Context: an optimization exercise on an open-source flow, tuned for small area. The choices shown serve that exercise and are no tape-out recipe.
The RTL was checked by simulation tests, not by an equivalence proof against the original design.
The series may have gaps, and a smaller design here may also do less where the tests do not look.
Power and IR-drop figures of this design are not reliable: the tool's default activity estimate is inflated in some of its runs.

### flow/design.v
module debounce #(
    parameter [31:0] DELAY = 500000
) (
    input wire clk_i,
    input wire rst_i,         
    input wire key_i,
    output wire debkey_o
);
    typedef enum logic [2:0] {
        IDLE = 0,
        PRESS_WAIT = 1, 
        PRESSED = 2,
        RELEASE_WAIT = 3,
        PULSE = 4
    } state_t;
    state_t state;
    logic intclock;
    logic [31:0] clockdiv;   
    always_ff @(posedge clk_i or posedge rst_i) begin
        if (rst_i) begin   
            state <= IDLE;
        end else begin
            case(state)
                IDLE: begin
                    if (intclock && key_i) begin
                        state <= PRESS_WAIT;
                    end
                end
                PRESS_WAIT: begin
                    if (intclock) begin
                        if (key_i) begin
                            state <= PRESSED;
                        end else begin
                            state <= IDLE;
                        end
                    end
                end
                PRESSED: begin
                    if (intclock && !key_i) begin
                        state <= RELEASE_WAIT;
                    end
                end
                RELEASE_WAIT: begin
                    if (intclock) begin
                        if (!key_i) begin
                            state <= PULSE;
                        end else begin
                            state <= PRESSED;
                        end
                    end
                end
                PULSE: begin
                    state <= IDLE;
                end
                default: state <= IDLE;
            endcase
        end
    end
    always_ff @(posedge clk_i or posedge rst_i) begin
        if (rst_i) begin   
            clockdiv <= 0;
            intclock <= 1'b0;
        end else begin
            if (clockdiv < DELAY) begin   
                clockdiv <= clockdiv + 1;
                intclock <= 1'b0;
            end else begin
                clockdiv <= 0;
                intclock <= 1'b1;   
            end
        end
    end
    assign debkey_o = (state == PULSE);
endmodule
module clock_divisor #(
    parameter int CLK_PER_SEC = 100000000
) (
    input  logic clk,         
    input  logic rst_i,       
    output logic pulse_1hz,   
    output logic pulse_500ms  
);
    localparam int COUNT_MAX    = CLK_PER_SEC - 1;
    localparam int COUNT_500MS  = CLK_PER_SEC / 2 - 1;
    logic [26:0] counter;
    always_ff @(posedge clk or posedge rst_i) begin
        if (rst_i) begin
            counter      <= 0;
            pulse_1hz    <= 0;
            pulse_500ms  <= 0;
        end else begin
            counter <= counter + 1;
            if (counter == COUNT_MAX) begin
                counter <= 0;
                pulse_1hz <= 1;
            end else begin
                pulse_1hz <= 0;
            end
            if (counter == COUNT_500MS || counter == 0) begin
                pulse_500ms <= ~pulse_500ms;
            end
        end
    end
endmodule
module watch_interface ( 
input logic clock,  
input logic reset,  
input logic pulse_1hz,  
input logic pulse_500ms,  
input logic mode_button,
input logic add_button,
input logic sub_button,
output logic[5:0] d1, d2, d3, d4, d5, d6, d7, d8  
);
typedef enum logic [2:0] {  
    RUN,
    SET_HOURS,
    SET_MINUTES,
    SET_SECONDS
} state_t;
state_t EA;
logic [3:0] U_seconds, D_seconds;
logic [3:0] U_minutes, D_minutes;
logic [3:0] U_hours, D_hours;
always_ff @(posedge clock, posedge reset)begin
    if(reset)begin
        EA <= RUN;
    end else begin
        case(EA)
            RUN:begin
                if(mode_button) begin   EA <= SET_HOURS;        
                end else EA <= RUN;
            end
            SET_HOURS:begin
                if(mode_button) begin   EA <= SET_MINUTES;        
                end else EA <= SET_HOURS;
            end
            SET_MINUTES:begin
                if(mode_button) begin   EA <= SET_SECONDS;        
                end else EA <= SET_MINUTES;
            end
            SET_SECONDS:begin
                if(mode_button) begin   EA <= RUN;        
                end else EA <= SET_SECONDS;
            end
        endcase
    end
end
always_ff @(posedge clock, posedge reset) begin  
    if(reset) begin
        U_hours <=0;
        U_minutes <=0;
        U_seconds <=0;
        D_hours <=0;
        D_minutes <=0;
        D_seconds <=0;
    end else begin
        case (EA)
            RUN: begin
                if(pulse_1hz) begin
                if (U_seconds < 9) begin
                    U_seconds <= U_seconds + 1;
                end else begin
                    U_seconds <= 0;
                    if (D_seconds < 5) begin
                        D_seconds <= D_seconds + 1;
                    end else begin
                        D_seconds <= 0;
                        if (U_minutes < 9) begin
                            U_minutes <= U_minutes + 1;
                        end else begin
                            U_minutes <= 0;
                            if (D_minutes < 5) begin
                                D_minutes <= D_minutes + 1;
                            end else begin
                                D_minutes <= 0;
                                if (D_hours < 2 || (D_hours == 2 && U_hours < 3)) begin
                                    if (U_hours < 9) begin
                                        U_hours <= U_hours + 1;
                                    end else begin
                                        U_hours <= 0;
                                        D_hours <= D_hours + 1;
                                    end
                                end else begin
                                    U_hours <= 0;
                                    D_hours <= 0;
                                end
                            end
                        end
                    end
                end
            end
            end
SET_HOURS: begin
    if (add_button) begin
        if (D_hours < 2 || (D_hours == 2 && U_hours < 3)) begin
            if (U_hours < 9)
                U_hours <= U_hours + 1;
            else begin
                U_hours <= 0;
                D_hours <= D_hours + 1;
            end
        end else begin
            U_hours <= 0;
            D_hours <= 0;
        end
    end else if (sub_button) begin
        if (D_hours > 0 || (D_hours == 0 && U_hours > 0)) begin
            if (U_hours > 0)
                U_hours <= U_hours - 1;
            else begin
                U_hours <= 9;
                D_hours <= D_hours - 1;
            end
        end else begin
            U_hours <= 3;
            D_hours <= 2;
        end
    end
end
SET_MINUTES: begin
    if (add_button) begin
        if (D_minutes < 5) begin
            if (U_minutes < 9)
                U_minutes <= U_minutes + 1;
            else begin
                U_minutes <= 0;
                D_minutes <= D_minutes + 1;
            end
        end else begin
            U_minutes <= 0;
            D_minutes <= 0;
        end
    end else if (sub_button) begin
        if (D_minutes > 0 || (D_minutes == 0 && U_minutes > 0)) begin
            if (U_minutes > 0)
                U_minutes <= U_minutes - 1;
            else begin
                U_minutes <= 9;
                D_minutes <= D_minutes - 1;
            end
        end else begin
            U_minutes <= 9;
            D_minutes <= 5;
        end
    end
end
SET_SECONDS: begin
    if (add_button) begin
        if (D_seconds < 5) begin
            if (U_seconds < 9)
                U_seconds <= U_seconds + 1;
            else begin
                U_seconds <= 0;
                D_seconds <= D_seconds + 1;
            end
        end else begin
            U_seconds <= 0;
            D_seconds <= 0;
        end
    end else if (sub_button) begin
        if (D_seconds > 0 || (D_seconds == 0 && U_seconds > 0)) begin
            if (U_seconds > 0)
                U_seconds <= U_seconds - 1;
            else begin
                U_seconds <= 9;
                D_seconds <= D_seconds - 1;
            end
        end else begin
            U_seconds <= 9;
            D_seconds <= 5;
        end
    end
end
            default: ; 
        endcase
    end
end
always_ff @(posedge clock)begin 
    case(EA)
        RUN: begin
            d8 <= {1'b1, D_hours, 1'b1};         
            d7 <= {1'b1, U_hours, 1'b1};         
            d6 <= {1'b0, 4'b0000, 1'b1};               
            d5 <= {1'b1, D_minutes , 1'b1};       
            d4 <= {1'b1, U_minutes , 1'b1};       
            d3 <= {1'b0, 4'b0000, 1'b1};               
            d2 <= {1'b1, D_seconds , 1'b1};       
            d1 <= {1'b1, U_seconds , 1'b1};       
        end
        SET_HOURS: begin
            d8 <= {pulse_500ms, D_hours , 1'b1};         
            d7 <= {pulse_500ms, U_hours , 1'b1};         
            d6 <= {1'b0, 4'b0000, 1'b1};               
            d5 <= {1'b1, D_minutes , 1'b1};       
            d4 <= {1'b1, U_minutes , 1'b1};       
            d3 <= {1'b0, 4'b0000, 1'b1};               
            d2 <= {1'b1, D_seconds , 1'b1};       
            d1 <= {1'b1, U_seconds , 1'b1};       
        end
        SET_MINUTES: begin
            d8 <= {1'b1, D_hours , 1'b1};         
            d7 <= {1'b1, U_hours , 1'b1};         
            d6 <= {1'b0, 4'b0000, 1'b1};               
            d5 <= {pulse_500ms, D_minutes , 1'b1};       
            d4 <= {pulse_500ms, U_minutes , 1'b1};       
            d3 <= {1'b0, 4'b0000, 1'b1};               
            d2 <= {1'b1, D_seconds , 1'b1};       
            d1 <= {1'b1, U_seconds , 1'b1};       
        end
        SET_SECONDS: begin
            d8 <= {1'b1, D_hours , 1'b1};         
            d7 <= {1'b1, U_hours , 1'b1};         
            d6 <= {1'b0, 4'b0000, 1'b1};               
            d5 <= {1'b1, D_minutes , 1'b1};       
            d4 <= {1'b1, U_minutes , 1'b1};       
            d3 <= {1'b0, 4'b0000, 1'b1};               
            d2 <= {pulse_500ms, D_seconds , 1'b1};       
            d1 <= {pulse_500ms, U_seconds , 1'b1};       
        end
    endcase
end
endmodule
module dspl_drv_8dig
(
	input wire clock,
	input wire reset,
	input wire [5:0] d8, d7, d6, d5, d4, d3, d2, d1,
	output reg [7:0] an, dec_ddp
);
	parameter [31:0] HALF_MS_COUNT=50000;
	reg ck_1KHz;
	reg ck_rise;  
	reg [2:0] dig_selection;
	reg [4:0] selected_dig;
	always @(posedge clock, posedge reset) begin : P1
		reg [31:0] count_50K;
		if (reset == 1'b1) begin
			count_50K = 0;
			ck_1KHz <= 1'b0;
			ck_rise <= 1'b0;
		end else begin
			count_50K = count_50K + 1;
			ck_rise <= 1'b0;
			if ((count_50K == (HALF_MS_COUNT - 1))) begin
				count_50K = 0;
				ck_1KHz <=  ~ck_1KHz;
				ck_rise <= ~ck_1KHz;
			end
		end
	end
	always @(posedge clock, posedge reset) begin
		if (reset == 1'b1) begin
			dig_selection <= {3{1'b0}};
			an <= {8{1'b1}};
		end else if (ck_rise) begin
			if (dig_selection == 3'b111) begin
				dig_selection <= {3{1'b0}};
			end
			else begin
				dig_selection <= dig_selection + 1;
			end
			if (dig_selection == 3'b000) begin
				selected_dig <= d1[4:0];
				an <= {7'b1111111, ~d1[5]};
			end
			else if (dig_selection == 3'b001) begin
				selected_dig <= d2[4:0];
				an <= {6'b111111, ~d2[5],1'b1};
			end
			else if (dig_selection == 3'b010) begin
				selected_dig <= d3[4:0];
				an <= {5'b11111, ~d3[5],2'b11};
			end
			else if (dig_selection == 3'b011) begin
				selected_dig <= d4[4:0];
				an <= {4'b1111, ~d4[5],3'b111};
			end
			else if (dig_selection == 3'b100) begin
				selected_dig <= d5[4:0];
				an <= {3'b111, ~d5[5],4'b1111};
			end
			else if (dig_selection == 3'b101) begin
				selected_dig <= d6[4:0];
				an <= {2'b11, ~d6[5],5'b11111};
			end
			else if (dig_selection == 3'b110) begin
				selected_dig <= d7[4:0];
				an <= {1'b1, ~d7[5],6'b111111};
			end
			else begin
				selected_dig <= d8[4:0];
				an <= { ~d8[5],7'b1111111};
			end
		end
	end
	always @(*) begin
		case (selected_dig[4:1])
		4'b0000 : dec_ddp[7:1] <= 7'b0000001;  
		4'b0001 : dec_ddp[7:1] <= 7'b1001111;  
		4'b0010 : dec_ddp[7:1] <= 7'b0010010;  
		4'b0011 : dec_ddp[7:1] <= 7'b0000110;  
		4'b0100 : dec_ddp[7:1] <= 7'b1001100;  
		4'b0101 : dec_ddp[7:1] <= 7'b0100100;  
		4'b0110 : dec_ddp[7:1] <= 7'b0100000;  
		4'b0111 : dec_ddp[7:1] <= 7'b0001111;  
		4'b1000 : dec_ddp[7:1] <= 7'b0000000;  
		4'b1001 : dec_ddp[7:1] <= 7'b0000100;  
		4'b1010 : dec_ddp[7:1] <= 7'b0001000;  
		4'b1011 : dec_ddp[7:1] <= 7'b1100000;  
		4'b1100 : dec_ddp[7:1] <= 7'b0110001;  
		4'b1101 : dec_ddp[7:1] <= 7'b1000010;  
		4'b1110 : dec_ddp[7:1] <= 7'b0110000;  
		default : dec_ddp[7:1] <= 7'b0111000;  
		endcase
		dec_ddp[0] <= selected_dig[0];
	end
endmodule
module top (
input logic clock,  
input logic reset,  
input logic mode_buttonBTNC,  
input logic add_buttonBTNR,  
input logic sub_buttonBTNL,  
output logic [7:0] AN,
output logic [7:0] DIGIT
);
parameter [31:0] DEB_DELAY = 1000;
parameter [31:0] HALF_MS_COUNT=50;
parameter [31:0] CLK_PER_SEC = 10000;
logic[5:0] d1, d2, d3, d4, d5, d6, d7, d8;  
logic pulse_1hz;  
logic pulse_500ms;  
logic mode_buttonDEBOUNCED;
logic add_buttonDEBOUNCED;
logic sub_buttonDEBOUNCED;
debounce #(
    .DELAY(DEB_DELAY)
    ) 
mode(
    .clk_i(clock),
    .rst_i(reset),
    .key_i(mode_buttonBTNC),
    .debkey_o(mode_buttonDEBOUNCED)
);
debounce #(
    .DELAY(DEB_DELAY)
    ) 
add(
    .clk_i(clock),
    .rst_i(reset),
    .key_i(add_buttonBTNR),
    .debkey_o(add_buttonDEBOUNCED)
);
debounce #(
    .DELAY(DEB_DELAY)
    ) 
sub(
    .clk_i(clock),
    .rst_i(reset),
    .key_i(sub_buttonBTNL),
    .debkey_o(sub_buttonDEBOUNCED)
);
dspl_drv_8dig #(
    .HALF_MS_COUNT(HALF_MS_COUNT)
    )
	display(
		.clock(clock),
		.reset(reset),
		.d1(d1),
		.d2(d2),
		.d3(d3),
		.d4(d4),
		.d5(d5),
		.d6(d6),
		.d7(d7),
		.d8(d8),
		.an(AN),
		.dec_ddp(DIGIT)
	);
clock_divisor #(
    .CLK_PER_SEC(CLK_PER_SEC)
    )
    divisor(
    .clk(clock),         
    .rst_i(reset),       
    .pulse_1hz(pulse_1hz),   
    .pulse_500ms(pulse_500ms)  
);
watch_interface  main( 
    .clock(clock),  
    .reset(reset),  
    .pulse_1hz(pulse_1hz),  
    .pulse_500ms(pulse_500ms),  
    .mode_button(mode_buttonDEBOUNCED),
    .add_button(add_buttonDEBOUNCED),
    .sub_button(sub_buttonDEBOUNCED),
    .d1(d1),
    .d2(d2),
    .d3(d3),
    .d4(d4),
    .d5(d5),
    .d6(d6),
    .d7(d7),
    .d8(d8)
);
endmodule
### flow/run.sh
#!/bin/bash
# synth_recipe.tcl (not shown) runs the flow's synth.tcl, then flattens the netlist and writes it again
# the make line also repeats each setting of config.mk as NAME=value (left out here)
make -C /OpenROAD-flow-scripts/flow DESIGN_CONFIG=/design/flow/config.mk WORK_HOME=/design/flow/orfs CLKGATE_MAP_FILE= SYNTH_SCRIPT=/design/flow/synth_recipe.tcl finish
### flow/config.mk
export PLATFORM = sky130hd
export DESIGN_NAME = top
export DESIGN_NICKNAME = top
export VERILOG_FILES = /design/flow/design.v
export SDC_FILE = /design/flow/constraint.sdc
export NUM_CORES = 4
export LEC_CHECK = 0
export CAP_MARGIN = 20
export CORE_MARGIN = 2
export CORE_UTILIZATION = 40
export SLEW_MARGIN = 20
### flow/constraint.sdc
create_clock -name core_clock -period 10.0 [get_ports {clock}]
set_input_delay 2.0000 -clock core_clock [delete_from_list [all_inputs] [get_ports {clock}]]
set_output_delay 2.0000 -clock core_clock [all_outputs]
set_load 0.01 [all_outputs]
Fig. 1: run 1, static IR drop
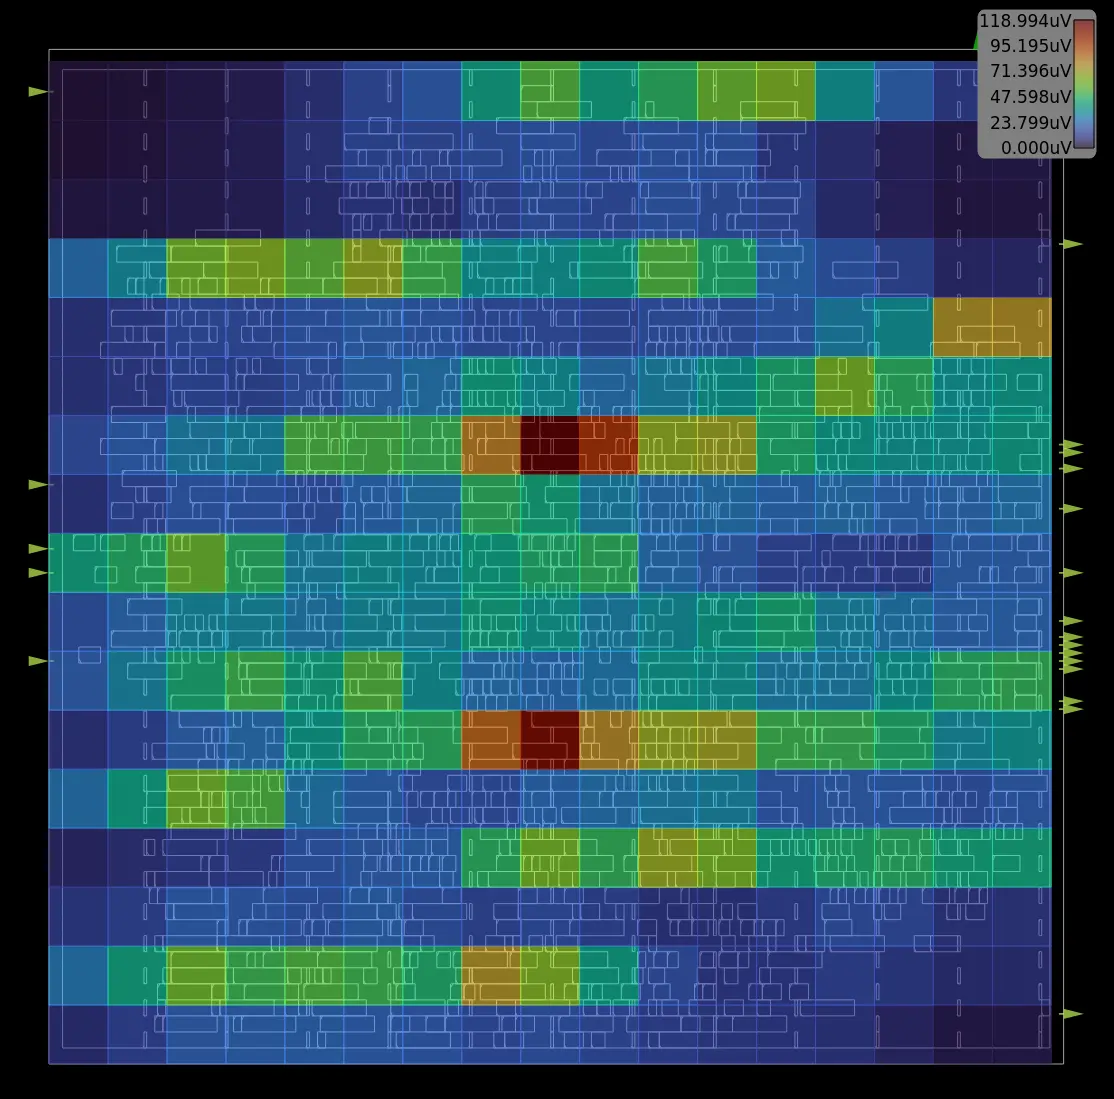

Fig. 2: run 1, sequential cells grouped by signal name
(3 px per um) Other sequential cells in the stronger grey, the rest of the logic in the fainter grey.
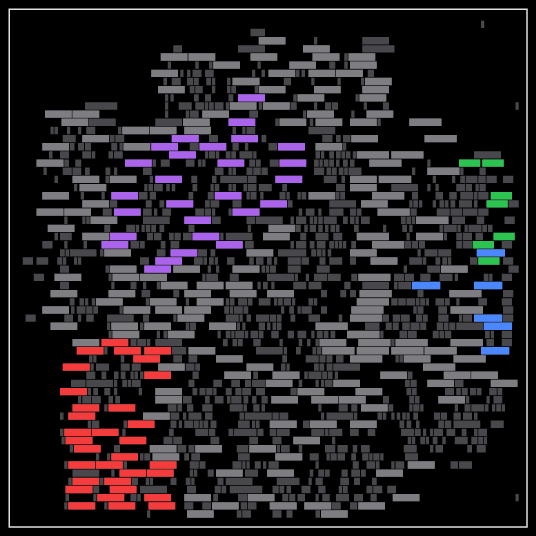
- green: DIGIT (flops 7)
- blue: display.an (flops 6; where right middle)
- red: sub.clockdiv (flops 32; where bottom left)
- purple: divisor.counter (flops 27)
- not coloured: 172

==> qor.csv, run 1 <==
metric,value,unit
setup violators final,0,
GR Util All Layers,0.145,
Final Util,0.467,
routing usage on met3,0.0240,
top post-synthesis cells by area,"dfrtp_1, edfxtp_1, ha_1, xor2_1, nor2_1",
Tmin final,4.41,ns
sequential area share after synthesis,0.552,
"most common cell after layout, fill and taps aside",dfrtp_1,
"Worst Path Class, Setup",primary input to register,
drt first pass iters,5,
vias in the first global route,7297,
chip width,172,um
DP HPWL,14.0,mm
DIE HEIGHT,172,um
Worst EP required,10.44,ns
Ant. Diodes,0,
Synth Area in XOR/XNOR,0.0636,
first-pass GRT wire length,35.5,mm
num rows,61,
vias per inst,5.04,
Post-Layout Cell Count,1539,
Setup TNS Final,0,ns
Fin. Hold Viols,0,
"commonest non-fill, non-tap cells in the layout","dfrtp_1, nor2_1, nand2_1, conb_1, nand3_1",
clock-cell share of area,0.0690,
status,no timing/DRC/antenna violations,
RSZ-0062 raised after global routing,no,
# clock sinks,244,
met3 WL,829,um
Inst Count DP,1493,
share of layout cells above drive strength 1,0.0672,
number of DRC markers in iteration 0,430,
Final Max Tran Viols,0,
fmax,227,MHz
CP max stage cell,o21ai_0,
Synth area leader,dfrtp_1,
setup bufs post-CTS,0,
CP Depth,8,
multi-input gates,799,
routed wire length,20.6,mm
CTS tree,built,
Filler cells,2652,
Startpoint Class,primary input,
H-tree levels,1,
worst path cell trace,clkdlybuf4s50_1 > inv_8 > nand2_1 > o21ai_0 > inv_1 > ha_1 > mux2_2 > mux2i_1,
Buffers on Ports,17,
CTS Buffer Depth,3,
Syn Std Cell Area,11300,um2
fraction of area in multi-input gates,0.384,
WHS Path Cells,1,
GPL Wtd Cong,0.808,
Yosys cell types,78,
Fig. 3: run 1, cell classes on the final placement
(3 px per um)
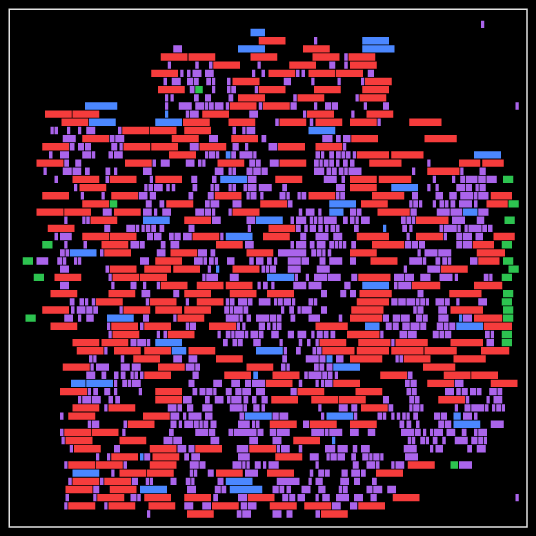
- green: remaining buffers and delay cells (cells 20; share of their area 1.5%)
- purple: remaining logic cells (cells 851; share of their area 41%)
- blue: clock drivers and dummy loads (cells 46; share of their area 7.2%)
- red: sequential cells (cells 244; share of their area 50%)
fraction of area in registers: 0.481
final instance area: 13000 um2
Core Footprint: 27800 um2

[run 1: state kept, by name, indices dropped and copies added, names as in the netlist, 4 cells and up]
signal                flops
main.d8                   5
display.P1.count_50K     32
main.U_minutes            4
main.D_hours              4
display.an                6
main.d4                   4
main.U_hours              4
add.clockdiv             32
display.selected_dig      4
main.d2                   5
main.d5                   5
main.D_seconds            4
main.d7                   4
main.D_minutes            4
sub.clockdiv             32
main.U_seconds            4
DIGIT                     7
main.d1                   4
mode.clockdiv            32
divisor.counter          27
[run 1: path summary, 6_finish.rpt]
path,from,end,slack [ns]
hold reg to reg,display.ck_1KHz,display.ck_rise,0.46
setup / recovery,reset,DIGIT[4],5.59
max in group asynchronous,reset,add.clockdiv[23],6.81
setup reg to reg,display.dig_selection[2],DIGIT[4],6.52
hold / removal,display.ck_1KHz,display.ck_rise,0.46
min in group asynchronous,reset,mode.state[0],2.00
## Run 2: files that changed since run 1, shown whole
==> flow/design.v <==
module debounce_tick (
    input  wire clk_i,
    input  wire rst_i,
    output wire tick,
    output wire tick2
);
    reg [9:0] q;
    assign tick  = (q == 10'b0011010001);
    assign tick2 = (q == 10'b1101000100);
    always @(posedge clk_i or posedge rst_i) begin
        if (rst_i) q <= 10'b1011010001;
        else       q <= {q[8:0], (q[9] ^ q[6]) & ~tick};
    end
endmodule
module debounce (
    input  wire clk_i,
    input  wire rst_i,
    input  wire tick,
    input  wire tick2,
    input  wire key_i,
    output wire debkey_o
);
    reg a, b, f;
    always @(posedge clk_i or posedge rst_i) begin
        if (rst_i) begin
            a <= 1'b0;
            b <= 1'b0;
            f <= 1'b0;
        end else if (tick) begin
            a <= (a & b) | (a & key_i) | (b & key_i);
            b <= key_i;
            f <= a & ~b & ~key_i;
        end
    end
    assign debkey_o = f & tick2;
endmodule
module clock_divisor (
    input  logic clk,
    input  logic rst_i,
    output logic pulse_1hz,
    output logic pulse_500ms
);
    logic [12:0] q;
    logic p, z;
    assign z = (q == 13'b0110111011100);
    assign pulse_1hz = z & ~p;
    assign pulse_500ms = p;
    always_ff @(posedge clk or posedge rst_i) begin
        if (rst_i) begin
            q <= 13'b0111011001110;
            p <= 1'b1;
        end else begin
            q <= {q[11:7], q[6] & ~(z & ~p), q[5:3], q[2] & ~(z & p), q[1], q[0] | z, q[12] ^ q[6]};
            if (z) p <= ~p;
        end
    end
endmodule
module watch_interface (
    input  logic clock,
    input  logic reset,
    input  logic pulse_1hz,
    input  logic mode_button,
    input  logic add_button,
    input  logic sub_button,
    output logic [1:0] EA,           
    output logic [3:0] U_seconds, U_minutes, U_hours,
    output logic [2:0] D_seconds, D_minutes,
    output logic [1:0] D_hours
);
always_ff @(posedge clock, posedge reset) begin
    if (reset) EA <= 2'd0;
    else if (mode_button) EA <= EA + 2'd1;
end
always_ff @(posedge clock, posedge reset) begin
    if (reset) begin
        U_hours <= 0; U_minutes <= 0; U_seconds <= 0;
        D_hours <= 0; D_minutes <= 0; D_seconds <= 0;
    end else begin
        case (EA)
            2'd0: if (pulse_1hz) begin
                if (U_seconds != 9) U_seconds <= U_seconds + 1;
                else begin
                    U_seconds <= 0;
                    if (D_seconds != 5) D_seconds <= D_seconds + 1;
                    else begin
                        D_seconds <= 0;
                        if (U_minutes != 9) U_minutes <= U_minutes + 1;
                        else begin
                            U_minutes <= 0;
                            if (D_minutes != 5) D_minutes <= D_minutes + 1;
                            else begin
                                D_minutes <= 0;
                                if (D_hours == 2 && U_hours == 3) begin
                                    U_hours <= 0; D_hours <= 0;
                                end else if (U_hours != 9) U_hours <= U_hours + 1;
                                else begin
                                    U_hours <= 0; D_hours <= D_hours + 1;
                                end
                            end
                        end
                    end
                end
            end
            2'd1: if (add_button) begin
                if (D_hours == 2 && U_hours == 3) begin
                    U_hours <= 0; D_hours <= 0;
                end else if (U_hours != 9) U_hours <= U_hours + 1;
                else begin
                    U_hours <= 0; D_hours <= D_hours + 1;
                end
            end else if (sub_button) begin
                if (D_hours == 0 && U_hours == 0) begin
                    U_hours <= 3; D_hours <= 2;
                end else if (U_hours != 0) U_hours <= U_hours - 1;
                else begin
                    U_hours <= 9; D_hours <= D_hours - 1;
                end
            end
            2'd2: if (add_button) begin
                if (D_minutes == 5) begin
                    U_minutes <= 0; D_minutes <= 0;
                end else if (U_minutes != 9) U_minutes <= U_minutes + 1;
                else begin
                    U_minutes <= 0; D_minutes <= D_minutes + 1;
                end
            end else if (sub_button) begin
                if (U_minutes != 0) U_minutes <= U_minutes - 1;
                else begin
                    U_minutes <= 9;
                    D_minutes <= (D_minutes == 0) ? 3'd5 : D_minutes - 3'd1;
                end
            end
            default: if (add_button) begin
                if (D_seconds == 5) begin
                    U_seconds <= 0; D_seconds <= 0;
                end else if (U_seconds != 9) U_seconds <= U_seconds + 1;
                else begin
                    U_seconds <= 0; D_seconds <= D_seconds + 1;
                end
            end else if (sub_button) begin
                if (U_seconds != 0) U_seconds <= U_seconds - 1;
                else begin
                    U_seconds <= 9;
                    D_seconds <= (D_seconds == 0) ? 3'd5 : D_seconds - 3'd1;
                end
            end
        endcase
    end
end
endmodule
module dspl_drv_8dig (
    input  wire clock,
    input  wire reset,
    input  wire [1:0] mode,        
    input  wire blink,
    input  wire [3:0] U_seconds, U_minutes, U_hours,
    input  wire [2:0] D_seconds, D_minutes,
    input  wire [1:0] D_hours,
    output wire [7:0] an,
    output reg  [7:0] dec_ddp
);
    reg [6:0] q;
    wire ck_rise = (q == 7'b0001100);
    always @(posedge clock or posedge reset) begin
        if (reset) q <= 7'b0001110;
        else       q <= {q[5:0], (q[6] ^ q[0]) | ck_rise};
    end
    reg [2:0] dig_selection;
    reg en;
    reg [3:0] selected_dig;
    reg [3:0] val;
    reg lit;
    always @(*) begin
        case (dig_selection)
            3'd0: begin val = U_seconds;          lit = blink | (mode != 2'd3); end
            3'd1: begin val = {1'b0, D_seconds};  lit = blink | (mode != 2'd3); end
            3'd3: begin val = U_minutes;          lit = blink | (mode != 2'd2); end
            3'd4: begin val = {1'b0, D_minutes};  lit = blink | (mode != 2'd2); end
            3'd6: begin val = U_hours;            lit = blink | (mode != 2'd1); end
            3'd7: begin val = {2'b00, D_hours};   lit = blink | (mode != 2'd1); end
            default: begin val = U_seconds;       lit = 1'b0; end
        endcase
    end
    always @(posedge clock or posedge reset) begin
        if (reset) begin
            dig_selection <= 3'd0;
            en <= 1'b0;
        end else if (ck_rise) begin
            dig_selection <= dig_selection + 3'd1;
            en <= lit;
        end
    end
    always @(posedge clock) begin
        if (ck_rise) selected_dig <= val;
    end
    genvar i;
    generate
        for (i = 0; i < 8; i = i + 1) begin : g_an
            assign an[i] = ~(en && dig_selection == ((i + 1) % 8));
        end
    endgenerate
    always @(*) begin
        case (selected_dig)
            4'd0: dec_ddp[7:1] = 7'b0000001;
            4'd1: dec_ddp[7:1] = 7'b1001111;
            4'd2: dec_ddp[7:1] = 7'b0010010;
            4'd3: dec_ddp[7:1] = 7'b0000110;
            4'd4: dec_ddp[7:1] = 7'b1001100;
            4'd5: dec_ddp[7:1] = 7'b0100100;
            4'd6: dec_ddp[7:1] = 7'b0100000;
            4'd7: dec_ddp[7:1] = 7'b0001111;
            4'd8: dec_ddp[7:1] = 7'b0000000;
            default: dec_ddp[7:1] = 7'b0000100;
        endcase
        dec_ddp[0] = 1'b1;
    end
endmodule
module top (
    input  logic clock,
    input  logic reset,
    input  logic mode_buttonBTNC,
    input  logic add_buttonBTNR,
    input  logic sub_buttonBTNL,
    output logic [7:0] AN,
    output logic [7:0] DIGIT
);
logic tick, tick2;
logic mode_p, add_p, sub_p;
logic pulse_1hz, pulse_500ms;
logic [1:0] EA;
logic [3:0] U_seconds, U_minutes, U_hours;
logic [2:0] D_seconds, D_minutes;
logic [1:0] D_hours;
debounce_tick dtick (.clk_i(clock), .rst_i(reset), .tick(tick), .tick2(tick2));
debounce mode (.clk_i(clock), .rst_i(reset), .tick(tick), .tick2(tick2), .key_i(mode_buttonBTNC), .debkey_o(mode_p));
debounce add  (.clk_i(clock), .rst_i(reset), .tick(tick), .tick2(tick2), .key_i(add_buttonBTNR),  .debkey_o(add_p));
debounce sub  (.clk_i(clock), .rst_i(reset), .tick(tick), .tick2(tick2), .key_i(sub_buttonBTNL),  .debkey_o(sub_p));
clock_divisor divisor (.clk(clock), .rst_i(reset), .pulse_1hz(pulse_1hz), .pulse_500ms(pulse_500ms));
watch_interface main (
    .clock(clock), .reset(reset), .pulse_1hz(pulse_1hz),
    .mode_button(mode_p), .add_button(add_p), .sub_button(sub_p),
    .EA(EA), .U_seconds(U_seconds), .U_minutes(U_minutes), .U_hours(U_hours),
    .D_seconds(D_seconds), .D_minutes(D_minutes), .D_hours(D_hours)
);
dspl_drv_8dig display (
    .clock(clock), .reset(reset), .mode(EA), .blink(pulse_500ms),
    .U_seconds(U_seconds), .U_minutes(U_minutes), .U_hours(U_hours),
    .D_seconds(D_seconds), .D_minutes(D_minutes), .D_hours(D_hours),
    .an(AN), .dec_ddp(DIGIT)
);
endmodule
==> qor.csv, run 2 <==
metric,value,unit
Reg2Reg Setup Slack,7.15,ns
Post-Layout Cell Count,607,
Buffers on Ports,19,
GR Util All Layers,0.175,
CP max stage cell,nor2b_1,
first-pass GRT wire length,16.2,mm
fmax,234,MHz
RSZ-0062 raised after global routing,no,
CTS tree,built,
CTS Buffer Depth,2,
routed wire length,9.53,mm
final instance area,4910,um2
Core Footprint,10800,um2
H-tree levels,3,
top flop regs,"divisor.q: 13 flops, dtick.q: 10 flops",
num rows,38,
DIE HEIGHT,109,um
setup bufs post-CTS,0,
WHS Endpoint,divisor.q[10],
vias per inst,5.65,
DP HPWL,6.71,mm
Fin. Hold Viols,0,
vias in the first global route,3251,
Tmin final,4.27,ns
number of DRC markers in iteration 0,350,
"most common cell after layout, fill and taps aside",dfrtp_1,
Synth Area in XOR/XNOR,0.0179,
drt first pass iters,8,
Final Max Tran Viols,0,
setup violators final,0,
Inst Count DP,591,
hold_sp,divisor.q[9],
Syn Std Cell Area,4420,um2
"Worst Path Class, Setup",register to output pin,
# clock sinks,77,
max reg flops,13,
status,no timing/DRC/antenna violations,
share of layout cells above drive strength 1,0.120,
run 2: logic make-up (layout without fill, tap and decap cells):
kind of cell    after synthesis  in the layout
fa+ha+maj                    21             21
buf+inv                      54             69
other cells                   1              1
mux                          14             14
compound gates              124            124
simple gates                152            152
xor+xnor                      9              9
flops                        77             77
run 2: worst max-delay path by stage:
stage	slack, ns	endpoint	start	cells past startpoint
after floorplan	6.37	add.a	reset	1
after global placement	6.20	AN[0]	display.dig_selection[1]	5
after detailed placement	6.11	AN[0]	display.dig_selection[1]	5
after CTS	5.72	AN[0]	display.dig_selection[1]	5
after global routing	5.58	AN[0]	display.dig_selection[1]	5
final	5.73	AN[0]	display.dig_selection[1]	5
run 2: metal layers:
metal | up-vias | part of all wire | track usage
met4 | 0 | 0.0068 | 0.0586
met2 | 86 | 0.45 | 0.260
li1 | 1706 | - | -
met5 | - | 0 | 0
met3 | 6 | 0.049 | 0.0508
met1 | 1634 | 0.49 | 0.245
run 2: layout make-up:
type                       count  area [um2]  area share
clock buffer                  12         165      0.0336
multi-input combinational    321        2270       0.463
tap                          140         175      0.0356
sequential                    77        1930       0.393
inverter                      33         124      0.0252
timing repair buffer          20         198      0.0402
clock inverter                 4        45.0     0.00916
Fig. 4: run 2, drive-strength map
(4 px per um)
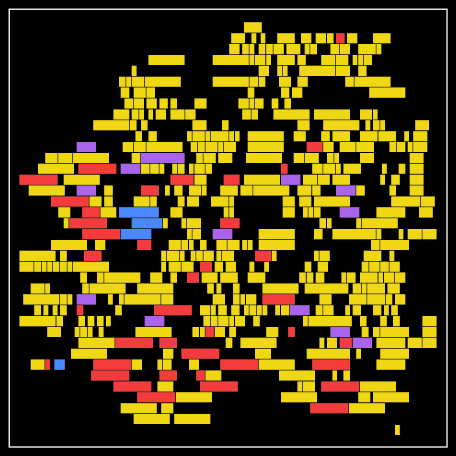
- blue: x3 and x4 (cells 4; share 0.86%; most used nor4_4)
- red: x2 (cells 39; share 8.4%; most used dfstp_2)
- purple: x6 and larger (cells 13; share 2.8%; most used clkbuf_8)
- yellow: x1 and smaller (cells 411; share 88%; most used dfrtp_1)

Fig. 5: run 2, sequential cells grouped by signal name
(4 px per um) Other sequential cells in the stronger grey, the rest of the logic in the fainter grey.
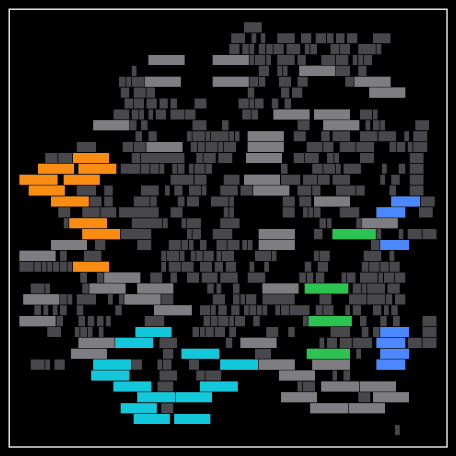
sequential cell area: 1930 um2
fraction of area in registers: 0.393
Final Util: 0.455

Fig. 6: run 2, I/O nets highlighted
(4 px per um)
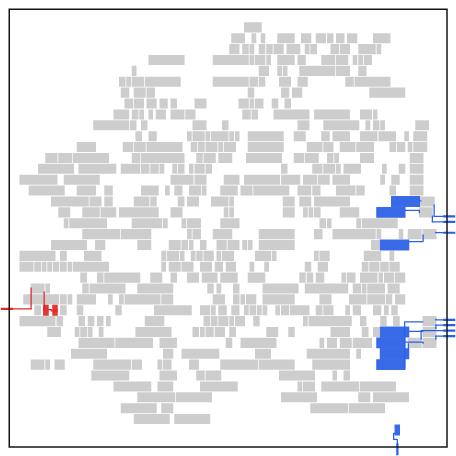
- blue: DIGIT (bits 8; direction output; edge 7 right, 1 bottom; end cells 8; buffers 7; wire 71.6 um)
- red: sub_buttonBTNL (bits 1; direction input; edge left; end cells 2; buffers 1; wire 18.4 um)

--- run 3 (diff from run 2) ---
--- a/flow/design.v
+++ b/flow/design.v
@@ -1,38 +1,52 @@
 module debounce_tick (
     input  wire clk_i,
     input  wire rst_i,
-    output wire tick,
-    output wire tick2
+    output wire tick
 );
     reg [9:0] q;
-    assign tick  = (q == 10'b0011010001);
-    assign tick2 = (q == 10'b1101000100);
+    assign tick = (q == 10'b0011010001);
     always @(posedge clk_i or posedge rst_i) begin
         if (rst_i) q <= 10'b1011010001;
         else       q <= {q[8:0], (q[9] ^ q[6]) & ~tick};
     end
 endmodule
-module debounce (
+module debounce #(
+    parameter int DELAY = 0
+) (
     input  wire clk_i,
     input  wire rst_i,
     input  wire tick,
-    input  wire tick2,
     input  wire key_i,
     output wire debkey_o
 );
-    reg a, b, f;
+    reg a, b;
+    wire done = tick & a & ~b & ~key_i;
     always @(posedge clk_i or posedge rst_i) begin
         if (rst_i) begin
             a <= 1'b0;
             b <= 1'b0;
-            f <= 1'b0;
         end else if (tick) begin
             a <= (a & b) | (a & key_i) | (b & key_i);
             b <= key_i;
-            f <= a & ~b & ~key_i;
-        end
-    end
-    assign debkey_o = f & tick2;
+        end
+    end
+    generate
+        if (DELAY == 0) begin : g_now
+            assign debkey_o = done;
+        end else begin : g_late
+            reg f1, f2;
+            always @(posedge clk_i or posedge rst_i) begin
+                if (rst_i) begin
+                    f1 <= 1'b0;
+                    f2 <= 1'b0;
+                end else begin
+                    f1 <= done;
+                    f2 <= f1;
+                end
+            end
+            assign debkey_o = f2;
+        end
+    endgenerate
 endmodule
 module clock_divisor (
     input  logic clk,
@@ -199,19 +213,21 @@
             assign an[i] = ~(en && dig_selection == ((i + 1) % 8));
         end
     endgenerate
+    localparam [15:0] SEG1 = 16'b1000000010000011;
+    localparam [15:0] SEG2 = 16'b1000100010001110;
+    localparam [15:0] SEG3 = 16'b1011101010111010;
+    localparam [15:0] SEG4 = 16'b1000000010010010;
+    localparam [15:0] SEG5 = 16'b0000010000000100;
+    localparam [15:0] SEG6 = 16'b0110000001100000;
+    localparam [15:0] SEG7 = 16'b0000000000010010;
     always @(*) begin
-        case (selected_dig)
-            4'd0: dec_ddp[7:1] = 7'b0000001;
-            4'd1: dec_ddp[7:1] = 7'b1001111;
-            4'd2: dec_ddp[7:1] = 7'b0010010;
-            4'd3: dec_ddp[7:1] = 7'b0000110;
-            4'd4: dec_ddp[7:1] = 7'b1001100;
-            4'd5: dec_ddp[7:1] = 7'b0100100;
-            4'd6: dec_ddp[7:1] = 7'b0100000;
-            4'd7: dec_ddp[7:1] = 7'b0001111;
-            4'd8: dec_ddp[7:1] = 7'b0000000;
-            default: dec_ddp[7:1] = 7'b0000100;
-        endcase
+        dec_ddp[1] = SEG1[selected_dig];
+        dec_ddp[2] = SEG2[selected_dig];
+        dec_ddp[3] = SEG3[selected_dig];
+        dec_ddp[4] = SEG4[selected_dig];
+        dec_ddp[5] = SEG5[selected_dig];
+        dec_ddp[6] = SEG6[selected_dig];
+        dec_ddp[7] = SEG7[selected_dig];
         dec_ddp[0] = 1'b1;
     end
 endmodule
@@ -224,17 +240,17 @@
     output logic [7:0] AN,
     output logic [7:0] DIGIT
 );
-logic tick, tick2;
+logic tick;
 logic mode_p, add_p, sub_p;
 logic pulse_1hz, pulse_500ms;
 logic [1:0] EA;
 logic [3:0] U_seconds, U_minutes, U_hours;
 logic [2:0] D_seconds, D_minutes;
 logic [1:0] D_hours;
-debounce_tick dtick (.clk_i(clock), .rst_i(reset), .tick(tick), .tick2(tick2));
-debounce mode (.clk_i(clock), .rst_i(reset), .tick(tick), .tick2(tick2), .key_i(mode_buttonBTNC), .debkey_o(mode_p));
-debounce add  (.clk_i(clock), .rst_i(reset), .tick(tick), .tick2(tick2), .key_i(add_buttonBTNR),  .debkey_o(add_p));
-debounce sub  (.clk_i(clock), .rst_i(reset), .tick(tick), .tick2(tick2), .key_i(sub_buttonBTNL),  .debkey_o(sub_p));
+debounce_tick dtick (.clk_i(clock), .rst_i(reset), .tick(tick));
+debounce #(.DELAY(2)) mode (.clk_i(clock), .rst_i(reset), .tick(tick), .key_i(mode_buttonBTNC), .debkey_o(mode_p));
+debounce #(.DELAY(0)) add  (.clk_i(clock), .rst_i(reset), .tick(tick), .key_i(add_buttonBTNR),  .debkey_o(add_p));
+debounce #(.DELAY(0)) sub  (.clk_i(clock), .rst_i(reset), .tick(tick), .key_i(sub_buttonBTNL),  .debkey_o(sub_p));
 clock_divisor divisor (.clk(clock), .rst_i(reset), .pulse_1hz(pulse_1hz), .pulse_500ms(pulse_500ms));
 watch_interface main (
     .clock(clock), .reset(reset), .pulse_1hz(pulse_1hz),
--- a/flow/config.mk
+++ b/flow/config.mk
@@ -7,5 +7,5 @@
 export LEC_CHECK = 0
 export CAP_MARGIN = 20
 export CORE_MARGIN = 2
-export CORE_UTILIZATION = 40
+export CORE_UTILIZATION = 65
 export SLEW_MARGIN = 20
==> qor.csv, run 3 <==
metric,value,unit
Tmin final,4.06,ns
clock-cell share of area,0.0515,
max reg flops,13,
met1 WL,3.73,mm
clkbuf count,11,
Seq cells,69,
Core Footprint,5890,um2
first-pass GRT wire length,12.8,mm
num rows,28,
Biggest register,divisor.q,
hold_sp,divisor.q[10],
max layer used,met4,
Non-Clock Buffer Area Fraction,0.0452,
Worst EP required,8.00,ns
Final Max Tran Viols,0,
DIE HEIGHT,81.9,um
fraction of area in registers,0.404,
Global Route met2 Usage,0.402,
GR Util All Layers,0.254,
Setup TNS Final,0,ns
CTS Buffer Depth,2,
Signal inverters,27,
routed wire length,8.16,mm
met1 usage,0.343,
status,no timing/DRC/antenna violations,
setup violators final,0,
"Worst Path Class, Setup",register to output pin,
Final Util,0.744,
WHS Path Cells,0,
routing usage on met3,0.0407,
number of DRC markers in iteration 0,329,
DP HPWL,5.52,mm
Buffers excl. clock,20,
Filler cells,432,
crit path from,display.dig_selection[2],
Top class by area,multi-input gates,
RSZ-0062 raised after global routing,no,
"commonest non-fill, non-tap cells in the layout","dfrtp_1, nor2_1, o21ai_0, nand2_1, a21oi_1",
WHS Endpoint,divisor.q[11],
multi-input gates,302,
# clock sinks,69,
vias in the first global route,2763,
reg2reg start,main.U_minutes[0],
Syn Std Cell Area,3940,um2
top post-synthesis cells by area,"dfrtp_1, dfstp_2, ha_1, o21ai_0, nor2_1",
"most common cell after layout, fill and taps aside",dfrtp_1,
chip width,81.9,um
area of the multi-input gates,1990,um2
met3 WL,375,um
fmax,246,MHz
Synth area leader,dfrtp_1,
Ant. Diodes,0,
top flop regs,"divisor.q: 13 flops, dtick.q: 10 flops, display.q: 7 flops",
drt first pass iters,4,
GPL Wtd Cong,0.910,
## run 3: cell count changes after synthesis, sizes merged, moves of 7 or more
cell / change
o21ai: +11
dfxtp: -7
nand3: +8
nor2: +14
a211oi: -7
nor3: -9
nor4: -9
## run 3: cells by family (layout without fill, tap and decap cells)
group           Yosys count  count (layout)  synth area share
xor+xnor                 10              10            0.0222
fa+ha+maj                23              23            0.0730
other cells               1               1          0.000951
simple gates            141             141             0.193
buf+inv                  46              63            0.0463
mux                       8               8            0.0213
flops                    69              69             0.449
compound gates          119             119             0.195
## run 3: through the flow
step,instance area (um2),cells
floorplan,3940,417
global placement,4150,493
detailed placement,4150,493
CTS,4380,509
global route,4380,509
finish,4380,509
## run 3: worst max-delay path: stages, from the launching register on
cell and delay, ns:
dfrtp_1 0.64, inv_1 0.16, ha_1 0.30, nand2_1 0.08, clkdlybuf4s50_1 0.53
Fig. 7: run 3, I/O nets highlighted
(6 px per um)
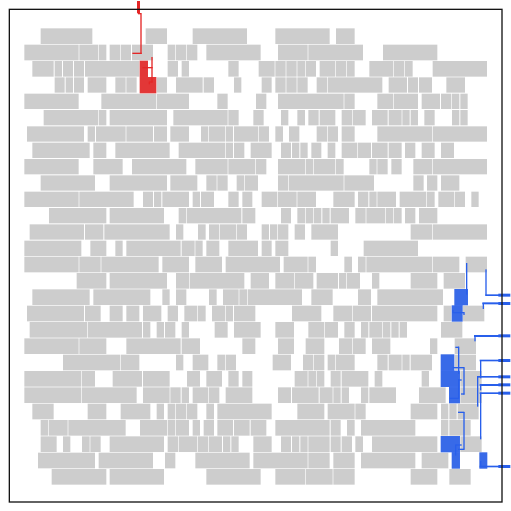
- red: sub_buttonBTNL (bits 1; direction input; edge top; end cells 2; buffers 1; wire 15.3 um)
- blue: DIGIT (bits 8; direction output; edge right; end cells 8; buffers 7; wire 81.7 um)

Fig. 8: run 3, cell classes on the final placement
(6 px per um)
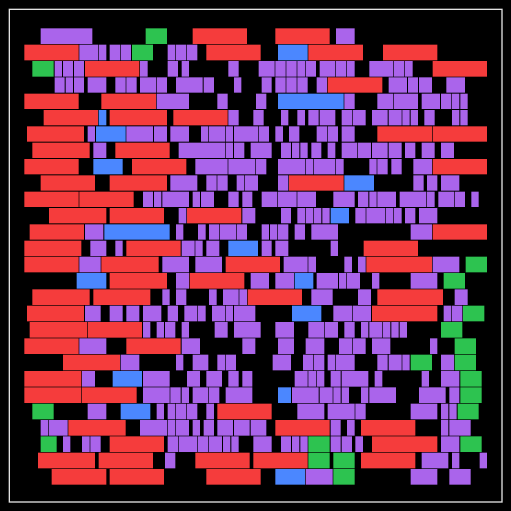
- purple: remaining logic cells (cells 329; share of their area 49%)
- red: sequential cells (cells 69; share of their area 41%)
- green: remaining buffers and delay cells (cells 20; share of their area 4.6%)
- blue: clock drivers and dummy loads (cells 16; share of their area 5.3%)

Fig. 9: run 3, static IR drop
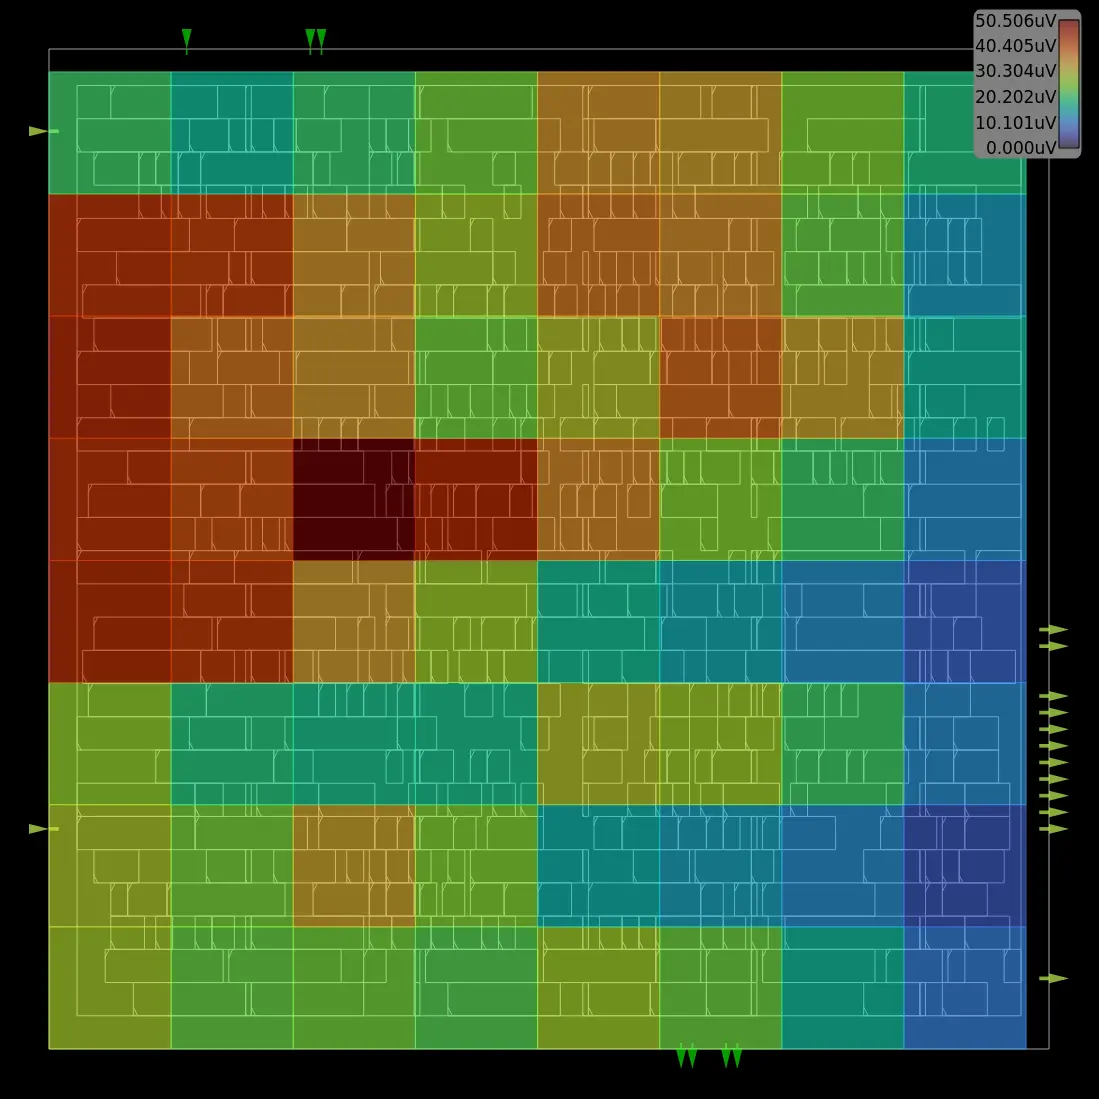

--- run 4 (diff from run 3) ---
--- a/flow/config.mk
+++ b/flow/config.mk
@@ -7,5 +7,5 @@
 export LEC_CHECK = 0
 export CAP_MARGIN = 20
 export CORE_MARGIN = 2
-export CORE_UTILIZATION = 65
+export CORE_UTILIZATION = 40
 export SLEW_MARGIN = 20
==> qor.csv, run 4 <==
metric,value,unit
Simple-Gate Fraction of Synth Area,0.193,
"most common cell after layout, fill and taps aside",dfrtp_1,
first-pass GRT wire length,14.3,mm
GRT overflow,0,
Synth Area in XOR/XNOR,0.0222,
DP HPWL,5.84,mm
Ports,21,
Fin. Hold Viols,0,
Biggest register,divisor.q,
CP max stage cell,dfrtp_1,
"EDFF count, synth",4,
"Area growth, synth to finish",12.8,%
CP top delay family,buffers and inverters,
number of routed nets with antenna violations,0,
Post-synth ARST share,0.942,
max layer used,met4,
Synth Area in Adders,0.0730,
Startpoint Class,register,
max_cap viols,0,
setup bufs post-CTS,0,
sequential area share after synthesis,0.449,
top flop regs,"divisor.q: 13 flops, dtick.q: 10 flops, display.q: 7 flops",
Worst EP required,8.00,ns
final instance area,4450,um2
hold_ws,0.366,ns
routed wire length,8.36,mm
Syn Std Cell Area,3940,um2
# clock sinks,69,
met1 usage,0.216,
H-tree levels,3,
mux cell area share after synthesis,0.0213,
vias per inst,5.50,
CP max stage delay,0.63,ns
GR Util All Layers,0.172,
most common cell in the synthesized netlist,dfrtp_1,
CTS tree,built,
DIE HEIGHT,103,um
Setup TNS Final,0,ns
status,no timing/DRC/antenna violations,
Hold Buf Count CTS,0,
root buffer cell,clkbuf_8,
Inst Count DP,551,
WP buf/inv,2,
main combinational cell family by area after synthesis,compound AO/OA/AOI/OAI gates,
vias post-DR,3118,
share of layout cells above drive strength 1,0.113,
max reg flops,13,
Post-Layout Cell Count,567,
fmax,247,MHz
DP Area,4220,um2
worst relative slew slack,0.461,
worst path cell trace,inv_1 > ha_1 > nand2_1 > clkdlybuf4s50_1,
pin count of the biggest net entering global routing,66,
chip width,103,um
Avg WL per Cell,14.7,um
Ant. Diodes,0,
Buffers on Ports,19,
total length of routed met2 wires,4.05,mm
RSZ-0062 raised after global routing,no,
Yosys cell types,61,
Tmin final,4.06,ns
routing usage on met3,0.0349,
top post-synthesis cells by area,"dfrtp_1, dfstp_2, ha_1, o21ai_0, nor2_1",
met1 WL,3.82,mm
num rows,36,
drt first pass iters,4,
Yosys Warn Count,6,
setup violators final,0,
#FFs+latches synth,69,
number of DRC markers in iteration 0,178,
Global Route met2 Usage,0.292,
CTS Buffer Depth,2,
"commonest non-fill, non-tap cells in the layout","dfrtp_1, nor2_1, o21ai_0, nand2_1, a21oi_1",
Compound-Gate Fraction of Synth Area,0.195,
Final Max Tran Viols,0,
CP Capture Type,output pin,
"Most Used Layer, Global Route",met2,
GPL Wtd Cong,0.817,
Clock Pin Slew Worst Setup and Hold Paths,0.07,ns
"Worst Path Class, Setup",register to output pin,
Filler cells,912,
WP data arrival,2.06,ns
Core Footprint,9680,um2
vias in the first global route,3005,
Clock Latency Late Sink,0.36,ns
Slew @ Worst Pin,0.809,ns
Synth area leader,dfrtp_1,
met3 WL,374,um
run 4: logic make-up after synthesis:
family / count (synthesis)
AOI/OAI and AO/OA: 119
other: 1
DFF: 69
adders and majority gates: 23
and+or+nand+nor: 141
muxes: 8
xor gates and xnor gates: 10
buffers and inverters: 46
run 4: area by class of cell:
| class | count | area (um2) | area share |
|---|---|---|---|
| multi-input cells | 302 | 1990 | 0.448 |
| flip-flops and latches | 69 | 1770 | 0.398 |
| repair buffers | 20 | 198 | 0.0445 |
| well taps | 133 | 166 | 0.0374 |
| clock buffers | 10 | 128 | 0.0287 |
| inverters | 27 | 101 | 0.0228 |
| clock inverters | 6 | 95.1 | 0.0214 |
run 4: final timing paths:
kind                                          start                 to  slack, ns  cells after the start
setup / recovery           display.dig_selection[2]              AN[2]       5.94                      4
hold / removal                         display.q[2]       display.q[3]       0.37                      0
setup reg to reg                  main.U_minutes[0]    main.U_hours[2]       7.62                      6
hold reg to reg                        display.q[2]       display.q[3]       0.37                      0
max in group asynchronous                     reset  main.U_minutes[3]       7.28                      3
min in group asynchronous                     reset     mode.g_late.f1       2.19                      3
Fig. 10: run 4, static IR drop
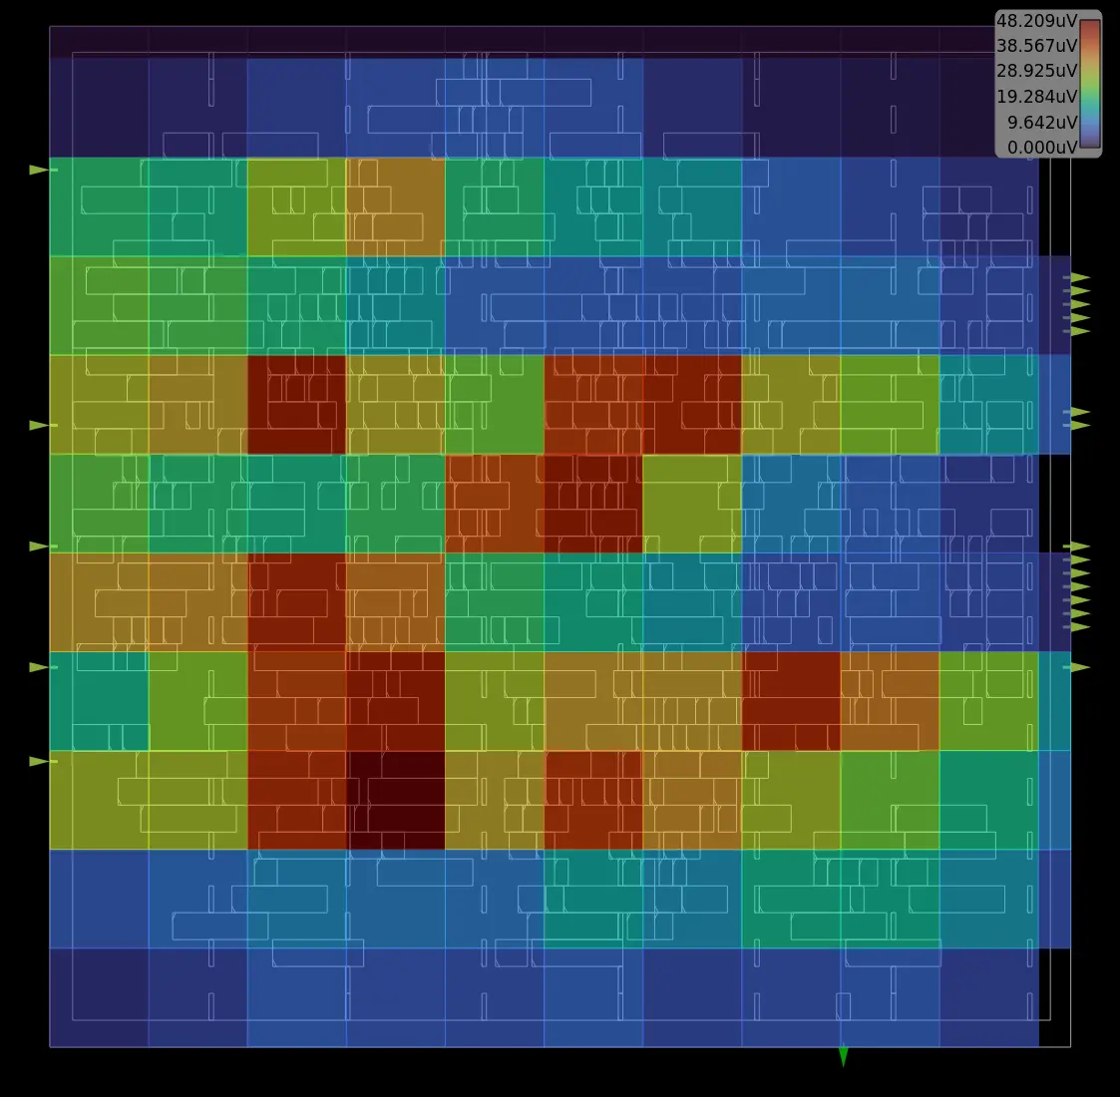

Fig. 11: run 4, I/O nets highlighted
(4 px per um)
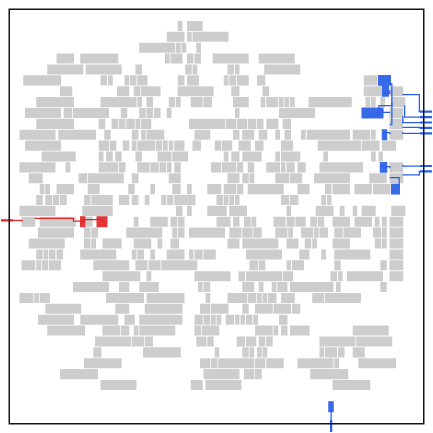
- red: sub_buttonBTNL (bits 1; direction input; edge left; end cells 2; buffers 1; wire 21.1 um)
- blue: DIGIT (bits 8; direction output; edge 7 right, 1 bottom; end cells 8; buffers 7; wire 77.3 um)

Fig. 12: run 4, sequential cells grouped by signal name
(4 px per um) Other sequential cells in the stronger grey, the rest of the logic in the fainter grey.
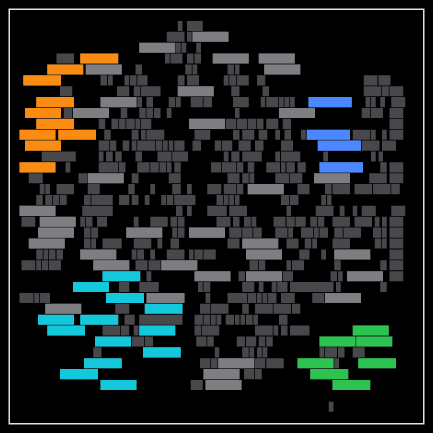
sequential cell area: 1770 um2
fraction of area in registers: 0.398
Final Util: 0.459

--- run 5 (diff from run 4) ---
--- a/flow/config.mk
+++ b/flow/config.mk
@@ -8,4 +8,5 @@
 export CAP_MARGIN = 20
 export CORE_MARGIN = 2
 export CORE_UTILIZATION = 40
+export CTS_BUF_LIST = sky130_fd_sc_hd__clkbuf_4 sky130_fd_sc_hd__clkbuf_8
 export SLEW_MARGIN = 20
==> qor.csv, run 5 <==
metric,value,unit
WP data arrival,2.06,ns
GRT overflow,0,
Synth Area in Adders,0.0730,
#FFs+latches synth,69,
drt first pass iters,4,
RSZ-0062 raised after global routing,no,
Synth Area in XOR/XNOR,0.0222,
DIE HEIGHT,103,um
worst path cell trace,inv_1 > ha_1 > nand2_1 > clkdlybuf4s50_1,
DP Area,4220,um2
Reg2Reg Setup Slack,7.62,ns
max reg flops,13,
num rows,36,
vias in the first global route,3005,
chip width,103,um
"Worst Path Class, Setup",register to output pin,
top post-synthesis cells by area,"dfrtp_1, dfstp_2, ha_1, o21ai_0, nor2_1",
WHS Endpoint,display.q[3],
fmax,247,MHz
main combinational cell family by area after synthesis,compound AO/OA/AOI/OAI gates,
CP max stage delay,0.63,ns
"Area growth, synth to finish",12.9,%
Buffers on Ports,19,
setup bufs post-CTS,0,
Worst Reg-to-Reg Cells,6,
final instance area,4450,um2
status,no timing/DRC/antenna violations,
worst relative slew slack,0.461,
first-pass GRT wire length,14.3,mm
routed wire length,8.36,mm
Post-synth ARST share,0.942,
Simple-Gate Fraction of Synth Area,0.193,
Inst Count DP,551,
Final Max Tran Viols,0,
Fin. Hold Viols,0,
Ports,21,
top flop regs,"divisor.q: 13 flops, dtick.q: 10 flops, display.q: 7 flops",
Compound-Gate Fraction of Synth Area,0.195,
Yosys cell types,61,
Ant. Diodes,0,
Hold Buf Count CTS,0,
Slew @ Worst Pin,0.809,ns
# clock sinks,69,
H-tree levels,3,
vias per inst,5.50,
Clock Pin Slew Worst Setup and Hold Paths,0.07,ns
Clock Latency Late Sink,0.36,ns
Core Footprint,9680,um2
number of routed nets with antenna violations,0,
Yosys Warn Count,6,
Avg WL per Cell,14.7,um
Worst EP required,8.00,ns
Startpoint Class,register,
max_cap viols,0,
"EDFF count, synth",4,
sequential cell area,1770,um2
GPL Wtd Cong,0.817,
Synth area leader,dfrtp_1,
Final Util,0.460,
CP Capture Type,output pin,
Tmin final,4.06,ns
GR Util All Layers,0.172,
Syn Std Cell Area,3940,um2
setup violators final,0,
Filler cells,911,
share of layout cells above drive strength 1,0.115,
hold_sp,display.q[2],
vias post-DR,3119,
WHS Path Cells,0,
"commonest non-fill, non-tap cells in the layout","dfrtp_1, nor2_1, o21ai_0, nand2_1, a21oi_1",
Post-Layout Cell Count,567,
## run 5: how the worst max path moves through the flow
stage | slack [ns] | from | to
after floorplan | 6.40 | reset | add.a
after global placement | 5.80 | add_buttonBTNR | main.U_hours[2]
after detailed placement | 5.71 | add_buttonBTNR | main.U_hours[2]
after CTS | 5.92 | display.dig_selection[2] | AN[2]
after global routing | 5.78 | display.dig_selection[2] | AN[2]
final | 5.94 | display.dig_selection[2] | AN[2]
## run 5: cell type report
| cell class | count | area share |
|---|---|---|
| clock buffers | 10 | 0.0295 |
| clock inverters | 6 | 0.0214 |
| inverters | 27 | 0.0228 |
| multi-input cells | 302 | 0.447 |
| flip-flops and latches | 69 | 0.397 |
| well taps | 133 | 0.0374 |
| repair buffers | 20 | 0.0444 |
## run 5: critical path: cells and delay by family, from the launching register on
kind	cells	cell delay, ns
buffers and inverters	2	0.70
AND/OR/NAND/NOR	1	0.08
flip-flops	1	0.63
adder cells (fa/ha/maj)	1	0.29
## run 5: per-layer routing
layer	global-route usage	share of wire
met3	0.0349	0.045
met2	0.292	0.48
met5	0	0
met4	0.0688	0.013
met1	0.216	0.46
Fig. 13: run 5, static IR drop
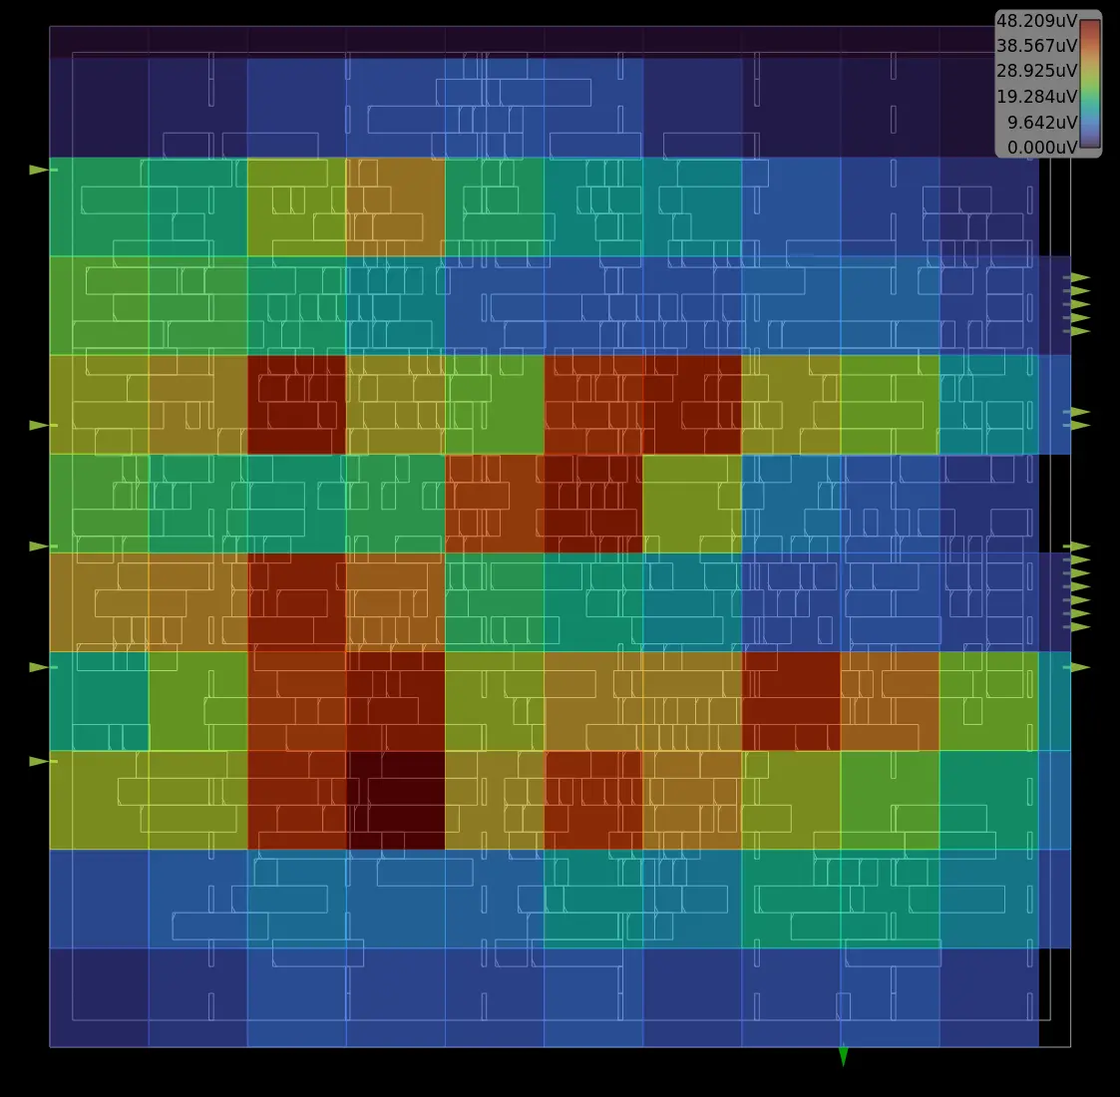

Fig. 14: run 5, cell classes on the final placement
(4 px per um)
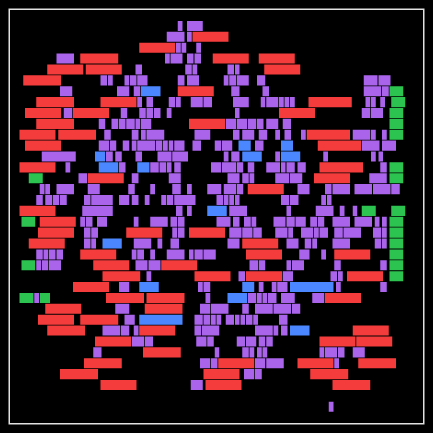
- purple: remaining logic cells (cells 329; share of their area 49%)
- blue: clock drivers and dummy loads (cells 16; share of their area 5.3%)
- red: sequential cells (cells 69; share of their area 41%)
- green: remaining buffers and delay cells (cells 20; share of their area 4.6%)

Fig. 15: run 5, drive-strength map
(4 px per um)
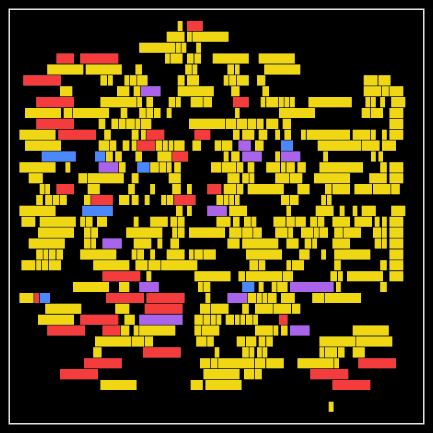
- red: x2 (cells 31; share 7.1%; most used dfstp_2)
- yellow: x1 and smaller (cells 384; share 88%; most used dfrtp_1)
- purple: x6 and larger (cells 12; share 2.8%; most used clkbuf_8)
- blue: x3 and x4 (cells 7; share 1.6%; most used clkinv_4)

## Run 6: files that changed since run 5, shown whole
removed: flow/run.sh
==> flow/design.v <==
module debounce_tick (
    input  wire clk_i,
    input  wire rst_i,
    output wire tick
);
    reg [9:0] q;
    assign tick = (q == 10'b0011010001);
    always @(posedge clk_i or posedge rst_i) begin
        if (rst_i) q <= 10'b1011010001;
        else       q <= {q[8:0], (q[9] ^ q[6]) & ~tick};
    end
endmodule
module debounce #(
    parameter int DELAY = 0
) (
    input  wire clk_i,
    input  wire rst_i,
    input  wire tick,
    input  wire key_i,
    output wire debkey_o
);
    reg a, b;
    wire done = tick & a & ~b & ~key_i;
    always @(posedge clk_i or posedge rst_i) begin
        if (rst_i) begin
            a <= 1'b0;
            b <= 1'b0;
        end else if (tick) begin
            a <= (a & b) | (a & key_i) | (b & key_i);
            b <= key_i;
        end
    end
    generate
        if (DELAY == 0) begin : g_now
            assign debkey_o = done;
        end else begin : g_late
            reg f1, f2;
            always @(posedge clk_i or posedge rst_i) begin
                if (rst_i) begin
                    f1 <= 1'b0;
                    f2 <= 1'b0;
                end else begin
                    f1 <= done;
                    f2 <= f1;
                end
            end
            assign debkey_o = f2;
        end
    endgenerate
endmodule
module clock_divisor (
    input  logic clk,
    input  logic rst_i,
    output logic pulse_1hz,
    output logic pulse_500ms
);
    logic [12:0] q;
    logic p, z;
    assign z = (q == 13'b0110111011100);
    assign pulse_1hz = z & ~p;
    assign pulse_500ms = p;
    always_ff @(posedge clk or posedge rst_i) begin
        if (rst_i) begin
            q <= 13'b0111011001110;
            p <= 1'b1;
        end else begin
            q <= {q[11:7], q[6] & ~(z & ~p), q[5:3], q[2] & ~(z & p), q[1], q[0] | z, q[12] ^ q[6]};
            if (z) p <= ~p;
        end
    end
endmodule
module watch_interface (
    input  logic clock,
    input  logic reset,
    input  logic pulse_1hz,
    input  logic mode_button,
    input  logic add_button,
    input  logic sub_button,
    output logic [1:0] EA,           
    output logic [3:0] U_seconds, U_minutes, U_hours,
    output logic [2:0] D_seconds, D_minutes,
    output logic [1:0] D_hours
);
function automatic [3:0] u_inc(input [3:0] u);
    u_inc = {u[0] & (u[3] | (u[2] & u[1])), u[1] & u[0], u[0] & ~u[3], 1'b1};
endfunction
function automatic [3:0] u_dec(input [3:0] u);
    u_dec = {~u[0] & (u[3] | ~(u[2] | u[1])), ~u[0] & ~u[1] & (u[3] | u[2]), ~u[0] & (u[3] | u[2] | u[1]), 1'b1};
endfunction
function automatic [2:0] t_inc(input [2:0] d);
    t_inc = {d[0] & (d[2] | d[1]), d[0] & ~d[2], 1'b1};
endfunction
function automatic [2:0] t_dec(input [2:0] d);
    t_dec = {~d[0] & ~d[1], ~d[0] & (d[2] | d[1]), 1'b1};
endfunction
wire run   = (EA == 2'd0);
wire set_h = (EA == 2'd1);
wire set_m = (EA == 2'd2);
wire set_s = (EA == 2'd3);
wire sub_only = sub_button & ~add_button;
wire s_u9 = U_seconds[3] & U_seconds[0];
wire s_u0 = ~|U_seconds;
wire s_d5 = D_seconds[2] & D_seconds[0];
wire s_d0 = ~|D_seconds;
wire m_u9 = U_minutes[3] & U_minutes[0];
wire m_u0 = ~|U_minutes;
wire m_d5 = D_minutes[2] & D_minutes[0];
wire m_d0 = ~|D_minutes;
wire h_u9 = U_hours[3] & U_hours[0];
wire h_u0 = ~|U_hours;
wire h_23 = D_hours[1] & U_hours[1] & U_hours[0];
wire h_d0 = ~|D_hours;
wire s_tick = run & pulse_1hz;                  
wire s_add  = set_s & add_button;               
wire s_sub  = set_s & sub_only;                 
wire s_clr  = s_d5 & (s_add | (s_tick & s_u9));
wire s_inc  = s_add | s_tick;
wire m_tick = s_tick & s_u9 & s_d5;
wire m_add  = set_m & add_button;
wire m_sub  = set_m & sub_only;
wire m_clr  = m_d5 & (m_add | (m_tick & m_u9));
wire m_inc  = m_add | m_tick;
wire h_inc  = (m_tick & m_u9 & m_d5) | (set_h & add_button);
wire h_sub  = set_h & sub_only;
always_ff @(posedge clock, posedge reset) begin
    if (reset) EA <= 2'd0;
    else if (mode_button) EA <= EA + 2'd1;
end
always_ff @(posedge clock, posedge reset) begin
    if (reset) begin
        U_seconds <= 0; D_seconds <= 0;
        U_minutes <= 0; D_minutes <= 0;
        U_hours <= 0; D_hours <= 0;
    end else begin
        if (s_clr) begin
            U_seconds <= 0; D_seconds <= 0;
        end else if (s_inc) begin
            U_seconds <= U_seconds ^ u_inc(U_seconds);
            if (s_u9) D_seconds <= D_seconds ^ t_inc(D_seconds);
        end else if (s_sub) begin
            U_seconds <= U_seconds ^ u_dec(U_seconds);
            if (s_u0) D_seconds <= D_seconds ^ t_dec(D_seconds);
        end
        if (m_clr) begin
            U_minutes <= 0; D_minutes <= 0;
        end else if (m_inc) begin
            U_minutes <= U_minutes ^ u_inc(U_minutes);
            if (m_u9) D_minutes <= D_minutes ^ t_inc(D_minutes);
        end else if (m_sub) begin
            U_minutes <= U_minutes ^ u_dec(U_minutes);
            if (m_u0) D_minutes <= D_minutes ^ t_dec(D_minutes);
        end
        if (h_inc) begin
            if (h_23) begin
                U_hours <= 0; D_hours <= 0;
            end else begin
                U_hours <= U_hours ^ u_inc(U_hours);
                if (h_u9) D_hours <= {D_hours[0], ~D_hours[0]};      
            end
        end else if (h_sub) begin
            if (h_u0) begin
                if (h_d0) begin
                    U_hours <= 4'd3; D_hours <= 2'd2;                 
                end else begin
                    U_hours <= 4'd9; D_hours <= {1'b0, D_hours[1]};  
                end
            end else U_hours <= U_hours ^ u_dec(U_hours);
        end
    end
end
endmodule
module dspl_drv_8dig (
    input  wire clock,
    input  wire reset,
    input  wire [1:0] mode,        
    input  wire blink,
    input  wire [3:0] U_seconds, U_minutes, U_hours,
    input  wire [2:0] D_seconds, D_minutes,
    input  wire [1:0] D_hours,
    output wire [7:0] an,
    output reg  [7:0] dec_ddp
);
    reg [6:0] q;
    wire ck_rise = (q == 7'b0001100);
    always @(posedge clock or posedge reset) begin
        if (reset) q <= 7'b0001110;
        else       q <= {q[5:0], (q[6] ^ q[0]) | ck_rise};
    end
    reg [2:0] dig_selection;
    reg en;
    reg [3:0] selected_dig;
    reg [3:0] val;
    reg lit;
    always @(*) begin
        case (dig_selection)
            3'd0: begin val = U_seconds;          lit = blink | (mode != 2'd3); end
            3'd1: begin val = {1'b0, D_seconds};  lit = blink | (mode != 2'd3); end
            3'd3: begin val = U_minutes;          lit = blink | (mode != 2'd2); end
            3'd4: begin val = {1'b0, D_minutes};  lit = blink | (mode != 2'd2); end
            3'd6: begin val = U_hours;            lit = blink | (mode != 2'd1); end
            3'd7: begin val = {2'b00, D_hours};   lit = blink | (mode != 2'd1); end
            default: begin val = U_seconds;       lit = 1'b0; end
        endcase
    end
    always @(posedge clock or posedge reset) begin
        if (reset) begin
            dig_selection <= 3'd0;
            en <= 1'b0;
        end else if (ck_rise) begin
            dig_selection <= dig_selection + 3'd1;
            en <= lit;
        end
    end
    always @(posedge clock) begin
        if (ck_rise) selected_dig <= val;
    end
    genvar i;
    generate
        for (i = 0; i < 8; i = i + 1) begin : g_an
            assign an[i] = ~(en && dig_selection == ((i + 1) % 8));
        end
    endgenerate
    localparam [15:0] SEG1 = 16'b1000000010000011;
    localparam [15:0] SEG2 = 16'b1000100010001110;
    localparam [15:0] SEG3 = 16'b1011101010111010;
    localparam [15:0] SEG4 = 16'b1000000010010010;
    localparam [15:0] SEG5 = 16'b0000010000000100;
    localparam [15:0] SEG6 = 16'b0110000001100000;
    localparam [15:0] SEG7 = 16'b0000000000010010;
    always @(*) begin
        dec_ddp[1] = SEG1[selected_dig];
        dec_ddp[2] = SEG2[selected_dig];
        dec_ddp[3] = SEG3[selected_dig];
        dec_ddp[4] = SEG4[selected_dig];
        dec_ddp[5] = SEG5[selected_dig];
        dec_ddp[6] = SEG6[selected_dig];
        dec_ddp[7] = SEG7[selected_dig];
        dec_ddp[0] = 1'b1;
    end
endmodule
module top (
    input  logic clock,
    input  logic reset,
    input  logic mode_buttonBTNC,
    input  logic add_buttonBTNR,
    input  logic sub_buttonBTNL,
    output logic [7:0] AN,
    output logic [7:0] DIGIT
);
logic tick;
logic mode_p, add_p, sub_p;
logic pulse_1hz, pulse_500ms;
logic [1:0] EA;
logic [3:0] U_seconds, U_minutes, U_hours;
logic [2:0] D_seconds, D_minutes;
logic [1:0] D_hours;
debounce_tick dtick (.clk_i(clock), .rst_i(reset), .tick(tick));
debounce #(.DELAY(2)) mode (.clk_i(clock), .rst_i(reset), .tick(tick), .key_i(mode_buttonBTNC), .debkey_o(mode_p));
debounce #(.DELAY(0)) add  (.clk_i(clock), .rst_i(reset), .tick(tick), .key_i(add_buttonBTNR),  .debkey_o(add_p));
debounce #(.DELAY(0)) sub  (.clk_i(clock), .rst_i(reset), .tick(tick), .key_i(sub_buttonBTNL),  .debkey_o(sub_p));
clock_divisor divisor (.clk(clock), .rst_i(reset), .pulse_1hz(pulse_1hz), .pulse_500ms(pulse_500ms));
watch_interface main (
    .clock(clock), .reset(reset), .pulse_1hz(pulse_1hz),
    .mode_button(mode_p), .add_button(add_p), .sub_button(sub_p),
    .EA(EA), .U_seconds(U_seconds), .U_minutes(U_minutes), .U_hours(U_hours),
    .D_seconds(D_seconds), .D_minutes(D_minutes), .D_hours(D_hours)
);
dspl_drv_8dig display (
    .clock(clock), .reset(reset), .mode(EA), .blink(pulse_500ms),
    .U_seconds(U_seconds), .U_minutes(U_minutes), .U_hours(U_hours),
    .D_seconds(D_seconds), .D_minutes(D_minutes), .D_hours(D_hours),
    .an(AN), .dec_ddp(DIGIT)
);
endmodule
==> flow/flow/run.sh <==
#!/bin/bash
# Own layout flow: the standard synthesis, then the combinational logic
# between the registers is re-mapped by ABC with an area-oriented script
# (registers, their names and cell types are kept as instances), then the standard flow's
# standard layout from that netlist, with the port buffers made of buf_1.
set -euo pipefail
W=$PWD
LIB=$FLOW_HOME/platforms/$FLOW_PLATFORM/lib/sky130_fd_sc_hd__tt_025C_1v80.lib
R=$W/orfs/results/$FLOW_PLATFORM/top/base

# 1. standard synthesis
bash standard.sh synth > $W/synth.log 2>&1

# 2. re-map the combinational logic
mkdir -p $W/reopt
cd $W/reopt
cp $R/1_2_yosys.v std_1_2_yosys.v
cp $R/1_2_yosys.v in.v
python3 $W/flow/mkcells.py $LIB cells.v
DONTUSE=$(grep -oE 'cell *\("?sky130_fd_sc_hd__(lpflow|probe|clk|dly)[a-z0-9_]*' $LIB | sed -E 's/.*\("?//' | sed 's/^/-dont_use /' | tr '\n' ' ')
sed -e "s#@TOP@#$FLOW_TOP#" -e "s#@LIB@#$LIB#g" -e "s#@ABC@#$W/flow/reopt.abc#" -e "s#@DONTUSE@#$DONTUSE#" $W/flow/reopt.ys.in > reopt.ys
yosys -q -l $W/reopt.log reopt.ys > /dev/null 2>&1
cp out.v $R/1_2_yosys.v
touch $R/1_2_yosys.v
cd $W

# 3. standard layout from the re-mapped netlist
export BUFFER_PORTS_ARGS="-buffer_cell sky130_fd_sc_hd__buf_1"
export CTS_ARGS="-sink_clustering_enable -repair_clock_nets -dont_use_dummy_load"
bash standard.sh finish > $W/layout.log 2>&1
==> flow/flow/mkcells.py <==
# Writes Verilog models of the liberty's cells: combinational cells as assigns,
# every other cell as a blackbox (kept as an instance).
import re, sys
lib, out = sys.argv[1], sys.argv[2]
cells = {}
cell = None; pin = None; depth = 0
for line in open(lib):
    m = re.match(r'\s*cell\s*\(\s*"?(\w+)"?\s*\)', line)
    if m:
        cell = m.group(1); cells[cell] = {'pins': {}, 'seq': False}; pin = None; continue
    if cell is None: continue
    if re.match(r'\s*(ff|latch|ff_bank|latch_bank|statetable|clock_gating_integrated_cell)\b', line):
        cells[cell]['seq'] = True
    m = re.match(r'\s*pin\s*\(\s*"?(\w+)"?\s*\)', line)
    if m: pin = m.group(1); cells[cell]['pins'][pin] = {'dir': None, 'fn': None}; continue
    m = re.match(r'\s*direction\s*:\s*"?(\w+)"?', line)
    if m and pin: cells[cell]['pins'][pin]['dir'] = m.group(1)
    m = re.match(r'\s*function\s*:\s*"([^"]*)"', line)
    if m and pin: cells[cell]['pins'][pin]['fn'] = m.group(1)
with open(out, 'w') as f:
    for c, d in cells.items():
        ins = [p for p, v in d['pins'].items() if v['dir'] == 'input']
        outs = [p for p, v in d['pins'].items() if v['dir'] == 'output']
        ports = ins + outs
        comb = (not d['seq']) and outs and all(d['pins'][o]['fn'] for o in outs)
        if not comb:
            f.write('(* blackbox *)\n')
        f.write(f"module {c} ({', '.join(ports)});\n")
        for p in ins: f.write(f"  input {p};\n")
        for p in outs: f.write(f"  output {p};\n")
        if comb:
            for o in outs:
                e = d['pins'][o]['fn'].replace('!', '~').replace('+', '|').replace('*', '&')
                e = re.sub(r'(\w)\s+(?=[\w(~])', r'\1 & ', e)  # implicit AND by juxtaposition
                f.write(f"  assign {o} = {e};\n")
        f.write("endmodule\n")
==> flow/flow/reopt.abc <==
strash
&get -n
&deepsyn -I 2 -J 30
&put
dch -f
amap
topo
==> flow/flow/reopt.ys.in <==
read_verilog cells.v
read_verilog in.v
hierarchy -top @TOP@
flatten
simplemap
opt -fast -purge
tee -o stat_before.txt stat
abc -liberty @LIB@ -script @ABC@ @DONTUSE@
opt_clean -purge
splitnets
opt_clean -purge
hilomap -singleton -hicell sky130_fd_sc_hd__conb_1 HI -locell sky130_fd_sc_hd__conb_1 LO
insbuf -buf sky130_fd_sc_hd__buf_4 A X
tee -o stat_after.txt stat -liberty @LIB@
write_verilog -noattr -nohex -nodec out.v
==> flow/standard.sh <==
#!/bin/bash
# synth_recipe.tcl (not shown) runs the flow's synth.tcl, then flattens the netlist and writes it again
# the make line also repeats each setting of config.mk as NAME=value (left out here)
make -C /OpenROAD-flow-scripts/flow DESIGN_CONFIG=/design/flow/config.mk WORK_HOME=/design/flow/orfs CLKGATE_MAP_FILE= SYNTH_SCRIPT=/design/flow/synth_recipe.tcl "${@:-finish}"
==> flow/config.mk <==
export PLATFORM = sky130hd
export DESIGN_NAME = top
export DESIGN_NICKNAME = top
export VERILOG_FILES = /design/flow/design.v
export SDC_FILE = /design/flow/constraint.sdc
export NUM_CORES = 4
export LEC_CHECK = 0
export CAP_MARGIN = 20
export CORE_MARGIN = 2
export CORE_UTILIZATION = 40
export SLEW_MARGIN = 20
==> qor.csv, run 6 <==
metric,value,unit
met1 WL,3.00,mm
residual DRC count,0,
Biggest register,divisor.q,
Final Max Tran Viols,0,
root buffer cell,clkbuf_8,
Starting Density,0.407,
Syn Std Cell Area,3120,um2
worst path cell trace,buf_1 > or4_1 > nor4_1 > nor2_1 > o2111a_1 > a22oi_1 > nor2_1 > a2111oi_0,
"Worst Path Class, Setup",primary input to register,
GRT overflow,0,
CTS Buffer Depth,2,
max reg flops,13,
Buffers on Ports,19,
setup violators final,0,
WHS Endpoint,display.q[5],
DP HPWL,4.49,mm
Post-Syn Instances,333,
max layer used,met4,
drt first pass iters,4,
Filler cells,748,
Yosys Warn Count,6,
H-tree levels,3,
"Area growth, synth to finish",10.4,%
WHS Path Cells,0,
Worst Reg-to-Reg Cells,10,
WP data arrival,4.31,ns
pre-CTS WS,5.65,ns
chip width,92.3,um
DIE HEIGHT,92.3,um
Reg2Reg Setup Slack,6.22,ns
number of routed nets with antenna violations,0,
Worst setup endpoint,main.U_seconds[2],
crit path from,add_buttonBTNR,
vias in the first global route,2277,
pin count of the biggest net entering global routing,66,
CTS tree,built,
CP max stage cell,nor4_1,
Ports,21,
first-pass GRT wire length,10.5,mm
final period utilization,0.411,
status,no timing/DRC/antenna violations,
hold_sp,display.q[4],
CP Capture Type,register,
final worst slack,5.89,ns
Tmin final,4.11,ns
GPL Wtd Cong,0.842,
"critical path fanouts, max",5,
routed wire length,6.12,mm
CP most frequent cell,nor2_1,
share of layout cells above drive strength 1,0.0776,
RSZ-0062 raised after global routing,no,
Avg WL per Cell,13.2,um
total length of routed met2 wires,2.80,mm
Num CTS Buffers,9,
# clock sinks,69,
fmax,243,MHz
met3 WL,275,um
"most common cell after layout, fill and taps aside",nor2_1,
vias post-DR,2419,
CP max stage delay,0.72,ns
die area,8510,um2
NumNets Final,368,
Setup TNS Final,0,ns
Core Footprint,7650,um2
Worst EP required,10.20,ns
Clock Latency Late Sink,0.34,ns
Hold Buf Count CTS,0,
Fin. Hold Viols,0,
worst relative slew slack,0.448,
"commonest non-fill, non-tap cells in the layout","nor2_1, inv_1, dfrtp_1, nand2_1",
Clock Pin Slew Worst Setup and Hold Paths,0.07,ns
initial antenna violation count,0,
reg2reg start,dtick.q[0],
number of DRC markers in iteration 0,101,
Layout Skew,0.0275,ns
top flop regs,"divisor.q: 13 flops, dtick.q: 10 flops, display.q: 7 flops",
worst min-delay path class,register to register,
max_cap viols,0,
"Avg Cell Area, Syn",9.36,um2
vias per inst,5.22,
RR Endpoint,main.U_seconds[2],
Slew @ Worst Pin,0.820,ns
setup bufs post-CTS,0,
Ant. Diodes,0,
Startpoint Class,primary input,
count of cells resized by post-cts repair,0,
GR Util All Layers,0.158,
-- run 6: cell type report --
type	instances	area, um2	share of cell area
flip-flops and latches	69	1770	0.514
inverters	49	184	0.0535
repair buffers	20	78.8	0.0229
clock buffers	9	124	0.0360
well taps	102	128	0.0371
multi-input cells	214	1160	0.336
-- run 6: metal layers --
metal,global-route usage,vias to the layer above
li1,-,1221
met1,0.209,1148
met2,0.246,48
met3,0.0559,2
met4,0.0448,0
met5,0,-
-- run 6: through the flow --
stage / hold slack [ns] / utilization / cells / area, um2
floorplan: 0.331 / - / 333 / 3120
global placement: 0.338 / 0.433 / 454 / 3310
detailed placement: 0.355 / 0.433 / 454 / 3310
CTS: 0.368 / 0.450 / 463 / 3440
global route: 0.372 / 0.450 / 463 / 3440
finish: 0.361 / 0.450 / 463 / 3440
-- run 6: worst max-delay path, delay by kind of cell --
family / cells / cell delay (ns)
AND/OR/NAND/NOR: 4 / 1.54
AO/OA/AOI/OAI: 3 / 0.67
buffers and inverters: 1 / 0.09
Fig. 16: run 6, sequential cells grouped by signal name
(4 px per um) Other sequential cells in the stronger grey, the rest of the logic in the fainter grey.
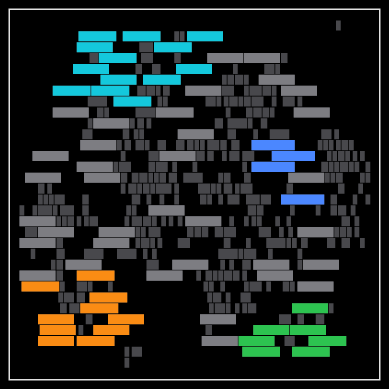
- blue: display.selected_dig (flops 4; where right middle)
- orange: dtick.q (flops 10; where bottom left)
- green: display.q (flops 7; where bottom right)
- cyan: divisor.q (flops 13)
- not coloured: 35
fraction of area in registers: 0.514
Final Util: 0.450

Fig. 17: run 6, I/O nets highlighted
(4 px per um)
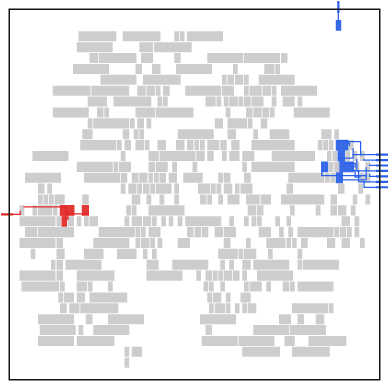
- blue: DIGIT (bits 8; direction output; edge 7 right, 1 top; end cells 8; buffers 7; wire 82.0 um)
- red: sub_buttonBTNL (bits 1; direction input; edge left; end cells 3; buffers 1; wire 23.2 um)

Fig. 18: run 6, cell classes on the final placement
(4 px per um)
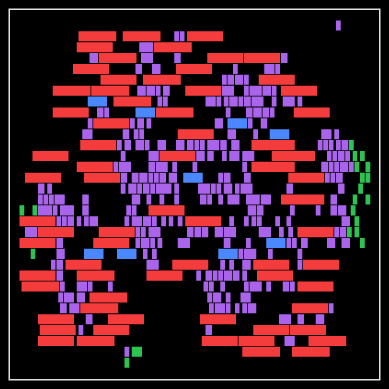
- red: sequential cells (cells 69; share of their area 53%)
- purple: remaining logic cells (cells 263; share of their area 40%)
- green: remaining buffers and delay cells (cells 20; share of their area 2.4%)
- blue: clock-net drivers (cells 9; share of their area 3.7%)
final instance area: 3440 um2
num rows: 32

--- run 7 (diff from run 6) ---
--- a/flow/flow/run.sh
+++ b/flow/flow/run.sh
@@ -26,5 +26,4 @@
 
 # 3. standard layout from the re-mapped netlist
 export BUFFER_PORTS_ARGS="-buffer_cell sky130_fd_sc_hd__buf_1"
-export CTS_ARGS="-sink_clustering_enable -repair_clock_nets -dont_use_dummy_load"
 bash standard.sh finish > $W/layout.log 2>&1
==> flow/flow/reopt.abc (replaced) <==
strash
&get -n
&deepsyn -I 10 -J 100
&put
dch -f
amap
topo
==> qor.csv, run 7 <==
metric,value,unit
status,no timing/DRC/antenna violations,
max_cap viols,0,
CTS tree,built,
Tmin final,3.73,ns
CP top delay family,compound AO/OA/AOI/OAI gates,
max layer used,met4,
sequential cell area,1770,um2
number of DRC markers in iteration 0,160,
"commonest non-fill, non-tap cells in the layout","inv_1, dfrtp_1, nor2_1, nand2_1",
routed wire length,6.12,mm
hold_ws,0.353,ns
"Most Used Layer, Global Route",met2,
count of cells resized by post-cts repair,0,
die area,8380,um2
GRT overflow,0,
vias per inst,5.14,
met3 WL,243,um
DIE HEIGHT,91.5,um
setup violators final,0,
top flop regs,"divisor.q: 13 flops, dtick.q: 10 flops, display.q: 7 flops",
H-tree levels,3,
root buffer cell,clkbuf_8,
chip width,91.5,um
Clock Latency Late Sink,0.34,ns
Startpoint Class,register,
WP buf/inv,2,
WP data arrival,1.73,ns
Ant. Diodes,0,
CTS Buffer Depth,2,
met1 usage,0.217,
initial antenna violation count,0,
residual DRC count,0,
total length of routed met2 wires,2.67,mm
pin count of the biggest net entering global routing,66,
max reg flops,13,
Yosys Warn Count,6,
# clock sinks,69,
"Avg Cell Area, Syn",9.29,um2
Fin. Hold Viols,0,
Post-Layout Cell Count,464,
CP max stage cell,a2111oi_0,
DP Area,3260,um2
final instance area,3470,um2
pre-CTS WS,5.99,ns
drt first pass iters,4,
Biggest register,divisor.q,
share of layout cells above drive strength 1,0.0904,
CP max stage delay,0.47,ns
Syn Std Cell Area,3060,um2
worst min-delay path class,register to register,
Global Route met2 Usage,0.230,
Slew @ Worst Pin,0.766,ns
Setup TNS Final,0,ns
vias post-DR,2386,
first-pass GRT wire length,10.5,mm
GR Util All Layers,0.158,
Layout Skew,0.00735,ns
RSZ-0062 raised after global routing,no,
Filler cells,719,
worst relative slew slack,0.489,
area of the multi-input gates,1100,um2
NumNets Final,365,
"most common cell after layout, fill and taps aside",inv_1,
vias in the first global route,2289,
CP Capture Type,output pin,
Inst Count DP,448,
final worst slack,6.27,ns
Clock Pin Slew Worst Setup and Hold Paths,0.07,ns
num rows,31,
"Area growth, synth to finish",13.4,%
met1 WL,3.08,mm
Avg WL per Cell,13.2,um
crit path from,display.selected_dig[2],
reg2reg start,dtick.q[6],
Num CTS Buffers,9,
Final Max Tran Viols,0,
number of routed nets with antenna violations,0,
Post-Syn Instances,330,
final period utilization,0.373,
setup bufs post-CTS,0,
routing usage on met3,0.0357,
Core Footprint,7330,um2
"critical path fanouts, max",5,
DP HPWL,4.48,mm
"Worst Path Class, Setup",register to output pin,
fmax,268,MHz
Worst EP required,8.00,ns
GPL Wtd Cong,0.837,
Starting Density,0.418,
hold_sp,mode.g_late.f1,
Hold Buf Count CTS,0,
worst path cell trace,inv_1 > nor2_1 > a2111oi_0 > a21o_1 > buf_1,
[run 7: worst paths after layout]
kind | slack [ns] | cells after the start | endpoint
setup / recovery | 6.27 | 5 | DIGIT[4]
hold / removal | 0.35 | 0 | mode.g_late.f2
setup reg to reg | 6.32 | 13 | main.D_seconds[2]
hold reg to reg | 0.35 | 0 | mode.g_late.f2
max in group asynchronous | 7.65 | 3 | display.dig_selection[2]
min in group asynchronous | 1.86 | 3 | divisor.q[4]
[run 7: worst reg2reg max path: stages, from the launching register on]
cell     delay, ns
dfstp_2       0.54
nand2_1       0.07
or4_1         0.47
nor3_1        0.59
inv_1         0.19
nor3_1        0.27
nand3_1       0.11
or3_1         0.39
nor2_1        0.18
nand3_1       0.15
o21a_1        0.20
or2_0         0.22
o21a_1        0.17
nor2_1        0.08
[run 7: layout make-up]
type                            count  share of cell area
Timing Repair Buffer               20              0.0227
Inverter                           51              0.0551
Sequential cell                    69               0.509
Clock inverter                      5              0.0238
Multi-Input combinational cell    209               0.316
Clock buffer                       11              0.0378
Tap cell                           99              0.0357
Fig. 19: run 7, sequential cells grouped by signal name
(4 px per um) Other sequential cells in the stronger grey, the rest of the logic in the fainter grey.
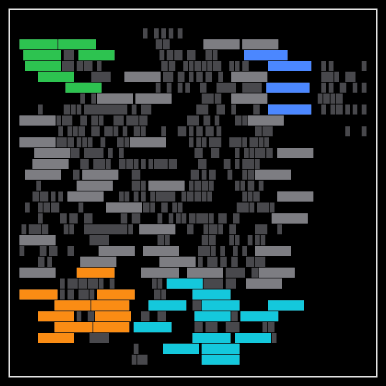
Final Util: 0.474
fraction of area in registers: 0.509

Fig. 20: run 7, I/O nets highlighted
(4 px per um)
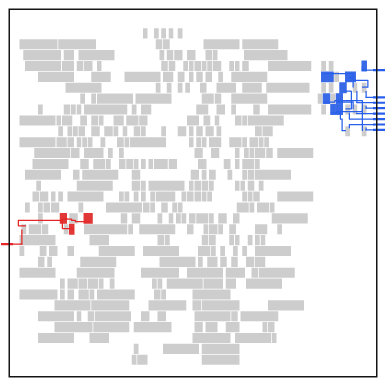
- red: sub_buttonBTNL (bits 1; direction input; edge left; end cells 3; buffers 1; wire 33.4 um)
- blue: DIGIT (bits 8; direction output; edge right; end cells 8; buffers 7; wire 106 um)
Buffers on Ports: 19
Ports: 21

Fig. 21: run 7, drive-strength map
(4 px per um)
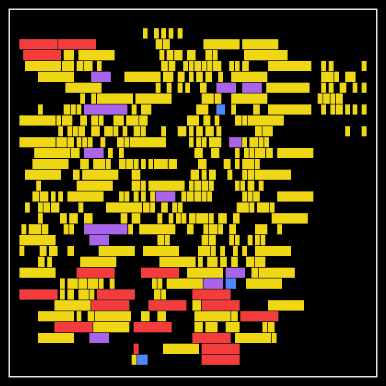
- red: x2 (cells 18; share 4.9%; most used dfstp_2)
- purple: x6 and larger (cells 12; share 3.3%; most used clkbuf_8)
- blue: x3 and x4 (cells 3; share 0.82%)
- yellow: x1 and smaller (cells 332; share 91%; most used inv_1)

--- run 8 (diff from run 7) ---
--- a/flow/flow/run.sh
+++ b/flow/flow/run.sh
@@ -26,4 +26,5 @@
 
 # 3. standard layout from the re-mapped netlist
 export BUFFER_PORTS_ARGS="-buffer_cell sky130_fd_sc_hd__buf_1"
+export CTS_ARGS="-sink_clustering_enable -repair_clock_nets -dont_use_dummy_load -sink_clustering_size 24 -sink_clustering_max_diameter 300 -buf_list \"sky130_fd_sc_hd__clkbuf_8 sky130_fd_sc_hd__clkbuf_16\""
 bash standard.sh finish > $W/layout.log 2>&1
==> flow/flow/reopt.abc (replaced) <==
strash
&get -n
&deepsyn -I 2 -J 30
&put
dch -f
amap
topo
==> qor.csv, run 8 <==
metric,value,unit
GRT overflow,0,
Starting Density,0.407,
top flop regs,"divisor.q: 13 flops, dtick.q: 10 flops, display.q: 7 flops",
"commonest non-fill, non-tap cells in the layout","nor2_1, inv_1, dfrtp_1, nand2_1",
total length of routed met2 wires,2.80,mm
WHS Path Cells,0,
Final Max Tran Viols,0,
Syn Std Cell Area,3120,um2
Ant. Diodes,0,
CP Capture Type,register,
met3 WL,275,um
Startpoint Class,primary input,
final instance area,3440,um2
GR Util All Layers,0.158,
max_cap viols,0,
setup violators final,0,
Clock Pin Slew Worst Setup and Hold Paths,0.07,ns
setup bufs post-CTS,0,
NumNets Final,368,
met1 WL,3.00,mm
number of DRC markers in iteration 0,101,
Layout Skew,0.0275,ns
vias in the first global route,2277,
status,no timing/DRC/antenna violations,
Reg2Reg Setup Slack,6.22,ns
pin count of the biggest net entering global routing,66,
Post-Layout Cell Count,463,
CTS Buffer Depth,2,
max reg flops,13,
Num CTS Buffers,9,
share of layout cells above drive strength 1,0.0776,
initial antenna violation count,0,
worst relative slew slack,0.448,
routing usage on met3,0.0559,
Worst setup endpoint,main.U_seconds[2],
Worst Reg-to-Reg Cells,10,
DP Area,3310,um2
WP data arrival,4.31,ns
# clock sinks,69,
reg2reg start,dtick.q[0],
-- run 8: changes by cell type in the layout (fill, tap and decap cells not counted), sizes merged, moves of 3 or more --
cell,change
o31ai,-3
a21oi,-7
nor3,-3
nand2,-3
nor2,+10
nand4,+3
nand3,-5
inv,-4
o32ai,+4
and3,+3
-- run 8: worst max-delay path: stages --
cell and delay (ns):
buf_1 0.09, or4_1 0.62, nor4_1 0.72, nor2_1 0.14, o2111a_1 0.19, a22oi_1 0.21
nor2_1 0.06, a2111oi_0 0.27
-- run 8: layout make-up --
| class | instances | area share |
|---|---|---|
| Inverter | 49 | 0.0535 |
| Sequential cell | 69 | 0.514 |
| Tap cell | 102 | 0.0371 |
| Clock buffer | 9 | 0.0360 |
| Multi-Input combinational cell | 214 | 0.336 |
| Timing Repair Buffer | 20 | 0.0229 |
-- run 8: per-stage QoR --
step	util	hold WS [ns]	worst slack [ns]
2_1_floorplan	-	0.331	6.06
3_3_place_gp	0.433	0.338	5.71
3_5_place_dp	0.433	0.355	5.65
4_1_cts	0.450	0.368	5.99
5_1_grt	0.450	0.372	5.81
6_report	0.450	0.361	5.89
Fig. 22: run 8, static IR drop
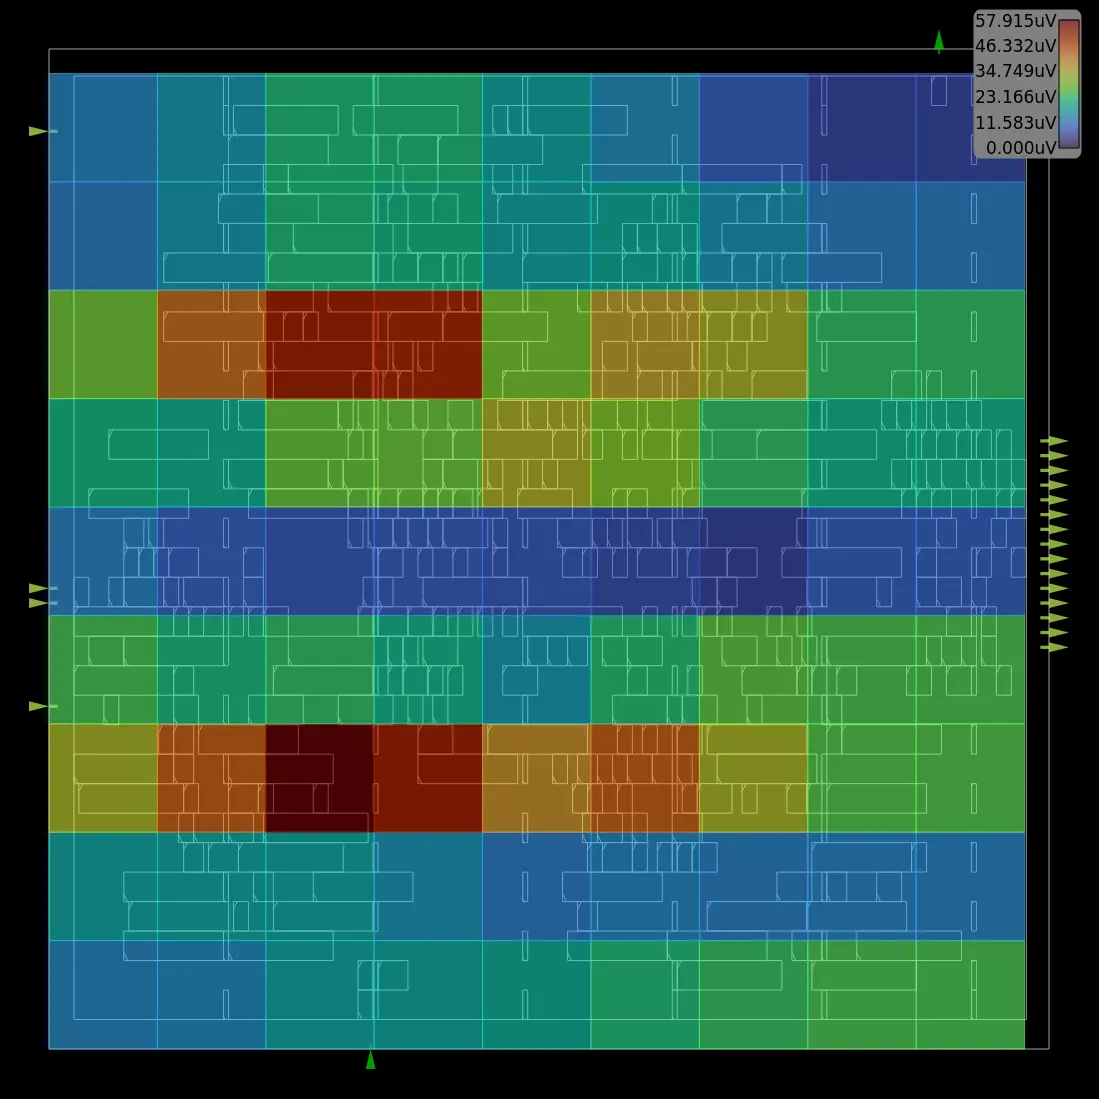

Fig. 23: run 8, drive-strength map
(4 px per um)
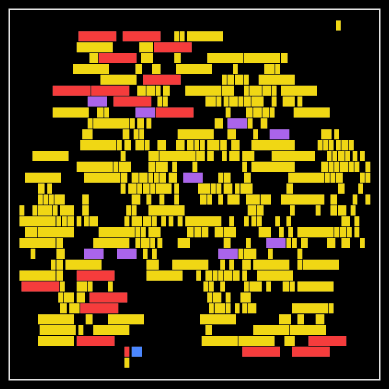
- blue: x3 and x4 (cells 1; share 0.28%; most used buf_4)
- purple: x6 and larger (cells 9; share 2.5%; most used clkbuf_8)
- red: x2 (cells 18; share 5.0%; most used dfstp_2)
- yellow: x1 and smaller (cells 333; share 92%; most used nor2_1)
Area growth, synth to finish: 10.4%
Buffers excl. clock: 20

--- run 9 (diff from run 8) ---
--- a/flow/flow/run.sh
+++ b/flow/flow/run.sh
@@ -26,5 +26,5 @@
 
 # 3. standard layout from the re-mapped netlist
 export BUFFER_PORTS_ARGS="-buffer_cell sky130_fd_sc_hd__buf_1"
-export CTS_ARGS="-sink_clustering_enable -repair_clock_nets -dont_use_dummy_load -sink_clustering_size 24 -sink_clustering_max_diameter 300 -buf_list \"sky130_fd_sc_hd__clkbuf_8 sky130_fd_sc_hd__clkbuf_16\""
+export CTS_ARGS="-sink_clustering_enable -repair_clock_nets -dont_use_dummy_load -sink_clustering_size 35 -sink_clustering_max_diameter 300 -buf_list sky130_fd_sc_hd__clkbuf_16"
 bash standard.sh finish > $W/layout.log 2>&1
==> qor.csv, run 9 <==
metric,value,unit
"Most Used Layer, Global Route",met2,
num rows,32,
met1 usage,0.211,
max layer used,met4,
Clock Pin Slew Worst Setup and Hold Paths,0.06,ns
RSZ-0062 raised after global routing,no,
CTS Buffer Depth,2,
Yosys Warn Count,6,
Hold Buf Count CTS,0,
DP HPWL,4.49,mm
setup bufs post-CTS,0,
drt first pass iters,4,
residual DRC count,0,
vias per inst,5.24,
pin count of the biggest net entering global routing,66,
met3 WL,311,um
"Avg Cell Area, Syn",9.36,um2
worst min-delay path class,register to register,
worst relative slew slack,0.476,
Slew @ Worst Pin,0.786,ns
top flop regs,"divisor.q: 13 flops, dtick.q: 10 flops, display.q: 7 flops",
pre-CTS WS,5.65,ns
Inst Count DP,454,
"critical path fanouts, max",5,
Ports,21,
Global Route met2 Usage,0.248,
Fin. Hold Viols,0,
share of layout cells above drive strength 1,0.0776,
WP data arrival,4.26,ns
Final Max Tran Viols,0,
"most common cell after layout, fill and taps aside",nor2_1,
# clock sinks,69,
final period utilization,0.407,
DIE HEIGHT,92.3,um
Setup TNS Final,0,ns
Layout Skew,0.0209,ns
number of routed nets with antenna violations,0,
GRT overflow,0,
chip width,92.3,um
Worst EP required,10.20,ns
Syn Std Cell Area,3120,um2
Avg WL per Cell,13.3,um
Ant. Diodes,0,
root buffer cell,clkbuf_16,
fmax,246,MHz
routed wire length,6.17,mm
number of DRC markers in iteration 0,90,
hold_ws,0.360,ns
count of cells resized by post-cts repair,0,
vias post-DR,2424,
"Worst Path Class, Setup",primary input to register,
max reg flops,13,
first-pass GRT wire length,10.7,mm
met1 WL,3.03,mm
Num CTS Buffers,9,
Buffers on Ports,19,
GR Util All Layers,0.161,
total length of routed met2 wires,2.75,mm
NumNets Final,368,
CTS tree,built,
DP Area,3310,um2
"commonest non-fill, non-tap cells in the layout","nor2_1, inv_1, dfrtp_1, nand2_1",
setup violators final,0,
GPL Wtd Cong,0.842,
max_cap viols,0,
routing usage on met3,0.0608,
Clock Latency Late Sink,0.33,ns
Tmin final,4.07,ns
"Area growth, synth to finish",13.6,%
initial antenna violation count,0,
CP Capture Type,register,
Biggest register,divisor.q,
Post-Layout Cell Count,463,
status,no timing/DRC/antenna violations,
die area,8510,um2
-- run 9: cell count changes in the layout (fill, tap and decap cells not counted) --
cell	before	now
clkbuf_16	0	9
clkbuf_8	9	0
-- run 9: final cells by class --
| cell class | instances | area, um2 |
|---|---|---|
| inverter | 49 | 184 |
| timing repair buffer | 20 | 78.8 |
| tap | 102 | 128 |
| clock buffer | 9 | 225 |
| multi-input combinational | 214 | 1160 |
| fill | 736 | 4110 |
| sequential | 69 | 1770 |
-- run 9: path summary, 6_finish.rpt --
check / endpoint / cells past startpoint / slack, ns / startpoint
worst min register to register: mode.g_late.f2 / 0 / 0.36 / mode.g_late.f1
max in group asynchronous: main.U_minutes[2] / 3 / 7.59 / reset
worst max register to register: main.U_hours[1] / 16 / 6.26 / dtick.q[6]
worst max-delay path: main.U_seconds[2] / 8 / 5.93 / add_buttonBTNR
worst min-delay path: mode.g_late.f2 / 0 / 0.36 / mode.g_late.f1
min in group asynchronous: dtick.q[3] / 3 / 1.88 / reset
-- run 9: critical path, cell delays in order --
cell       delay, ns
buf_1           0.09
or4_1           0.62
nor4_1          0.68
nor2_1          0.14
o2111a_1        0.19
a22oi_1         0.20
nor2_1          0.06
a2111oi_0       0.28
Fig. 24: run 9, sequential cells grouped by signal name
(4 px per um) Other sequential cells in the stronger grey, the rest of the logic in the fainter grey.
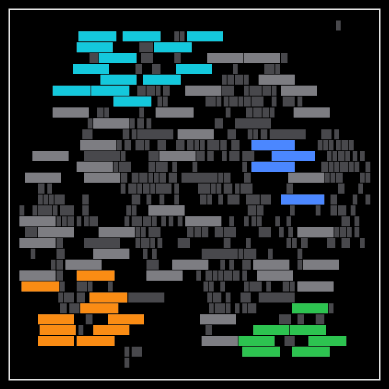
fraction of area in registers: 0.499
Final Util: 0.463

Fig. 25: run 9, cell classes on the final placement
(4 px per um)
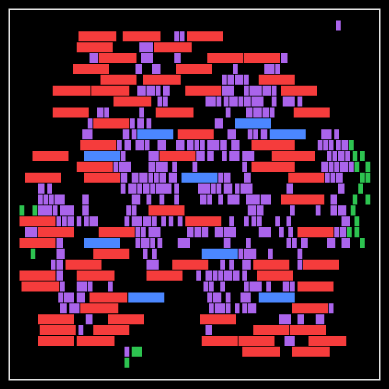
- green: remaining buffers and delay cells (cells 20; share of their area 2.3%)
- red: sequential cells (cells 69; share of their area 52%)
- blue: clock-net drivers (cells 9; share of their area 6.6%)
- purple: remaining logic cells (cells 263; share of their area 39%)
final instance area: 3540 um2
Core Footprint: 7650 um2

Fig. 26: run 9, static IR drop
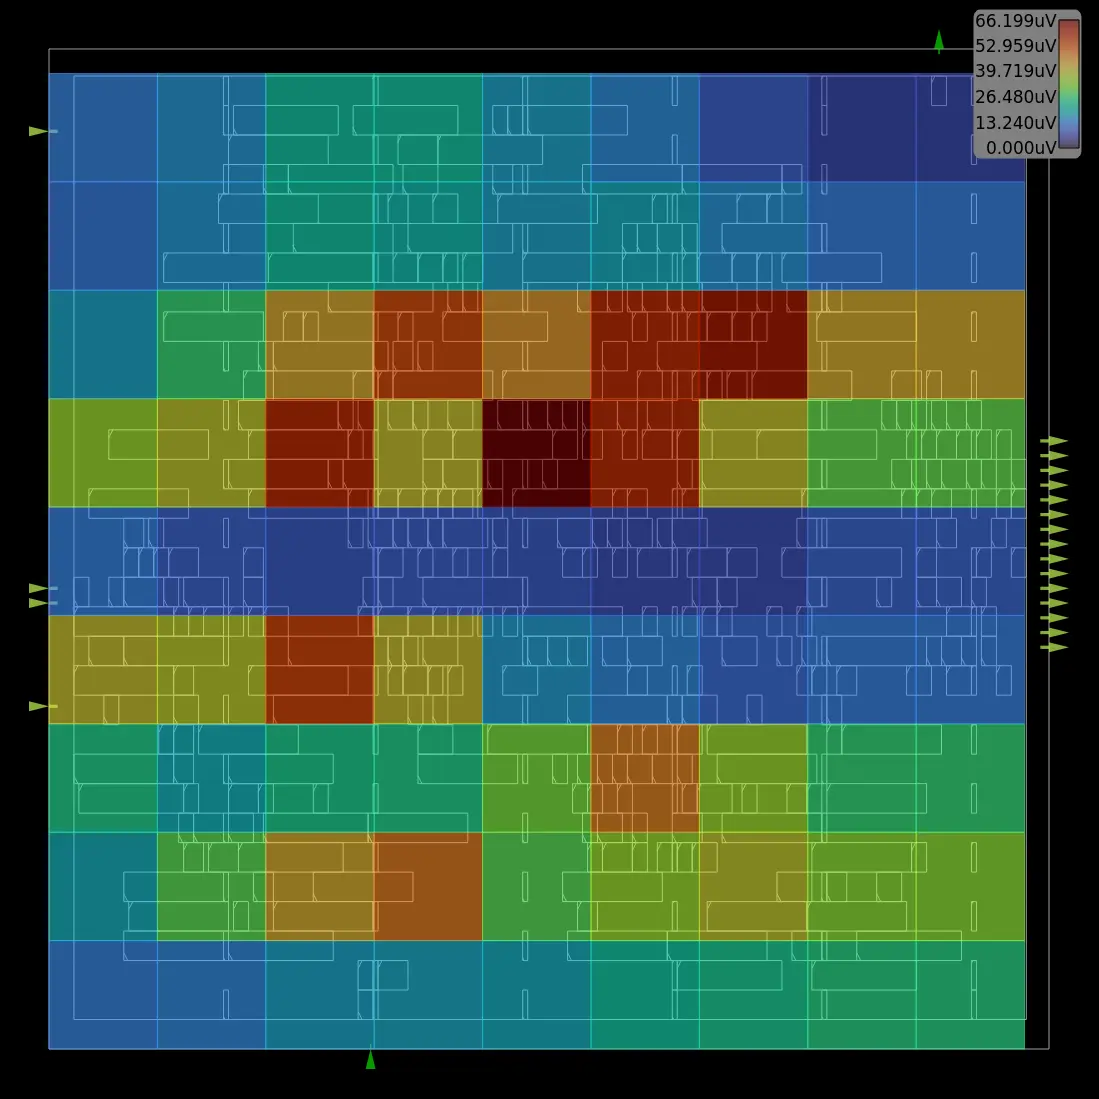

--- run 10 (diff from run 9) ---
--- a/flow/flow/run.sh
+++ b/flow/flow/run.sh
@@ -2,7 +2,8 @@
 # Own layout flow: the standard synthesis, then the combinational logic
 # between the registers is re-mapped by ABC with an area-oriented script
 # (registers, their names and cell types are kept as instances), then the standard flow's
-# standard layout from that netlist, with the port buffers made of buf_1.
+# standard layout from that netlist, with the port buffers made of buf_1
+# and no dummy loads in the clock tree.
 set -euo pipefail
 W=$PWD
 LIB=$FLOW_HOME/platforms/$FLOW_PLATFORM/lib/sky130_fd_sc_hd__tt_025C_1v80.lib
@@ -26,5 +27,6 @@
 
 # 3. standard layout from the re-mapped netlist
 export BUFFER_PORTS_ARGS="-buffer_cell sky130_fd_sc_hd__buf_1"
-export CTS_ARGS="-sink_clustering_enable -repair_clock_nets -dont_use_dummy_load -sink_clustering_size 35 -sink_clustering_max_diameter 300 -buf_list sky130_fd_sc_hd__clkbuf_16"
+# clock tree: ORFS defaults, without the dummy loads that only balance load
+export CTS_ARGS="-sink_clustering_enable -repair_clock_nets -dont_use_dummy_load"
 bash standard.sh finish > $W/layout.log 2>&1
==> flow/flow/reopt.abc (replaced) <==
strash
&get -n
&deepsyn -I 10 -J 100
&put
dch -f
amap
topo
==> qor.csv, run 10 <==
metric,value,unit
Reg2Reg Setup Slack,6.34,ns
worst min-delay path class,register to register,
reg2reg start,dtick.q[6],
Buffers on Ports,19,
GRT overflow,0,
NumNets Final,365,
Fin. Hold Viols,0,
final worst slack,6.24,ns
CTS Buffer Depth,2,
Clock Pin Slew Worst Setup and Hold Paths,0.06,ns
Yosys Warn Count,6,
"Most Used Layer, Global Route",met2,
Setup TNS Final,0,ns
hold_ws,0.351,ns
Tmin final,3.76,ns
Avg WL per Cell,13.3,um
Biggest register,divisor.q,
"Avg Cell Area, Syn",9.29,um2
number of routed nets with antenna violations,0,
"Worst Path Class, Setup",primary input to register,
max layer used,met4,
status,no timing/DRC/antenna violations,
"critical path fanouts, max",4,
met3 WL,287,um
final period utilization,0.376,
Slew @ Worst Pin,0.767,ns
pin count of the biggest net entering global routing,66,
Syn Std Cell Area,3060,um2
share of layout cells above drive strength 1,0.0782,
total length of routed met2 wires,2.62,mm
drt first pass iters,4,
number of DRC markers in iteration 0,139,
chip width,91.5,um
Startpoint Class,primary input,
# clock sinks,69,
vias post-DR,2392,
Layout Skew,0.0240,ns
Global Route met2 Usage,0.226,
max reg flops,13,
die area,8380,um2
Clock Latency Late Sink,0.34,ns
CP Capture Type,register,
met1 usage,0.221,
Hold Buf Count CTS,0,
crit path from,sub_buttonBTNL,
DP HPWL,4.48,mm
GR Util All Layers,0.157,
root buffer cell,clkbuf_8,
"most common cell after layout, fill and taps aside",inv_1,
DIE HEIGHT,91.5,um
worst path cell trace,buf_1 > nor4_1 > nand2_1 > nor3_1 > nand2_1 > nor2_1 > nand2_1 > o31ai_1 > a21oi_1 > nor3_1,
vias in the first global route,2287,
hold_sp,mode.g_late.f1,
[run 10: layout make-up]
class | instances | area [um2]
repair buffers | 20 | 78.8
multi-input cells | 209 | 1100
inverters | 51 | 191
flip-flops and latches | 69 | 1770
well taps | 99 | 124
clock buffers | 9 | 124
fillers | 724 | 3950
[run 10: metrics by stage]
| step | instance area [um2] | cells | util |
|---|---|---|---|
| after floorplan | 3060 | 330 | - |
| after global placement | 3260 | 448 | 0.445 |
| after detailed placement | 3260 | 448 | 0.445 |
| after CTS | 3380 | 457 | 0.462 |
| after global routing | 3380 | 457 | 0.462 |
| final | 3380 | 457 | 0.462 |
[run 10: path summary, 6_finish.rpt]
path | depth (start not counted) | endpoint
min | 0 | mode.g_late.f2
max in group asynchronous | 3 | main.D_minutes[0]
max | 10 | main.D_minutes[1]
min in group asynchronous | 3 | divisor.q[4]
max reg2reg | 13 | main.D_seconds[1]
min reg2reg | 0 | mode.g_late.f2
Fig. 27: run 10, sequential cells grouped by signal name
(4 px per um) Other sequential cells in the stronger grey, the rest of the logic in the fainter grey.
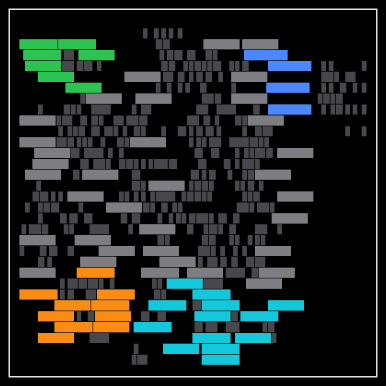
- cyan: divisor.q (flops 13; where bottom middle)
- orange: dtick.q (flops 10; where bottom left)
- green: display.q (flops 7; where top left)
- blue: display.selected_dig (flops 4; where top right)
- not coloured: 35

Fig. 28: run 10, cell classes on the final placement
(4 px per um)
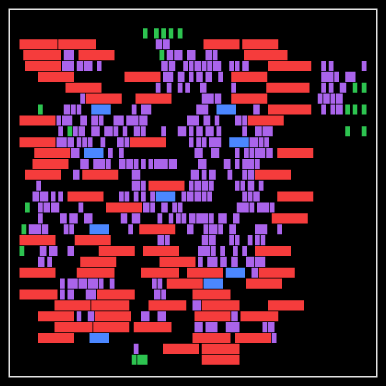
- blue: clock-net drivers (cells 9; share of their area 3.8%)
- purple: remaining logic cells (cells 260; share of their area 40%)
- green: remaining buffers and delay cells (cells 20; share of their area 2.4%)
- red: sequential cells (cells 69; share of their area 54%)

Fig. 29: run 10, I/O nets highlighted
(4 px per um)
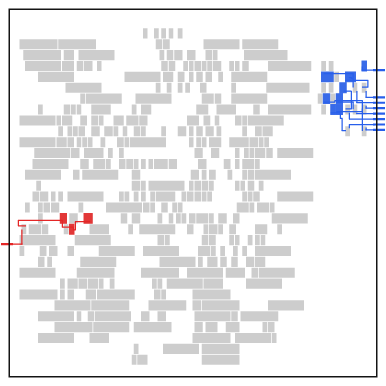


==> layout pictures side by side <==
I/O nets highlighted.
panel A
(4 px per um)
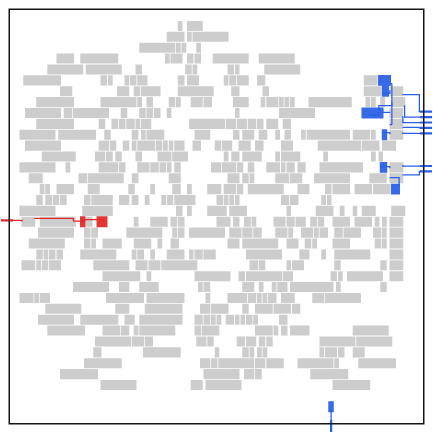
panel B
(4 px per um)
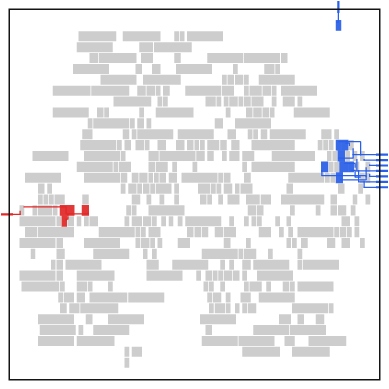
panel C
(3 px per um)
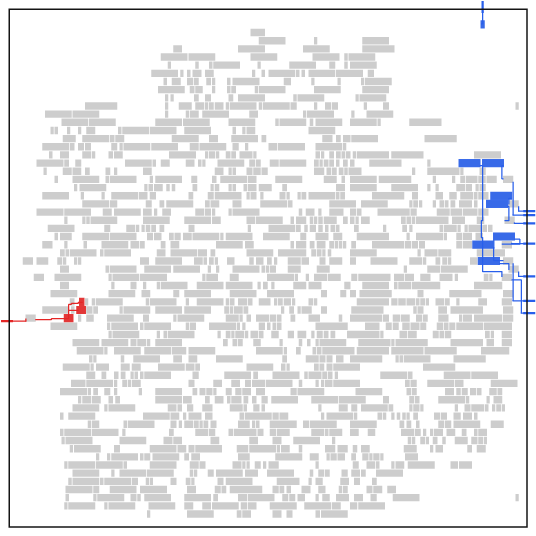
run 9: panel B
run 5: panel A
run 1: panel C
Of these, most cells: panel C

Key to panel B:
- red: sub_buttonBTNL (bits 1; direction input; edge left; end cells 3; buffers 1; wire 23.2 um)
- blue: DIGIT (bits 8; direction output; edge 7 right, 1 top; end cells 8; buffers 7; wire 82.0 um)


==> notes/layouts.md <==
Pictures saved along the way, in no particular order.

Drive-strength map.
shot_01.png
(4 px per um)
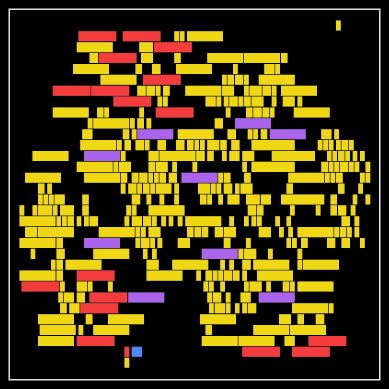
shot_02.png
(3 px per um)
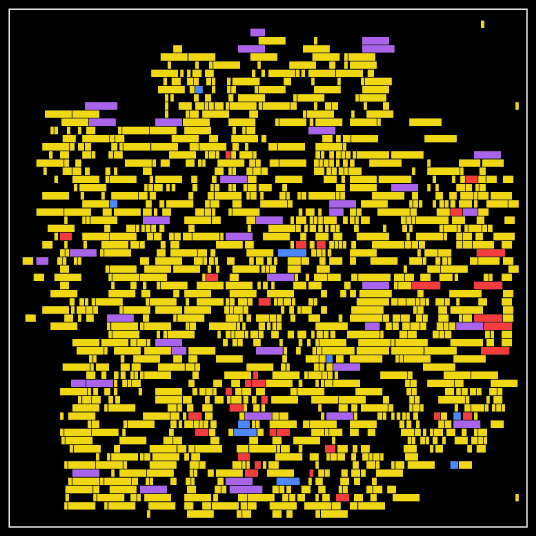
shot_03.png
(4 px per um)
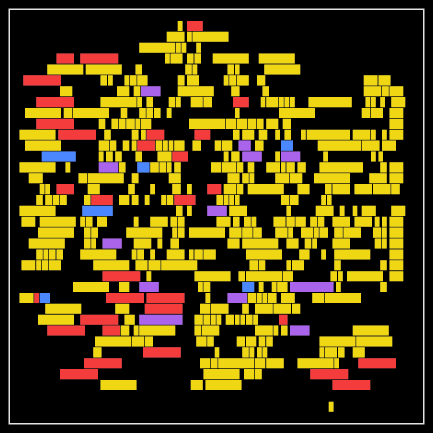
shot_04.png
(4 px per um)
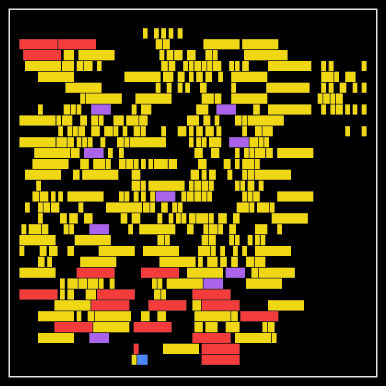
shot_05.png
(6 px per um)
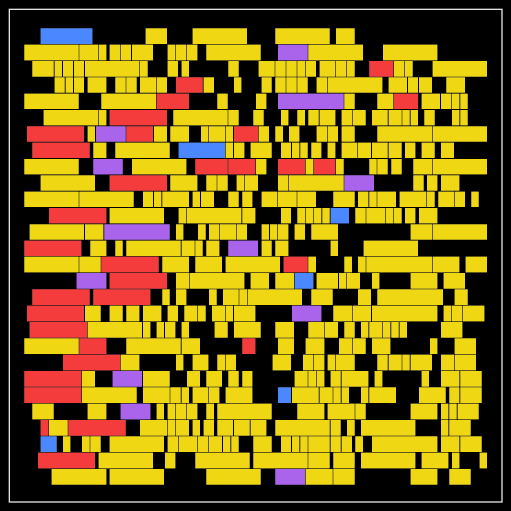
shot_05.png: run 3
shot_03.png: run 4
shot_02.png: run 1
shot_04.png: run 10
shot_01.png: run 9

Key to shot_03.png:
- purple: x6 and larger (cells 12; share 2.8%; most used clkbuf_8)
- red: x2 (cells 31; share 7.1%; most used dfstp_2)
- blue: x3 and x4 (cells 6; share 1.4%; most used clkinv_4)
- yellow: x1 and smaller (cells 385; share 89%; most used dfrtp_1)

[what the ideal ports hide]
The flow's constraints put no driver on any port. The routed layouts listed below were extracted and timed again, unchanged, in two steps.
Step 1 sets driving cells, clkbuf_16 on the clock port and buf_2 on the other inputs (assumed; they add their load-dependent delay and slew).
Step 2, shift: input delay + t, output delay - t, t = (earliest + latest rising clock arrival at the registers) / 2. This alone moves slack from input paths to output paths.
a / b / c = ideal ports / drivers / drivers and shift; a / b = the first two.
| run | t (ns) | slack for setup (ns) | worst slew at a driven data input, ns | pins driven straight from the clock port |
|---|---|---|---|---|
| run 1 | 0.564 | 5.595 / 5.623 / 5.059 | 0.03 | 1 |
| run 2 | 0.387 | 5.729 / 5.698 / 6.084 | 0.03 | 1 |
| run 3 | 0.379 | 5.940 / 5.908 / 5.872 | 0.03 | 1 |
| run 4 | 0.384 | 5.944 / 5.911 / 5.841 | 0.03 | 1 |
| run 5 | 0.384 | 5.944 / 5.911 / 5.841 | 0.03 | 1 |
| run 6 | 0.354 | 5.889 / 5.900 / 5.547 | 0.03 | 1 |
| run 7 | 0.369 | 6.271 / 6.242 / 5.927 | 0.03 | 1 |
| run 8 | 0.354 | 5.889 / 5.900 / 5.547 | 0.03 | 1 |
| run 9 | 0.356 | 5.934 / 5.950 / 5.594 | 0.03 | 1 |
| run 10 | 0.358 | 6.243 / 6.251 / 5.893 | 0.03 | 1 |
After both steps every run listed still meets setup and hold. The setup slack of run 1, which loses most, moves by +0.028 ns with the drivers and by -0.536 ns with both steps.
